Source: an optimization exercise on an open RTL-to-GDS flow (aim: small area). Production flows keep margins and buffers that such runs may drop. At most, simulation tests tie the RTL to the original design; equivalence was not proved. The series may have gaps, and a smaller design here may also do less where the tests do not look. Only the layout flow was run in runs 2, 3 and 5 to 7; the RTL was not checked for function there.

### design/flow/config.mk
export PLATFORM = sky130hd
export DESIGN_NAME = cordic_pipeline
export DESIGN_NICKNAME = cordic_pipeline
export VERILOG_FILES = /design/flow/design.v
export SDC_FILE = /design/flow/constraint.sdc
export NUM_CORES = 4
export LEC_CHECK = 0
export CAP_MARGIN = 20
export CORE_MARGIN = 2
export CORE_UTILIZATION = 40
export SLEW_MARGIN = 20
### design/flow/constraint.sdc
create_clock -name core_clock -period 4.0 [get_ports {clk}]
set_input_delay 0.8000 -clock core_clock [delete_from_list [all_inputs] [get_ports {clk}]]
set_output_delay 0.8000 -clock core_clock [all_outputs]
set_load 0.01 [all_outputs]
### design/flow/design.v
`timescale 1ns / 1ps
module cordic_single_stage #(parameter m = 6, parameter n = 10, parameter iter_length = 4)(clk, x_in, y_in, z_in, i, atan, x_out, y_out, z_out);
	input clk;
	input signed [m + n - 1:0] x_in, y_in, z_in;
	input signed [m + n - 1:0] atan;
	input [iter_length - 1:0] i;
	output reg [m + n - 1:0] x_out, y_out, z_out;
	reg signed [1:0] d;	
	always @(posedge clk) begin
		d = z_in[m + n - 1] == 1'b0 ? 1 : -1;
		x_out <= x_in - d * (y_in >>> i);
		y_out <= y_in + d * (x_in >>> i);
		z_out <= z_in - d * atan;
	end
endmodule
`timescale 1ns / 1ps
module cordic_pipeline(clk, x0, y0, z0, out_x, out_y, out_z);
	parameter M = 6;
	parameter N = 10;
	parameter ITER_BIT = 4;
	parameter ITER_COUNT = 11;
	input clk;
	input signed [M + N - 1:0] x0;
	input signed [M + N - 1:0] y0;
	input signed [M + N - 1:0] z0;
	output signed [M + N - 1:0] out_x;
	output signed [M + N - 1:0] out_y;
	output signed [M + N - 1:0] out_z;
	reg signed [M + N - 1:0] atan_lut [ITER_COUNT:0];
	initial begin
		atan_lut[0] = 16'b0000001100100100;
		atan_lut[1] = 16'b0000000111011010;
		atan_lut[2] = 16'b0000000011111010;
		atan_lut[3] = 16'b0000000001111111;
		atan_lut[4] = 16'b0000000000111111;
		atan_lut[5] = 16'b0000000000011111;
		atan_lut[6] = 16'b0000000000001111;
		atan_lut[7] = 16'b0000000000000111;
		atan_lut[8] = 16'b0000000000000011;
		atan_lut[9] = 16'b0000000000000001;
		atan_lut[10] = 16'b0000000000000000;
		atan_lut[11] = 16'b0000000000000000;
	end
	wire signed [M + N - 1:0] x_values [ITER_COUNT:0];
	wire signed [M + N - 1:0] y_values [ITER_COUNT:0];
	wire signed [M + N - 1:0] z_values [ITER_COUNT:0];
	assign x_values[0] = x0;
	assign y_values[0] = y0;
	assign z_values[0] = z0;
	genvar i;
	generate
		for (i = 0; i < ITER_COUNT; i = i + 1)
			begin
				cordic_single_stage #(.m(M), .n(N), .iter_length(ITER_BIT)) stage (
					 .clk(clk), 
					 .x_in(x_values[i]), 
					 .y_in(y_values[i]), 
					 .z_in(z_values[i]), 
					 .i(i), 
					 .atan(atan_lut[i]), 
					 .x_out(x_values[i + 1]), 
					 .y_out(y_values[i + 1]), 
					 .z_out(z_values[i + 1])
				);
			end
	endgenerate
	assign out_x = x_values[ITER_COUNT];
	assign out_y = y_values[ITER_COUNT];
	assign out_z = z_values[ITER_COUNT];
endmodule
### design/flow/run.sh
#!/bin/bash
# synth_recipe.tcl (not shown) runs the flow's synth.tcl, then flattens the netlist and writes it again
# the make line also repeats each setting of config.mk as NAME=value (left out here)
make -C /OpenROAD-flow-scripts/flow DESIGN_CONFIG=/design/flow/config.mk WORK_HOME=/design/flow/orfs CLKGATE_MAP_FILE= SYNTH_SCRIPT=/design/flow/synth_recipe.tcl finish
run_1/m1.png
Bar = 100 µm.
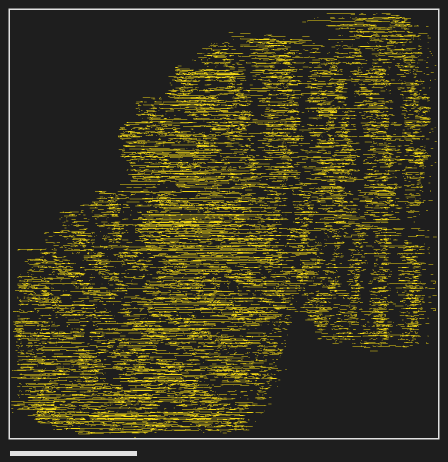
longest straight run: 95.2 µm
main direction: horizontal
wire length on this layer: 43.0 mm
nets with wire on the layer: 5,983
share of all routed wire: 47%
final wirelength: 90.58 mm
met1 Resource Use GR: 0.2101
Vias: 32,640

run_1/m2.png
Bar = 100 µm. Cells faint in the background.
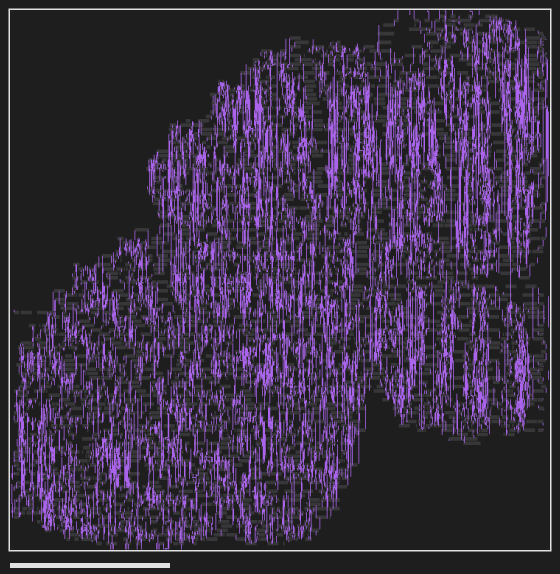
nets with wire on the layer: 5,144
share of all routed wire: 47%
wire length on this layer: 42.6 mm
met2 Usage GRT: 0.2917

run_1/m3.png
Cells faint in the background.
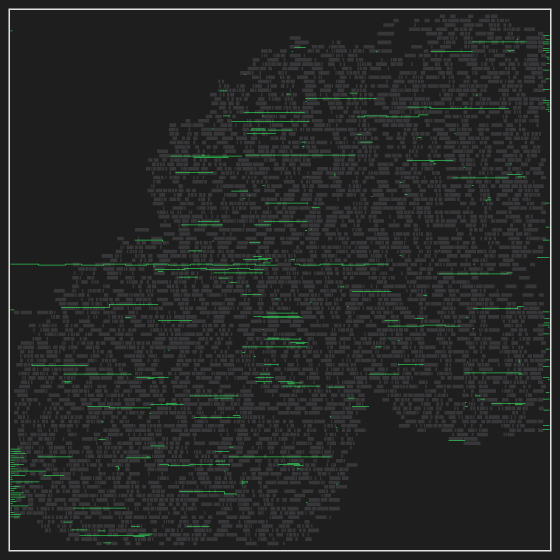
wire length on this layer: 2,800 µm
longest straight run: 68.5 µm
main direction: horizontal
nets with wire on the layer: 190
share of all routed wire: 3.1%
M3 GR Usage: 0.02168

==> run summary, run 1 <==
* Global-route wire length before repair at 156.4 mm
* Cell with the most instances after synthesis: inv_1
* Met2 WL at 42.59 mm
* Worst R2R Start: genblk1[2].stage.z_out[15]
* Routed len/inst at 13.52 µm
* Post-Syn Area per Cell at 8.882 µm²
* Pre-CTS WS at -0.3726 ns
* Hold Path End: genblk1[1].stage.z_out[0]
* EDFF count, synth at 0
* Final Skew at 0.04714 ns
* Syn nets at 6,068
* NumNets Final at 6,238
* Final design utilization at 0.4514
* Reg area at 10,570 µm²
* Met1 wire length at 42.96 mm
* Share of the synthesized area in the top cell type at 0.2382
* Antenna viol nets, final at 0
* Die H at 337.1 µm
* Grt ovf at 0
* 1st-iter DRT viols at 1,188
* Met3 WL at 2.801 mm
* Starting Density at 0.4021
* Finished Layout Cells at 6,702
* Synth Cell Area at 44,380 µm²
* Vias/cell at 4.870
* Max_cap viols at 0
* Highest metal used: met5
* DRC at 0
* Clock latency on the worst-skew pair at 0.64 ns
* RR Endpoint: genblk1[3].stage.x_out[12]
* Most frequent cells in the layout: inv_1, ha_1, dfxtp_1
* GRT busiest layer: met2
* Clk slew on worst S/H paths at 0.06 ns
* Die Width at around 340 µm
* R2R Setup Slk at just under 0.3 ns
* Worst Min Path Start: genblk1[0].stage.z_out[0]
* Cell count of the worst reg-to-reg path at 15
* Num CTS Buffers at 67
* YS warnings at 13
* DR pass1 iterations at 5
* H-tree depth at 3
* Initial antenna violation count at 2
* Max Slew Vio Count at 0
* Status: complete, no violations
* Fin Setup TNS at 0 ns
* CTS tree: done
## run 1: area by class of cell
type | count | area share
multi-input cells | 3561 | 0.6104
clock inverters | 25 | 0.006807
repair buffers | 172 | 0.03125
clock buffers | 92 | 0.03898
flip-flops and latches | 528 | 0.2122
inverters | 836 | 0.06299
well taps | 1488 | 0.03737
## run 1: what timing repair did
item                                    CTS  global route
hold buffers                              0             0
endpoints found under the setup margin    0             2
resized for setup                         0             2
## run 1: cell families after synthesis
logic type / Yosys count / share of synthesized area
mux: 26 / 0.006344
compound gates: 1038 / 0.1491
xor+xnor: 481 / 0.09493
simple gates: 993 / 0.1064
flops: 528 / 0.2382
buf+inv: 907 / 0.07672
fa+ha+maj: 1023 / 0.3284
## run 1: worst max-delay path, stage by stage
cell,delay (ns)
clkdlybuf4s50_1,0.48
inv_1,0.11
buf_4,0.17
nor2_1,0.11
ha_1,0.25
fa_1,0.48
inv_1,0.04
ha_1,0.31
a21oi_2,0.16
o21bai_1,0.10
a2111o_1,0.43
and3_4,0.21
or2_4,0.24
a221oi_2,0.25
xnor2_1,0.14
==> run 1 -> run 2 <==
==> design/flow/design.v (replaced) <==
module cordic_single_stage #(parameter K = 0, parameter signed [15:0] A = 16'sd0) (
	input clk,
	input [15:0] x_in, y_in, z_in,
	output reg [15:0] x_out, y_out, z_out
);
	wire D = ~z_in[15];                       
	wire [15:0] sx = $signed(x_in) >>> K;
	wire [15:0] sy = $signed(y_in) >>> K;
	localparam [15:0] AP = A;
	localparam [15:0] AN = -A;
	wire [15:0] bx = sy ^ {16{D}};
	wire [15:0] by = sx ^ {16{~D}};
	wire [16:0] cx, cy;
	assign cx[0] = D;
	assign cy[0] = ~D;
	genvar j;
	generate for (j = 0; j < 16; j = j + 1) begin : rc
		assign cx[j+1] = (x_in[j] & bx[j]) | (cx[j] & (x_in[j] ^ bx[j]));
		assign cy[j+1] = (y_in[j] & by[j]) | (cy[j] & (y_in[j] ^ by[j]));
	end endgenerate
	always @(posedge clk) begin
		x_out <= x_in ^ bx ^ cx[15:0];
		y_out <= y_in ^ by ^ cy[15:0];
		z_out <= z_in + (D ? AN : AP);
	end
endmodule
module cordic_pipeline(clk, x0, y0, z0, out_x, out_y, out_z);
	input clk;
	input [15:0] x0, y0, z0;
	output [15:0] out_x, out_y, out_z;
	wire [15:0] xv [0:11];
	wire [15:0] yv [0:11];
	wire [15:0] zv [0:11];
	assign xv[0] = x0;
	assign yv[0] = y0;
	assign zv[0] = z0;
	localparam [16*11-1:0] ATAN = {16'd0, 16'd1, 16'd3, 16'd7, 16'd15, 16'd31,
	                               16'd63, 16'd127, 16'd250, 16'd474, 16'd804};
	genvar i;
	generate
		for (i = 0; i < 11; i = i + 1) begin : stage
			cordic_single_stage #(.K(i), .A(ATAN[16*i +: 16])) st (
				.clk(clk), .x_in(xv[i]), .y_in(yv[i]), .z_in(zv[i]),
				.x_out(xv[i+1]), .y_out(yv[i+1]), .z_out(zv[i+1]));
		end
	endgenerate
	assign out_x = xv[11];
	assign out_y = yv[11];
	assign out_z = zv[11];
endmodule
run_2/m4.png
Bar = 100 µm. Cells faint in the background.
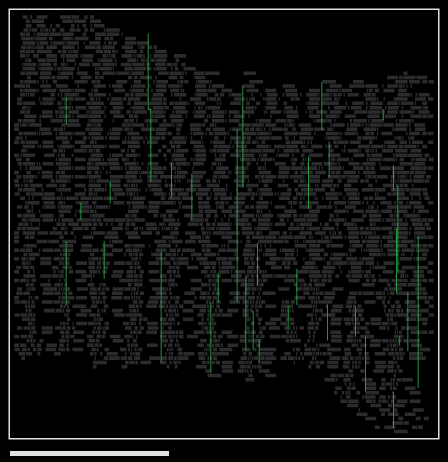
main direction: vertical
nets with wire on the layer: 14
wire length on this layer: 1,140 µm
longest straight run: 108 µm
share of all routed wire: 2.6%
final wirelength: 43.87 mm
Vias: 16,450

run_2/m3.png
Cells faint in the background.
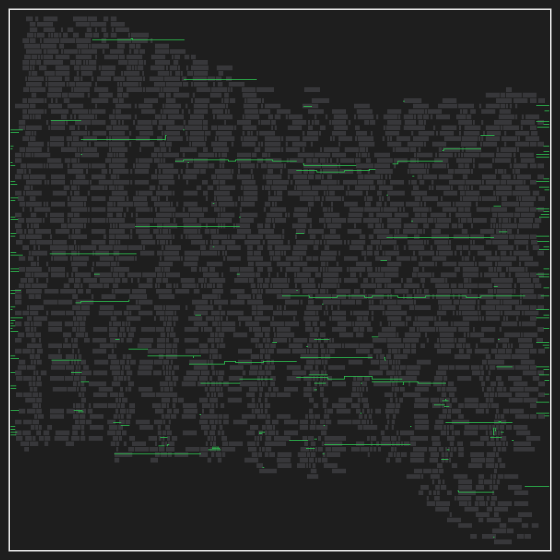
share of all routed wire: 3.4%
wire length on this layer: 1,490 µm
longest straight run: 53.4 µm
main direction: horizontal
nets with wire on the layer: 120
M3 GR Usage: 0.02333

==> run summary, run 2 <==
* Status: complete, but fails checks
* Layout check faults: negative setup slack
* Routed len/inst at 11.31 µm
* Reg area at between 10,000 and 15,000 µm²
* Finished Layout Cells at just under 4,000
* Share of the synthesized area in the top cell type at 0.3746
* Final design utilization at 0.4914
* Starting Density at 0.4037
* Crit path max-delay family: adder cells
* Final setup vio count at about 150
* Post-Syn Area per Cell at around 11 µm²
* Fin Setup TNS at -194.45 ns
* Highest metal used: met4
* DR pass1 iterations at 4
* CP max stage cell: fa_2
* Die Width at between 200 and 300 µm
* Grt ovf at 0
* GRT busiest layer: met2
* Vias/cell at 4.242
* 1st-iter DRT viols at between 400 and 500
* Setup WS post-layout at -2.123 ns
* CTS tree: done
* Pre-CTS WS at -3.050 ns
* Crit path buf inv count at 3
* EDFF count, synth at 0
* H-tree depth at 2
* Clock latency on the worst-skew pair at 0.62 ns
run_2/m1.png
Bar = 100 µm.
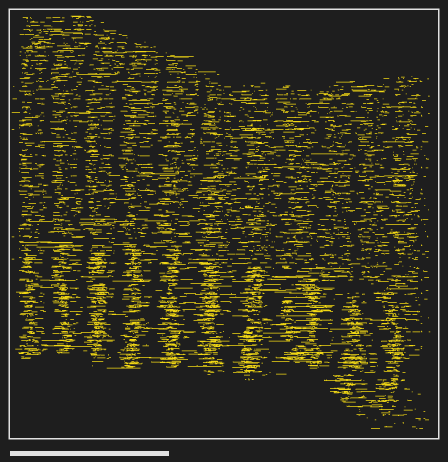
share of all routed wire: 38%
nets with wire on the layer: 3,234
main direction: horizontal
wire length on this layer: 16,600 µm
met1 Resource Use GR: 0.1287

run 2: area by class of cell:
cell class	count	share of cell area
inverter	691	0.07551
tap	940	0.03424
clock inverter	24	0.009689
timing repair buffer	217	0.05602
clock buffer	83	0.04910
multi-input combinational	1394	0.4664
sequential	528	0.3091
run 2: logic make-up after synthesis:
| kind of cell | Yosys count | synth area share |
|---|---|---|
| buf+inv | 727 | 0.09763 |
| xor+xnor | 383 | 0.1189 |
| fa+ha+maj | 454 | 0.2859 |
| flops | 528 | 0.3746 |
| mux | 15 | 0.005320 |
| simple gates | 214 | 0.03698 |
| compound gates | 328 | 0.08078 |
run 2: final timing paths:
check	from	to	cells past startpoint
max	stage[4].st.z_out[15]	stage[5].st.x_out[15]	19
min reg2reg	stage[9].st.z_out[2]	stage[10].st.z_out[2]	0
min	stage[9].st.z_out[2]	stage[10].st.z_out[2]	0
max reg2reg	stage[4].st.z_out[15]	stage[5].st.x_out[15]	19
run 2: repair_timing:
item,4_1_cts,5_1_grt
setup buffers,7,5
endpoints found under the setup margin,166,160
pin swaps,23,9
hold buffers,0,0
gates resized for setup,66,70
==> run 2 -> run 3 <==
--- a/design/flow/design.v
+++ b/design/flow/design.v
@@ -10,15 +10,5 @@
 	localparam [15:0] AN = -A;
-	wire [15:0] bx = sy ^ {16{D}};
-	wire [15:0] by = sx ^ {16{~D}};
-	wire [16:0] cx, cy;
-	assign cx[0] = D;
-	assign cy[0] = ~D;
-	genvar j;
-	generate for (j = 0; j < 16; j = j + 1) begin : rc
-		assign cx[j+1] = (x_in[j] & bx[j]) | (cx[j] & (x_in[j] ^ bx[j]));
-		assign cy[j+1] = (y_in[j] & by[j]) | (cy[j] & (y_in[j] ^ by[j]));
-	end endgenerate
 	always @(posedge clk) begin
-		x_out <= x_in ^ bx ^ cx[15:0];
-		y_out <= y_in ^ by ^ cy[15:0];
+		x_out <= x_in + (sy ^ {16{D}}) + {15'd0, D};
+		y_out <= y_in + (sx ^ {16{~D}}) + {15'd0, ~D};
 		z_out <= z_in + (D ? AN : AP);
run_3/m3.png
Cells faint in the background.
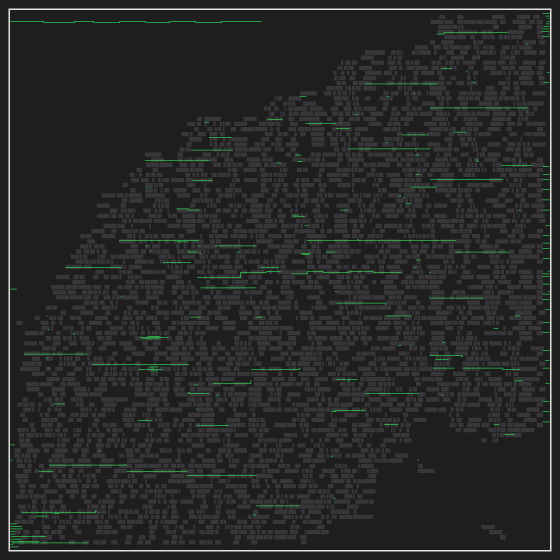
main direction: horizontal
share of all routed wire: 3.0%
Vias: 22,780
final wirelength: 61.38 mm
M3 GR Usage: 0.02211

run_3/critical_path.png
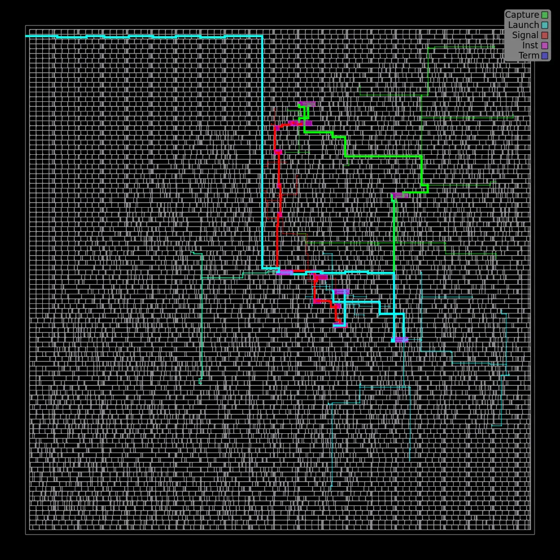
final design utilization: 0.4595
Fin Setup TNS: 0 ns

==> run summary, run 3 <==
* Share of the synthesized area in the top cell type at 0.3280
* YS warnings at 12
* Crit path max-delay family: compound AO/OA/AOI/OAI gates
* Adder-cell share of the synthesized area at 0.2008
* Status: complete, no violations
* WHS Path Cells at 0
* Worst Setup SP: stage[5].st.z_out[15]
* Worst stage delay on the critical path at 0.56 ns
* Routed len/inst at 13.34 µm
* Most used cell, CP: a31oi_1
* Antenna viol nets, final at 0
* Crit path buf inv count at 1
* CTS tree: done
* Final Skew at ~0.028 ns
* Vias/cell at 4.952
* Cell count of the worst reg-to-reg path at 11
* Hold_buf cts at 0
* Die H at 287.9 µm
* Post-synthesis xor/xnor area fraction at 0.1780
* Post-Syn Area per Cell at 9.664 µm²
* Compound-Gate Fraction of Synth Area at 0.1855
* Max Slew Vio Count at 0
* Num CTS Buffers at 61
run_3/m2.png
Bar = 100 µm. Cells faint in the background.
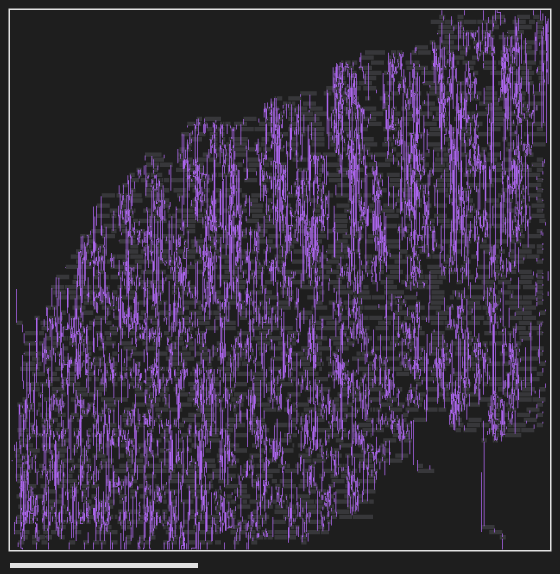
longest straight run: 94.9 µm
main direction: vertical
wire length on this layer: 30.0 mm
met2 Usage GRT: 0.2721

-- run 3: routing by layer --
metal,part of all wire,wire length [µm],vias up,global-route usage
met5,0,0,-,0
li1,-,-,12190,-
met2,0.49,29990,248,0.2721
met3,0.030,1843,103,0.02211
met4,0.026,1623,0,0.04624
met1,0.45,27920,10240,0.1780
-- run 3: logic make-up (layout without fill, tap and decap cells) --
logic type | Yosys count | after routing
adders and majority gates | 498 | 498
buffers and inverters | 124 | 330
DFF | 528 | 528
AOI/OAI and AO/OA | 920 | 920
muxes | 11 | 11
and+or+nand+nor | 599 | 599
xor gates and xnor gates | 655 | 655
-- run 3: worst paths after layout --
check        slack (ns)               endpoint
max                0.63  stage[6].st.y_out[14]
max reg2reg        0.63  stage[6].st.y_out[14]
min reg2reg        0.32  stage[10].st.z_out[8]
min                0.32  stage[10].st.z_out[8]
-- run 3: final cells by class --
type	instances	area [µm²]
clock buffer	79	1695
clock inverter	33	533.0
fill	7729	43330
inverter	96	360.3
multi-input combinational	2683	21190
sequential	528	10570
tap	1060	1326
timing repair buffer	122	1151
==> run 3 -> run 4 <==
--- a/design/flow/design.v
+++ b/design/flow/design.v
@@ -6,4 +6,6 @@
 	wire D = ~z_in[15];                       
-	wire [15:0] sx = $signed(x_in) >>> K;
-	wire [15:0] sy = $signed(y_in) >>> K;
+	wire signed [15:0] xs = x_in;
+	wire signed [15:0] ys = y_in;
+	wire [15:0] sx = xs >>> K;
+	wire [15:0] sy = ys >>> K;
 	localparam [15:0] AP = A;
run_4/m4.png
Bar = 100 µm. Cells faint in the background.
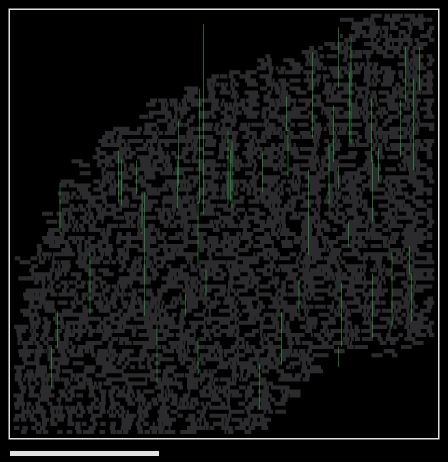
main direction: vertical
nets with wire on the layer: 25
longest straight run: 128 µm
share of all routed wire: 3.1%
Vias: 22,880
final wirelength: 61.85 mm

run_4/m1.png
Bar = 100 µm.
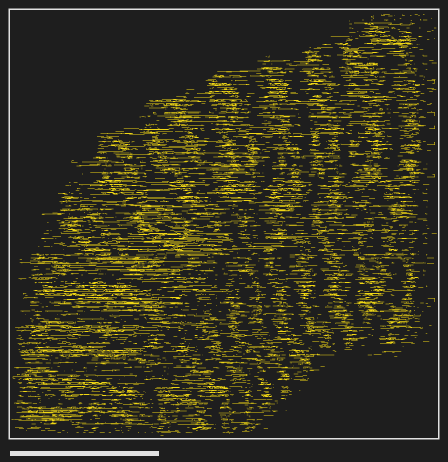
main direction: horizontal
wire length on this layer: 27.5 mm
met1 Resource Use GR: 0.1752

==> run summary, run 4 <==
* Status: complete, no violations
* Layout non-clock buf frac at 0.03151
* Max Slew Vio Count at 0
* Hold_buf cts at 0
* Final Skew at 0.01644 ns
* Setup WS post-layout at 0.6293 ns
* Inverters at 104
* Crit path max-delay family: compound AO/OA/AOI/OAI gates
* WHS Path Cells at 0
* Max_cap viols at 0
* Clock-cell share at 0.05548
* Pre-CTS WS at 0.4013 ns
* Worst path depth at 11
* Die Width at between 200 and 300 µm
* Final setup vio count at 0
* Met2 WL at 30.88 mm
* Met1 wire length at 27.48 mm
* Non-clk bufs at ~120
* Share of the synthesized area in the top cell type at 0.3274
* Clock buffer count at 83
* Post-CTS Setup Inserts at 0
* Most used cell, CP: a21oi_2
* Antenna viol nets, final at 0
* Final sequential cell count at about 530
* Fraction of area in multi-input gates at 0.5781
* Fin Setup TNS at 0 ns
run_4/critical_path.png
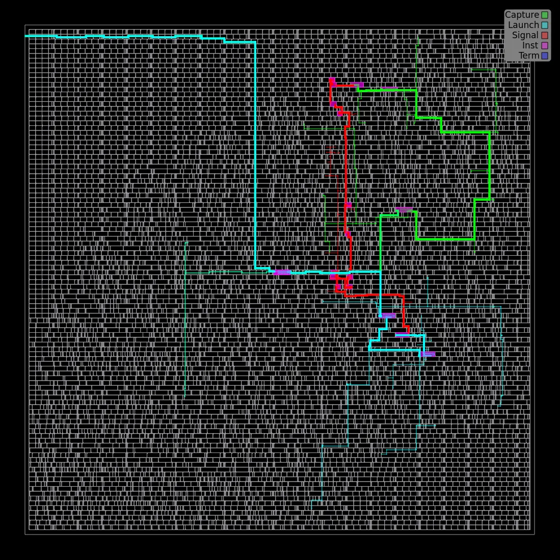
final design utilization: 0.4578
min cycle time layout: 3.371 ns
Finished Layout Cells: 4,622

==> run 4: changes by cell type after synthesis, sizes merged, moves of 5 or more <==
cell,change
a211oi,+7
nor2,+8
a21oi,+9
nand2b,-6
o22ai,+5
inv,+8
o21a,-10
nor2b,+11
a211o,-6
==> run 4: worst paths after layout <==
path	startpoint	endpoint	slack [ns]
hold / removal	stage[9].st.z_out[9]	stage[10].st.z_out[9]	0.33
setup reg to reg	stage[6].st.z_out[15]	stage[7].st.y_out[14]	0.63
hold reg to reg	stage[9].st.z_out[9]	stage[10].st.z_out[9]	0.33
setup / recovery	stage[6].st.z_out[15]	stage[7].st.y_out[14]	0.63
==> run 4: cell families (layout without fill, tap and decap cells) <==
logic type,after synthesis,in the layout,share of synthesized area
buf+inv,133,330,0.01558
simple gates,615,615,0.09126
flops,528,528,0.3274
xor+xnor,659,659,0.1788
mux,11,11,0.003720
fa+ha+maj,498,498,0.2004
compound gates,921,921,0.1829
## Run 5: large edit since run 4, in outline
design/flow/design.v: 42 -> 3903 lines; modules unchanged: 0
  cordic_pipeline: edited, 24 -> 3903 lines
  removed: cordic_single_stage
==> design/flow/flow/run.sh (new file) <==
#!/bin/bash
# Own layout flow: the standard synthesis, then a netlist clean-up that pushes inverters
# through full adders and xor/xnor cells (flow/invopt.py; registers and ports untouched),
# then the standard layout with smaller port buffers.
set -euo pipefail
R=orfs/results/${FLOW_PLATFORM}/cordic_pipeline/base
bash standard.sh synth > synth.log 2>&1
cp $R/1_2_yosys.v synth_netlist.v
python3 flow/invopt.py synth_netlist.v $R/1_2_yosys.v > invopt.log 2>&1
rm -f $R/1_synth.odb $R/1_synth.sdc
bash standard.sh BUFFER_PORTS_ARGS="-buffer_cell sky130_fd_sc_hd__buf_2" finish > layout.log 2>&1
==> design/flow/flow/invopt.py (new file) <==
#!/usr/bin/env python3
"""Inverter clean-up after synthesis. Full adders, majority gates, buffers and muxes are
self-dual and nand/nor, and/or, aoi/oai pairs are De Morgan duals, so complementing all
(data) inputs and the output of such a cell keeps its function (the cell type changes to its
dual). xor/xnor cells take either input polarity by swapping type. This pass chooses which
cells to complement so that as few inverters as possible are needed; registers, half adders and
ports are left as they are. usage: invopt2.py IN.v OUT.v"""
import re, sys, random, collections

LIB = '/OpenROAD-flow-scripts/flow/platforms/sky130hd/lib/sky130_fd_sc_hd__tt_025C_1v80.lib'
import os
if 'FLOW_HOME' in os.environ:
    LIB = os.path.join(os.environ['FLOW_HOME'], 'platforms/sky130hd/lib/sky130_fd_sc_hd__tt_025C_1v80.lib')
libtxt = open(LIB).read()
AREA = {}
for m in re.finditer(r'cell\s*\(\s*"?(\w+)"?\s*\)\s*\{(.*?)area\s*:\s*([\d.]+)', libtxt, re.S):
    AREA[m.group(1)] = float(m.group(3))
DONT = set()
PFX = 'sky130_fd_sc_hd__'
PAIRS = [('nand2', 'nor2'), ('nand3', 'nor3'), ('nand4', 'nor4'), ('and2', 'or2'), ('and3', 'or3'),
         ('and4', 'or4'), ('a21oi', 'o21ai'), ('a21o', 'o21a'), ('a31oi', 'o31ai'), ('a31o', 'o31a'),
         ('a22oi', 'o22ai'), ('a22o', 'o22a'), ('a211oi', 'o211ai'), ('a211o', 'o211a'),
         ('a41oi', 'o41ai'), ('a41o', 'o41a'), ('a221oi', 'o221ai'), ('a311oi', 'o311ai'),
         ('a2111oi', 'o2111ai'), ('a32oi', 'o32ai'), ('a32o', 'o32a')]
DUAL = {}
for a, b in PAIRS:
    DUAL[a] = b; DUAL[b] = a
for s in ('fa', 'maj3', 'buf', 'mux2', 'mux2i'):
    DUAL[s] = s
DATA_ONLY = {'mux2': {'A0', 'A1'}, 'mux2i': {'A0', 'A1'}}

def split(t):
    m = re.fullmatch(PFX + r'([a-z0-9]+?)_(\d+)', t)
    return (m.group(1), m.group(2)) if m else (None, None)

def dual_type(t):
    base, drv = split(t)
    if base not in DUAL: return None
    d = DUAL[base]
    cand = [c for c in AREA if split(c)[0] == d]
    if not cand: return None
    same = PFX + d + '_' + drv
    if same in AREA: return same
    # closest area
    return min(cand, key=lambda c: abs(AREA[c] - AREA[t]))

src = open(sys.argv[1]).read()
cell_re = re.compile(r'\n  (sky130_fd_sc_hd__\w+)\s+(\S+)\s*\((.*?)\);', re.S)
OUTPINS = {'X', 'Y', 'Q', 'Q_N', 'SUM', 'COUT', 'HI', 'LO'}
cells = []
for mm in cell_re.finditer(src):
    typ, name, body = mm.group(1), mm.group(2), mm.group(3)
    pins = [(p, n.strip()) for p, n in re.findall(r'\.(\w+)\(([^()]*)\)', body)]
    cells.append([typ, name, pins, mm.start(), mm.end()])
ports_in = set(); ports_out = set()
for kind, rng, names in re.findall(r'\n  (input|output)\s+(\[\d+:\d+\])?\s*([^;]+);', src):
    for nm in names.split(','):
        nm = nm.strip()
        if rng:
            hi, lo = map(int, rng[1:-1].split(':'))
            for i in range(min(hi, lo), max(hi, lo) + 1):
                (ports_in if kind == 'input' else ports_out).add('%s[%d]' % (nm, i))
        else:
            (ports_in if kind == 'input' else ports_out).add(nm)

def is_inv(t): return re.fullmatch(PFX + r'(clk)?inv_\d+', t) is not None
def is_xor(t): return re.fullmatch(PFX + r'x(n)?or2_\d+', t) is not None
def flippable(t): return dual_type(t) is not None

drv = {}
for ci, (typ, name, pins, a, b) in enumerate(cells):
    for p, n in pins:
        if p in OUTPINS: drv[n] = (ci, p)

def root(n):
    pol = 0; seen = 0
    while n in drv and is_inv(cells[drv[n][0]][0]) and seen < 50:
        ci = drv[n][0]
        n = dict(cells[ci][2])['A']; pol ^= 1; seen += 1
    return n, pol

frozen_roots = set()
for ci, c in enumerate(cells):
    if is_inv(c[0]):
        pins = dict(c[2])
        if pins['A'] in ports_in or pins['Y'] in ports_out:
            frozen_roots.add(root(pins['A'])[0])
for p in ports_out:
    frozen_roots.add(root(p)[0])

def data_pin(ci, p):
    base = split(cells[ci][0])[0]
    if base in DATA_ONLY: return p in DATA_ONLY[base]
    return True

cons = collections.defaultdict(list)
for ci, c in enumerate(cells):
    if is_inv(c[0]): continue
    for p, n in c[2]:
        if p in OUTPINS or n.startswith("1'"): continue
        r, pol = root(n)
        if is_xor(c[0]): continue
        cons[r].append((ci, p, pol))
for p in ports_out:
    r, pol = root(p)
    cons[r].append((-1, p, pol))
producer = {}
for ci, c in enumerate(cells):
    if is_inv(c[0]): continue
    for p, n in c[2]:
        if p in OUTPINS: producer[n] = ci
flip = [0] * len(cells)

def sig_cost(r):
    if r in frozen_roots: return 0
    pi = flip[producer[r]] if r in producer else 0
    for ci, p, pol in cons[r]:
        need = pol
        if ci >= 0 and flip[ci] and data_pin(ci, p): need ^= 1
        if need != pi: return 1
    return 0

def area_delta(ci):
    t = cells[ci][0]
    if is_xor(t): return 0.0
    d = dual_type(t)
    return (AREA[d] - AREA[t]) / 3.75 if flip[ci] else 0.0

def cell_sigs(ci):
    s = set()
    for p, n in cells[ci][2]:
        if n.startswith("1'"): continue
        if is_xor(cells[ci][0]) and p not in OUTPINS: continue
        s.add(root(n)[0])
    return s

cands = [ci for ci, c in enumerate(cells) if (flippable(c[0]) or is_xor(c[0])) and not is_inv(c[0])]
# cells with constant inputs are not flipped
cands = [ci for ci in cands if not any(n.startswith("1'") for p, n in cells[ci][2])]
sigs = {ci: cell_sigs(ci) for ci in cands}
movable = [ci for ci in cands if not (sigs[ci] & frozen_roots)]
allroots = set(cons) | set(producer)
def total():
    return sum(sig_cost(r) for r in allroots) + sum(area_delta(ci) for ci in movable)
before = total()
def try_group(g):
    ss = set()
    for ci in g: ss |= sigs[ci]
    c0 = sum(sig_cost(r) for r in ss) + sum(area_delta(ci) for ci in g)
    for ci in g: flip[ci] ^= 1
    c1 = sum(sig_cost(r) for r in ss) + sum(area_delta(ci) for ci in g)
    if c1 < c0 - 1e-9: return True
    for ci in g: flip[ci] ^= 1
    return False
# neighbours for pair moves
nbr = collections.defaultdict(set)
mset = set(movable)
for ci in movable:
    for r in sigs[ci]:
        if r in producer and producer[r] in mset and producer[r] != ci: nbr[ci].add(producer[r])
        for cj, p, pol in cons[r]:
            if cj in mset and cj != ci: nbr[ci].add(cj)
random.seed(1)
for it in range(30):
    changed = False
    order = movable[:]; random.shuffle(order)
    for ci in order:
        if try_group([ci]): changed = True
    for ci in order:
        for cj in nbr[ci]:
            if try_group([ci, cj]): changed = True
    if not changed: break
after = total()
pass

newcells = []; newwires = []; net_for = {}; cnt = 0
def get_net(r, pol):
    global cnt
    pi = flip[producer[r]] if r in producer else 0
    if pol == pi: return r
    key = (r, pol)
    if key not in net_for:
        cnt += 1
        nn = 'invopt_n%d' % cnt
        newwires.append(nn)
        newcells.append('  sky130_fd_sc_hd__inv_1 invopt_i%d (\n    .A(%s),\n    .Y(%s)\n  );' % (cnt, r, nn))
        net_for[key] = nn
    return net_for[key]

keep_inv = set()
for ci, c in enumerate(cells):
    if is_inv(c[0]):
        pins = dict(c[2])
        if root(pins['A'])[0] in frozen_roots: keep_inv.add(ci)
out = []; pos = 0
for ci, c in enumerate(cells):
    typ, name, pins, a, b = c
    out.append(src[pos:a]); pos = b
    if is_inv(typ) and ci not in keep_inv: continue
    if is_inv(typ): out.append(src[a:b]); continue
    fl = flip[ci]
    newpins = []
    if is_xor(typ):
        par = fl
        for p, n in pins:
            if p in OUTPINS or n.startswith("1'") or root(n)[0] in frozen_roots:
                newpins.append((p, n)); continue
            r, pol = root(n)
            pi = flip[producer[r]] if r in producer else 0
            newpins.append((p, get_net(r, pi)))
            par ^= pi ^ pol
        if par:
            if 'xnor2' in typ:
                typ = typ.replace('xnor2', 'xor2'); newpins = [('X' if p == 'Y' else p, n) for p, n in newpins]
            else:
                typ = typ.replace('xor2', 'xnor2'); newpins = [('Y' if p == 'X' else p, n) for p, n in newpins]
    else:
        for p, n in pins:
            if p in OUTPINS or n.startswith("1'") or root(n)[0] in frozen_roots:
                newpins.append((p, n)); continue
            r, pol = root(n)
            inv = fl and data_pin(ci, p)
            newpins.append((p, get_net(r, pol ^ inv)))
        if fl:
            typ = dual_type(typ)
    body = ',\n'.join('    .%s(%s)' % (p, n) for p, n in newpins)
    out.append('\n  %s %s (\n%s\n  );' % (typ, name, body))
out.append(src[pos:])
res = ''.join(out)
decl = ''.join('  wire %s;\n' % w for w in newwires)
ins = res.index(';\n', res.index('module')) + 2
res = res[:ins] + decl + res[ins:]
endm = res.rindex('endmodule')
res = res[:endm] + '\n'.join(newcells) + '\n' + res[endm:]
open(sys.argv[2], 'w').write(res)
==> design/flow/standard.sh (new file) <==
#!/bin/bash
# synth_recipe.tcl (not shown) runs the flow's synth.tcl, then flattens the netlist and writes it again
# the make line also repeats each setting of config.mk as NAME=value (left out here)
make -C /OpenROAD-flow-scripts/flow DESIGN_CONFIG=/design/flow/config.mk WORK_HOME=/design/flow/orfs CLKGATE_MAP_FILE= SYNTH_SCRIPT=/design/flow/synth_recipe.tcl "${@:-finish}"
--- a/design/flow/config.mk
+++ b/design/flow/config.mk
@@ -8,4 +8,8 @@
 export CAP_MARGIN = 20
 export CORE_MARGIN = 2
-export CORE_UTILIZATION = 40
+export CORE_UTILIZATION = 70
+export CTS_BUF_LIST = sky130_fd_sc_hd__clkbuf_8
+export CTS_CLUSTER_DIAMETER = 60
+export CTS_CLUSTER_SIZE = 20
+export PLACE_DENSITY = 0.8
 export SLEW_MARGIN = 20
removed: design/flow/run.sh
run_5/m2.png
Bar = 50 µm. Cells faint in the background.
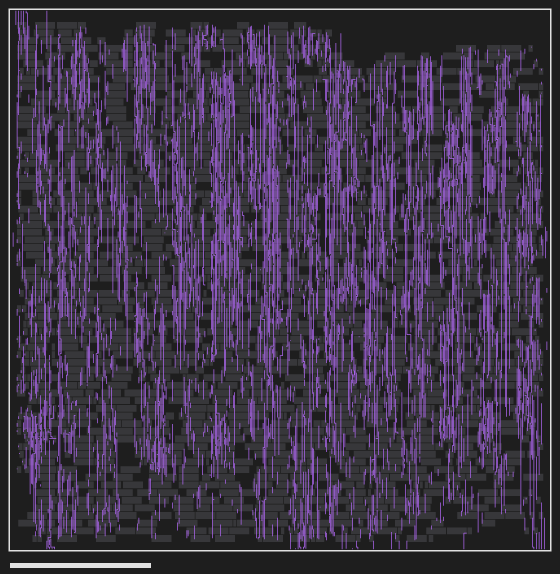
wire length on this layer: 21.4 mm
longest straight run: 73.8 µm
share of all routed wire: 60%
main direction: vertical
nets with wire on the layer: 2,005
met2 Usage GRT: 0.4450
Vias: 12,150
final wirelength: 35.59 mm

run_5/critical_path.png
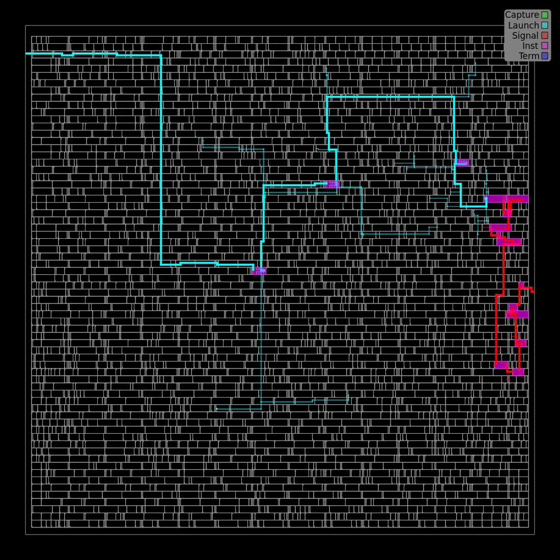
Setup WS post-layout: -0.4996 ns
final design utilization: 0.7624
Fin Setup TNS: -2.037 ns
min cycle time layout: 4.500 ns
Finished Layout Cells: 2,421

==> run summary, run 5 <==
* Layout check faults: negative setup slack
* Max_cap viols at 0
* YS warnings at 1
* Worst R2R Start: y3_s_562_r1
* Multi-input gate area at 11,710 µm²
* Synth Cell Area at 24,680 µm²
* DR pass1 iterations at 4
* Pre-CTS WS at -0.06789 ns
* CTS tree: done
* Final setup vio count at 9
* Post-Syn Area per Cell at 13.24 µm²
* Final Skew at 0.01483 ns
* RR Endpoint: x4_s_615_r1
* Crit path capture: out_y[15]
* Max Slew Vio Count at 0
* Worst stage delay on the critical path at 0.46 ns
* Worst Setup SP: x9_q_1159_r1
* 1st-iter DRT viols at 302
* GRT busiest layer: met2
* R2R Setup Slk at 0.13 ns
* Cell chain of the critical path: xor2_1 -> fa_2 -> fa_2 -> inv_2 -> ha_4 -> or4b_4 -> or3_4 -> or4_4 -> mux2i_4 -> xor2_1 -> buf_2
* H-tree depth at 2
* CP max stage cell: or4b_4
* Global-route wire length before repair at 59.28 mm
* Reg area at 12,150 µm²
* Die H at about 190 µm
* Cell count of the worst reg-to-reg path at 9
* Setup WS post-layout at -0.4996 ns
* Num CTS Buffers at 39
* Clock latency on the worst-skew pair at 0.59 ns
* Status: complete, but fails checks
* Grt ovf at 0
* Clk slew on worst S/H paths at between 0.1 and 0.15 ns
* M3 GR Usage at 0.02923
* Antenna viol nets, final at 0
* Initial antenna violation count at 0
* WHS Path Cells at 1
run_5/m1.png
Bar = 50 µm.
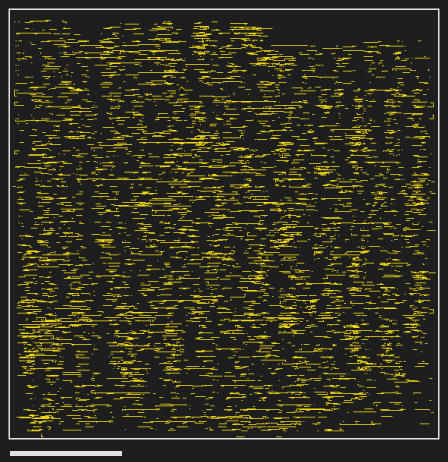
nets with wire on the layer: 2,114
share of all routed wire: 33%
wire length on this layer: 11,700 µm
main direction: horizontal
met1 Resource Use GR: 0.1785

==> run 5: worst min path at each step <==
| stage | to |
|---|---|
| after floorplan | x0_13_r2 |
| after global placement | y0_15_r2 |
| after detailed placement | z1s_61_r7 |
| after CTS | y0_13_r1 |
| after global routing | y0_13_r1 |
| final | y0_13_r1 |
==> run 5: what timing repair did <==
action / in CTS / in global routing
resized for setup: 23 / 11
endpoints found under the setup margin: 12 / 14
setup buffers: 6 / 2
pin swaps: 5 / 7
==> run 5: area by class of cell <==
class | instances | area share
Timing Repair Buffer | 131 | 0.02872
Tap cell | 455 | 0.02156
Clock inverter | 14 | 0.006540
Clock buffer | 44 | 0.02294
Multi-Input combinational cell | 1054 | 0.4434
Sequential cell | 607 | 0.4604
Inverter | 116 | 0.01649
==> run 5: layer usage <==
layer / wire length, µm / vias to the layer above / part of all wire
li1: - / 5975 / -
met1: 11710 / 5903 / 0.33
met2: 21370 / 185 / 0.60
met3: 1065 / 82 / 0.030
met4: 1448 / 0 / 0.041
met5: 0 / - / 0
## Run 6: large edit since run 5, in outline
design/flow/design.v: 3903 -> 3801 lines; modules unchanged: 0
  cordic_pipeline: edited, 3903 -> 3801 lines
==> design/flow/flow/run.sh (replaced) <==
#!/bin/bash
# Own layout flow: the standard synthesis, then a netlist clean-up that removes inverters
# (flow/invopt.py complements self-dual or De Morgan-dual cells such as full adders, xor/xnor,
# nand/nor and aoi/oai, and splits a half adder into xor2 + nand2 where its carry is wanted
# inverted, so fewer inverters are needed; registers and output ports are untouched), then
# the standard layout with buf_1 port buffers. Each tool writes its own
# log here: synth.log, invopt.log, layout.log.
set -euo pipefail
R=orfs/results/${FLOW_PLATFORM}/cordic_pipeline/base
bash standard.sh synth > synth.log 2>&1
cp $R/1_2_yosys.v synth_netlist.v
if ! python3 flow/invopt.py synth_netlist.v $R/1_2_yosys.v > invopt.log 2>&1; then
  echo "invopt failed; keeping the standard netlist" >> invopt.log
  cp synth_netlist.v $R/1_2_yosys.v
fi
rm -f $R/1_synth.odb $R/1_synth.sdc
bash standard.sh BUFFER_PORTS_ARGS="-buffer_cell sky130_fd_sc_hd__buf_1" finish > layout.log 2>&1
--- a/design/flow/flow/invopt.py
+++ b/design/flow/flow/invopt.py
@@ -3,7 +3,9 @@
 self-dual and nand/nor, and/or, aoi/oai pairs are De Morgan duals, so complementing all
 (data) inputs and the output of such a cell keeps its function (the cell type changes to its
-dual). xor/xnor cells take either input polarity by swapping type. This pass chooses which
-cells to complement so that as few inverters as possible are needed; registers, half adders and
-ports are left as they are. usage: invopt2.py IN.v OUT.v"""
+dual). xor/xnor cells take either input polarity by swapping type; a cell with an inverting
+twin (nand2/and2, a21oi/a21o, mux2i/mux2, ...) can complement its output by swapping type; a
+half adder whose carry is wanted inverted becomes xor2 + nand2. This pass chooses these changes
+so that as few inverters (and as little area) as possible are needed. Registers and output
+ports are left as they are. usage: invopt.py IN.v OUT.v"""
 import re, sys, random, collections
 
@@ -28,5 +30,25 @@
 for s in ('fa', 'maj3', 'buf', 'mux2', 'mux2i'):
     DUAL[s] = s
+TWIN_PAIRS = [('nand2', 'and2'), ('nor2', 'or2'), ('nand3', 'and3'), ('nor3', 'or3'), ('nand4', 'and4'),
+              ('nor4', 'or4'), ('a21oi', 'a21o'), ('o21ai', 'o21a'), ('a31oi', 'a31o'), ('o31ai', 'o31a'),
+              ('a22oi', 'a22o'), ('o22ai', 'o22a'), ('a211oi', 'a211o'), ('o211ai', 'o211a'),
+              ('a41oi', 'a41o'), ('o41ai', 'o41a'), ('a32oi', 'a32o'), ('o32ai', 'o32a'),
+              ('a221oi', 'a221o'), ('o221ai', 'o221a'), ('a311oi', 'a311o'), ('o311ai', 'o311a'),
+              ('a2111oi', 'a2111o'), ('o2111ai', 'o2111a'), ('mux2i', 'mux2')]
+TWIN = {}
+for a, b in TWIN_PAIRS:
+    TWIN[a] = b; TWIN[b] = a
+INVERTING = set(a for a, b in TWIN_PAIRS)
 DATA_ONLY = {'mux2': {'A0', 'A1'}, 'mux2i': {'A0', 'A1'}}
+
+def twin_type(t):
+    base, drv = split(t)
+    if base not in TWIN: return None
+    d = TWIN[base]
+    cand = [c for c in AREA if split(c)[0] == d]
+    if not cand: return None
+    same = PFX + d + '_' + drv
+    if same in AREA: return same
+    return min(cand, key=lambda c: abs(AREA[c] - AREA[t]))
 
 def split(t):
@@ -66,5 +88,6 @@
 def is_inv(t): return re.fullmatch(PFX + r'(clk)?inv_\d+', t) is not None
 def is_xor(t): return re.fullmatch(PFX + r'x(n)?or2_\d+', t) is not None
-def flippable(t): return dual_type(t) is not None
+def is_ha(t): return re.fullmatch(PFX + r'ha_\d+', t) is not None
+def flippable(t): return dual_type(t) is not None or is_ha(t)
 
 drv = {}
@@ -84,5 +107,5 @@
     if is_inv(c[0]):
         pins = dict(c[2])
-        if pins['A'] in ports_in or pins['Y'] in ports_out:
+        if pins['Y'] in ports_out:
             frozen_roots.add(root(pins['A'])[0])
 for p in ports_out:
@@ -90,4 +113,5 @@
 
 def data_pin(ci, p):
+    if is_ha(cells[ci][0]): return False
     base = split(cells[ci][0])[0]
     if base in DATA_ONLY: return p in DATA_ONLY[base]
@@ -111,8 +135,15 @@
         if p in OUTPINS: producer[n] = ci
 flip = [0] * len(cells)
+oflip = [0] * len(cells)
+
+def prod_pol(r):
+    if r not in producer: return 0
+    ci = producer[r]
+    if is_ha(cells[ci][0]) and dict(cells[ci][2]).get('COUT') != r: return 0
+    return flip[ci] ^ oflip[ci]
 
 def sig_cost(r):
     if r in frozen_roots: return 0
-    pi = flip[producer[r]] if r in producer else 0
+    pi = prod_pol(r)
     for ci, p, pol in cons[r]:
         need = pol
@@ -121,9 +152,16 @@
     return 0
 
+def final_type(ci):
+    t = cells[ci][0]
+    if flip[ci]: t = dual_type(t)
+    if oflip[ci]: t = twin_type(t)
+    return t
+
 def area_delta(ci):
     t = cells[ci][0]
-    if is_xor(t): return 0.0
-    d = dual_type(t)
-    return (AREA[d] - AREA[t]) / 3.75 if flip[ci] else 0.0
+    if is_xor(t) or is_ha(t): return 0.0
+    ft = final_type(ci)
+    if ft is None: return 1e6
+    return (AREA[ft] - AREA[t]) / 3.75
 
 def cell_sigs(ci):
@@ -132,4 +170,5 @@
         if n.startswith("1'"): continue
         if is_xor(cells[ci][0]) and p not in OUTPINS: continue
+        if is_ha(cells[ci][0]) and p != 'COUT': continue
         s.add(root(n)[0])
     return s
@@ -161,4 +200,17 @@
         for cj, p, pol in cons[r]:
             if cj in mset and cj != ci: nbr[ci].add(cj)
+def out_sigs(ci):
+    return set(root(n)[0] for p, n in cells[ci][2] if p in OUTPINS)
+twinable = [ci for ci in movable if not is_xor(cells[ci][0]) and not is_ha(cells[ci][0])
+            and twin_type(cells[ci][0]) is not None and (dual_type(cells[ci][0]) is None or twin_type(dual_type(cells[ci][0])) is not None)]
+osigs = {ci: out_sigs(ci) for ci in twinable}
+def try_oflip(ci):
+    ss = osigs[ci]
+    c0 = sum(sig_cost(r) for r in ss) + area_delta(ci)
+    oflip[ci] ^= 1
+    c1 = sum(sig_cost(r) for r in ss) + area_delta(ci)
+    if c1 < c0 - 1e-9: return True
+    oflip[ci] ^= 1
+    return False
 random.seed(1)
 for it in range(30):
@@ -167,4 +219,6 @@
     for ci in order:
         if try_group([ci]): changed = True
+    for ci in twinable:
+        if try_oflip(ci): changed = True
     for ci in order:
         for cj in nbr[ci]:
@@ -177,5 +231,5 @@
 def get_net(r, pol):
     global cnt
-    pi = flip[producer[r]] if r in producer else 0
+    pi = prod_pol(r)
     if pol == pi: return r
     key = (r, pol)
@@ -207,5 +261,5 @@
                 newpins.append((p, n)); continue
             r, pol = root(n)
-            pi = flip[producer[r]] if r in producer else 0
+            pi = prod_pol(r)
             newpins.append((p, get_net(r, pi)))
             par ^= pi ^ pol
@@ -215,4 +269,14 @@
             else:
                 typ = typ.replace('xor2', 'xnor2'); newpins = [('Y' if p == 'X' else p, n) for p, n in newpins]
+    elif is_ha(typ) and fl:
+        pd = dict(pins)
+        def inp(n):
+            if n.startswith("1'") or root(n)[0] in frozen_roots: return n
+            r, pol = root(n)
+            return get_net(r, pol)
+        a_, b_ = inp(pd['A']), inp(pd['B'])
+        out.append('\n  sky130_fd_sc_hd__xor2_1 %s_hx (\n    .A(%s),\n    .B(%s),\n    .X(%s)\n  );' % (name.strip().lstrip('\\').replace('$', '_'), a_, b_, pd['SUM']))
+        out.append('\n  sky130_fd_sc_hd__nand2_1 %s_hn (\n    .A(%s),\n    .B(%s),\n    .Y(%s)\n  );' % (name.strip().lstrip('\\').replace('$', '_'), a_, b_, pd['COUT']))
+        continue
     else:
         for p, n in pins:
@@ -222,6 +286,11 @@
             inv = fl and data_pin(ci, p)
             newpins.append((p, get_net(r, pol ^ inv)))
-        if fl:
-            typ = dual_type(typ)
+        if (fl or oflip[ci]) and not is_ha(typ):
+            nt = final_type(ci)
+            old_inv = split(typ)[0] in INVERTING
+            new_inv = split(nt)[0] in INVERTING
+            typ = nt
+            if old_inv != new_inv:
+                newpins = [(('X' if p == 'Y' else 'Y') if p in ('X', 'Y') else p, n) for p, n in newpins]
     body = ',\n'.join('    .%s(%s)' % (p, n) for p, n in newpins)
     out.append('\n  %s %s (\n%s\n  );' % (typ, name, body))
run_6/m4.png
Bar = 50 µm. Cells faint in the background.
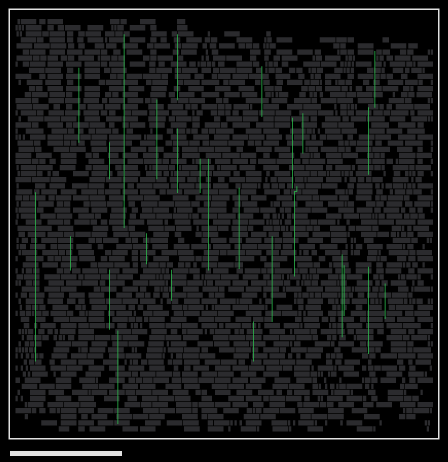
main direction: vertical
wire length on this layer: 852 µm
share of all routed wire: 2.5%
Vias: 11,780
final wirelength: 34.43 mm

run_6/m2.png
Bar = 50 µm. Cells faint in the background.
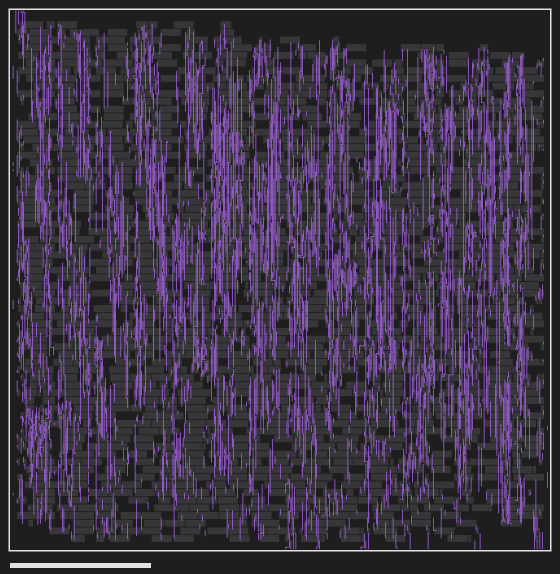
wire length on this layer: 20.8 mm
main direction: vertical
share of all routed wire: 60%
nets with wire on the layer: 1,947
met2 Usage GRT: 0.4260

==> run summary, run 6 <==
* Clock latency on the worst-skew pair at 0.58 ns
* YS warnings at 1
* Hold_buf cts at 0
* Vias/cell at roughly 4.9
* M3 GR Usage at 0.02662
* Layout check faults: negative setup slack
* Met2 WL at 20.79 mm
* Routed len/inst at roughly 14 µm
* Max Slew Vio Count at 0
* DR pass1 iterations at 4
* Min cycle time layout at 4.101 ns
* Syn nets at 2,193
* Synth Cell Area at about 25,000 µm²
* Final setup vio count at 8
* CTS tree: done
* Post-CTS Setup Inserts at 4
* GRT busiest layer: met2
* 1st-iter DRT viols at roughly 280
* Status: complete, but fails checks
* Cell count of the worst reg-to-reg path at 13
* Setup WS post-layout at -0.1013 ns
* Post-CTS Resized at 32
* Max_cap viols at 0
* WHS Path Cells at 1
* Most frequent cells in the layout: dfxtp_1, xor2_1, fa_1
* Final design utilization at 0.7647
* Hold Path End: x0_13_r1
run_6/m1.png
Bar = 50 µm.
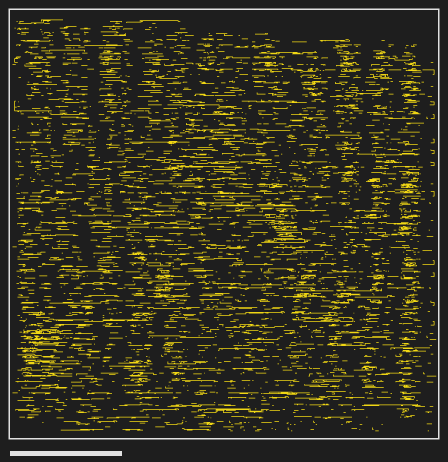
wire length on this layer: 11,800 µm
nets with wire on the layer: 2,110
main direction: horizontal
met1 Resource Use GR: 0.1861

run 6: worst max path at each step:
| stage | to |
|---|---|
| after detailed placement | y10_q_1253_r1 |
| after global placement | y5_s_749_r1 |
| after floorplan | x7_q_900_r1 |
| after global routing | x10_q_1203_r1 |
| final | x10_q_1203_r1 |
| after CTS | x7_q_900_r1 |
run 6: cell type report:
class	instances	area, µm²
Clock inverter	17	108.9
Fill cell	2198	8147
Tap cell	455	569.3
Inverter	85	324.1
Sequential cell	604	12100
Clock buffer	42	578.1
Timing Repair Buffer	160	840.8
Multi-Input combinational cell	1022	11960
run 6: metrics by stage:
stage	cell area, µm²	hold WS [ns]
after floorplan	24700	0.3096
after global placement	25420	0.3097
after detailed placement	25420	0.3121
after CTS	26260	0.2674
after global routing	26480	0.2710
final	26480	0.2993
run 6: worst max-delay path: stages (launching register included):
cell and delay, ns:
dfxtp_2 0.34, fa_2 0.38, fa_2 0.35, fa_2 0.35, fa_2 0.35, fa_2 0.34
fa_2 0.39, inv_2 0.08, ha_4 0.12, or4b_4 0.48, or4_4 0.46, inv_4 0.09
mux2i_1 0.08, xnor2_1 0.15
==> run 7: too many edits to list; what changed since run 6 <==
design/flow/design.v: 3801 -> 3865 lines; modules unchanged: 0
  cordic_pipeline: edited, 3801 -> 3865 lines
--- a/design/flow/flow/run.sh
+++ b/design/flow/flow/run.sh
@@ -4,5 +4,5 @@
 # nand/nor and aoi/oai, and splits a half adder into xor2 + nand2 where its carry is wanted
 # inverted, so fewer inverters are needed; registers and output ports are untouched), then
-# the standard layout with buf_1 port buffers. Each tool writes its own
+# the standard layout with buf_1 port buffers and a clock tree without dummy loads. Each tool writes its own
 # log here: synth.log, invopt.log, layout.log.
 set -euo pipefail
@@ -15,3 +15,5 @@
 fi
 rm -f $R/1_synth.odb $R/1_synth.sdc
-bash standard.sh BUFFER_PORTS_ARGS="-buffer_cell sky130_fd_sc_hd__buf_1" finish > layout.log 2>&1
+bash standard.sh BUFFER_PORTS_ARGS="-buffer_cell sky130_fd_sc_hd__buf_1" \
+  CTS_ARGS="-sink_clustering_enable -repair_clock_nets -sink_clustering_size 20 -sink_clustering_max_diameter 60 -buf_list sky130_fd_sc_hd__clkbuf_8 -dont_use_dummy_load" \
+  finish > layout.log 2>&1
--- a/design/flow/flow/invopt.py
+++ b/design/flow/flow/invopt.py
@@ -3,9 +3,7 @@
 self-dual and nand/nor, and/or, aoi/oai pairs are De Morgan duals, so complementing all
 (data) inputs and the output of such a cell keeps its function (the cell type changes to its
-dual). xor/xnor cells take either input polarity by swapping type; a cell with an inverting
-twin (nand2/and2, a21oi/a21o, mux2i/mux2, ...) can complement its output by swapping type; a
-half adder whose carry is wanted inverted becomes xor2 + nand2. This pass chooses these changes
-so that as few inverters (and as little area) as possible are needed. Registers and output
-ports are left as they are. usage: invopt.py IN.v OUT.v"""
+dual). xor/xnor cells take either input polarity by swapping type. This pass chooses which
+cells to complement so that as few inverters as possible are needed; registers, half adders and
+ports are left as they are. usage: invopt2.py IN.v OUT.v"""
 import re, sys, random, collections
 
@@ -30,25 +28,5 @@
 for s in ('fa', 'maj3', 'buf', 'mux2', 'mux2i'):
     DUAL[s] = s
-TWIN_PAIRS = [('nand2', 'and2'), ('nor2', 'or2'), ('nand3', 'and3'), ('nor3', 'or3'), ('nand4', 'and4'),
-              ('nor4', 'or4'), ('a21oi', 'a21o'), ('o21ai', 'o21a'), ('a31oi', 'a31o'), ('o31ai', 'o31a'),
-              ('a22oi', 'a22o'), ('o22ai', 'o22a'), ('a211oi', 'a211o'), ('o211ai', 'o211a'),
-              ('a41oi', 'a41o'), ('o41ai', 'o41a'), ('a32oi', 'a32o'), ('o32ai', 'o32a'),
-              ('a221oi', 'a221o'), ('o221ai', 'o221a'), ('a311oi', 'a311o'), ('o311ai', 'o311a'),
-              ('a2111oi', 'a2111o'), ('o2111ai', 'o2111a'), ('mux2i', 'mux2')]
-TWIN = {}
-for a, b in TWIN_PAIRS:
-    TWIN[a] = b; TWIN[b] = a
-INVERTING = set(a for a, b in TWIN_PAIRS)
 DATA_ONLY = {'mux2': {'A0', 'A1'}, 'mux2i': {'A0', 'A1'}}
-
-def twin_type(t):
-    base, drv = split(t)
-    if base not in TWIN: return None
-    d = TWIN[base]
-    cand = [c for c in AREA if split(c)[0] == d]
-    if not cand: return None
-    same = PFX + d + '_' + drv
-    if same in AREA: return same
-    return min(cand, key=lambda c: abs(AREA[c] - AREA[t]))
 
 def split(t):
@@ -135,5 +113,4 @@
         if p in OUTPINS: producer[n] = ci
 flip = [0] * len(cells)
-oflip = [0] * len(cells)
 
 def prod_pol(r):
@@ -141,5 +118,5 @@
     ci = producer[r]
     if is_ha(cells[ci][0]) and dict(cells[ci][2]).get('COUT') != r: return 0
-    return flip[ci] ^ oflip[ci]
+    return flip[ci]
 
 def sig_cost(r):
@@ -152,16 +129,9 @@
     return 0
 
-def final_type(ci):
-    t = cells[ci][0]
-    if flip[ci]: t = dual_type(t)
-    if oflip[ci]: t = twin_type(t)
-    return t
-
 def area_delta(ci):
     t = cells[ci][0]
     if is_xor(t) or is_ha(t): return 0.0
-    ft = final_type(ci)
-    if ft is None: return 1e6
-    return (AREA[ft] - AREA[t]) / 3.75
+    d = dual_type(t)
+    return (AREA[d] - AREA[t]) / 3.75 if flip[ci] else 0.0
 
 def cell_sigs(ci):
@@ -200,17 +170,4 @@
         for cj, p, pol in cons[r]:
             if cj in mset and cj != ci: nbr[ci].add(cj)
-def out_sigs(ci):
-    return set(root(n)[0] for p, n in cells[ci][2] if p in OUTPINS)
-twinable = [ci for ci in movable if not is_xor(cells[ci][0]) and not is_ha(cells[ci][0])
-            and twin_type(cells[ci][0]) is not None and (dual_type(cells[ci][0]) is None or twin_type(dual_type(cells[ci][0])) is not None)]
-osigs = {ci: out_sigs(ci) for ci in twinable}
-def try_oflip(ci):
-    ss = osigs[ci]
-    c0 = sum(sig_cost(r) for r in ss) + area_delta(ci)
-    oflip[ci] ^= 1
-    c1 = sum(sig_cost(r) for r in ss) + area_delta(ci)
-    if c1 < c0 - 1e-9: return True
-    oflip[ci] ^= 1
-    return False
 random.seed(1)
 for it in range(30):
@@ -219,6 +176,4 @@
     for ci in order:
         if try_group([ci]): changed = True
-    for ci in twinable:
-        if try_oflip(ci): changed = True
     for ci in order:
         for cj in nbr[ci]:
@@ -286,11 +241,6 @@
             inv = fl and data_pin(ci, p)
             newpins.append((p, get_net(r, pol ^ inv)))
-        if (fl or oflip[ci]) and not is_ha(typ):
-            nt = final_type(ci)
-            old_inv = split(typ)[0] in INVERTING
-            new_inv = split(nt)[0] in INVERTING
-            typ = nt
-            if old_inv != new_inv:
-                newpins = [(('X' if p == 'Y' else 'Y') if p in ('X', 'Y') else p, n) for p, n in newpins]
+        if fl and not is_ha(typ):
+            typ = dual_type(typ)
     body = ',\n'.join('    .%s(%s)' % (p, n) for p, n in newpins)
     out.append('\n  %s %s (\n%s\n  );' % (typ, name, body))
run_7/m2.png
Bar = 50 µm. Cells faint in the background.
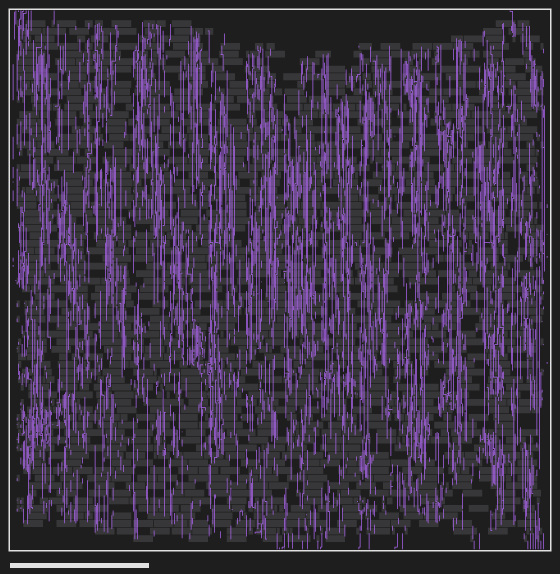
longest straight run: 98.9 µm
nets with wire on the layer: 1,974
met2 Usage GRT: 0.4089
final wirelength: 35.20 mm

run_7/critical_path.png
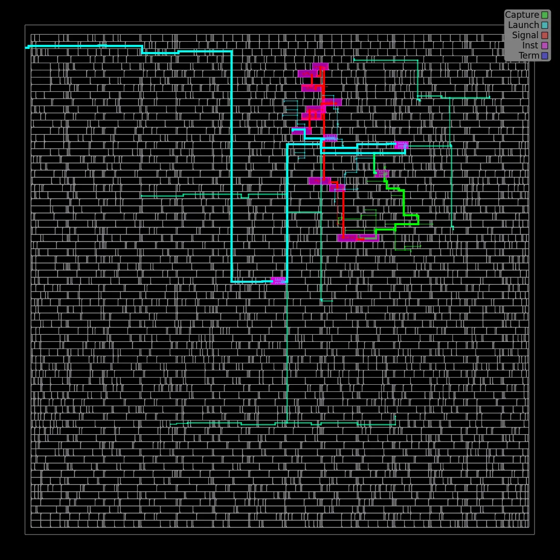
Finished Layout Cells: 2,373
Fin Setup TNS: 0 ns
min cycle time layout: 3.960 ns
Setup WS post-layout: 0.03952 ns
final design utilization: 0.7465

==> run summary, run 7 <==
* Non-clk bufs at 133
* Met3 WL at 1.073 mm
* Hold_ws at between 0.2 and 0.3 ns
* Post-CTS Setup Inserts at 1
* Reg area at between 10,000 and 15,000 µm²
* Clock-cell share at 0.02073
* Grt ovf at 0
* WHS Path Cells at 1
* Cell count of the worst reg-to-reg path at 9
* Syn nets at 2,194
* Multi-input gate area at 11,700 µm²
* Post-Syn Area per Cell at 13.83 µm²
* Final sequential cell count at 636
* Die H at 194.0 µm
* Final setup vio count at 0
* Hold_buf cts at 0
* Clock buffer count at 40
* Fraction of area in multi-input gates at 0.4404
* Global-route wire length before repair at 59.57 mm
* Leading cell kind: sequential cells
* Hold Path End: y0_9_r1
* DRC at 0
* Sequential cell area share at 0.4796
* Vias/cell at 5.014
* Pre-CTS WS at -0.06211 ns
* Multi-Input Combinational at just over 1,000
* 1st-iter DRT viols at approximately 330
* Most frequent cells in the layout: dfxtp_1, fa_1, xor2_1
* Clock latency on the worst-skew pair at between 0.6 and 0.7 ns
* Met1 wire length at 11.85 mm
* RR Endpoint: y7_s_912_r1
* Routed len/inst at 14.83 µm
* NumNets Final at 2,281
* DR pass1 iterations at 4
* Worst Min Path Start: y0[9]
* Placer Congestion at 0.8544
* Worst R2R Start: y4_s_658_r1
* Max Slew Vio Count at 0
* Status: complete, no violations
* R2R Setup Slk at 0.04 ns
* Fill count at about 2,300
* Max_cap viols at 0
* Initial antenna violation count at 0
* Fmax at 252.5 MHz
* Starting Density at 0.7103
* Clk slew on worst S/H paths at 0.11 ns
* Num CTS Buffers at 40
* Largest net degree at the start of global routing at 21
* CTS tree: done
* Inverters at 95
* Highest metal used: met4
* Worst Setup SP: y4_s_658_r1
* Die Width at 194.0 µm
* Crit path kind: reg -> reg
* WP data arrival at around 4.5 ns
* Post-CTS Resized at 8
* YS warnings at 1
* Antenna viol nets, final at 0
* Tap cells at 461
run_7/m3.png
Cells faint in the background.
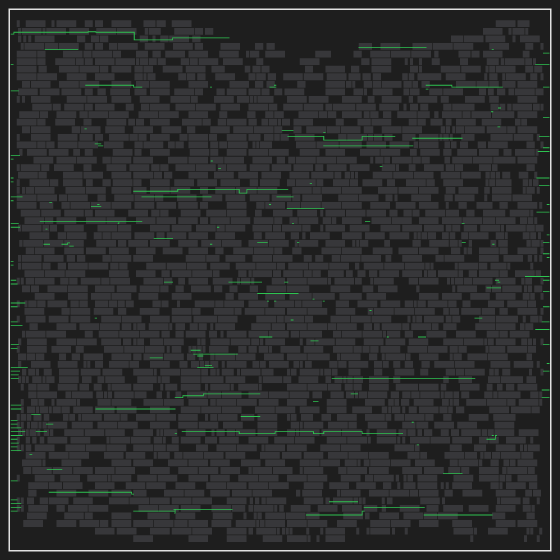
main direction: horizontal
nets with wire on the layer: 106
Vias: 11,900
M3 GR Usage: 0.03479

## run 7: worst max-delay path, cell delays in order (launching register included)
cell,delay (ns)
dfxtp_1,0.33
fa_1,0.43
fa_1,0.41
fa_1,0.40
fa_1,0.39
fa_1,0.55
xor2_2,0.21
fa_2,0.50
xnor2_2,0.16
fa_1,0.47
## run 7: worst max path at each step
stage                       end  slack, ns  cells past startpoint
floorplan           x0_s_247_r1      -0.04                     10
global placement    x7_s_865_r1       0.03                      9
detailed placement  y7_s_912_r1      -0.06                      9
CTS                 x7_s_865_r1      0.006                      9
global route        y7_s_912_r1      -0.05                      9
finish              y7_s_912_r1       0.04                      9
## run 7: layer usage
layer / GRT usage / vias to the layer above
li1: - / 5829
met1: 0.1847 / 5792
met2: 0.4089 / 186
met3: 0.03479 / 91
met4: 0.08838 / 0
met5: 0 / -
## run 7: stage by stage
step	area, µm²
after global placement	25930
after floorplan	25280
after detailed placement	25930
after CTS	26520
final	26550
after global routing	26550

separate check: timing with driven ports:
The results above use ideal ports. As a check the final layouts listed here were re-extracted and re-timed, cells and wires unchanged. Step 1, drivers: a clkbuf_16 drives clk and a buf_2 each remaining input, both assumed. Step 2 adds t to the input delays and takes it off the output delays; t is the mean of the earliest and latest rising clock arrival at the registers after step 1. Input paths then give back, and output paths get back, about the clock's delay inside the block. Three values: ideal ports, drivers, drivers and shift; two values: the first two.
run | t, ns | slack for setup (ns) | worst hold slack (ns) | latest minus earliest clock arrival (ns) | worst data-port slew with drivers (ns)
run 1 | 0.677 | 0.253 / 0.285 / -0.393 | 0.328 / 0.328 / 0.328 | 0.048 / 0.047 | 0.08
run 2 | 0.663 | -2.123 / -2.123 / -2.598 | 0.324 / 0.324 / 0.324 | 0.029 / 0.029 | 0.11
run 3 | 0.680 | 0.631 / 0.631 / 0.135 | 0.325 / 0.325 / 0.325 | 0.030 / 0.030 | 0.06
run 4 | 0.668 | 0.629 / 0.629 / 0.401 | 0.325 / 0.325 / 0.325 | 0.021 / 0.020 | 0.05
run 5 | 0.631 | -0.500 / -0.547 / 0.084 | 0.299 / 0.271 / 0.333 | 0.022 / 0.022 | 0.04
run 6 | 0.617 | -0.101 / -0.101 / -0.101 | 0.299 / 0.270 / 0.332 | 0.034 / 0.034 | 0.03
run 7 | 0.645 | 0.040 / 0.040 / 0.040 | 0.275 / 0.247 / 0.327 | 0.063 / 0.063 | 0.03
With both steps, setup timing fails in run 1, where it was met with ideal ports. The setup slack of run 1, which loses most, moves by +0.032 ns with the drivers and by -0.646 ns with both steps.
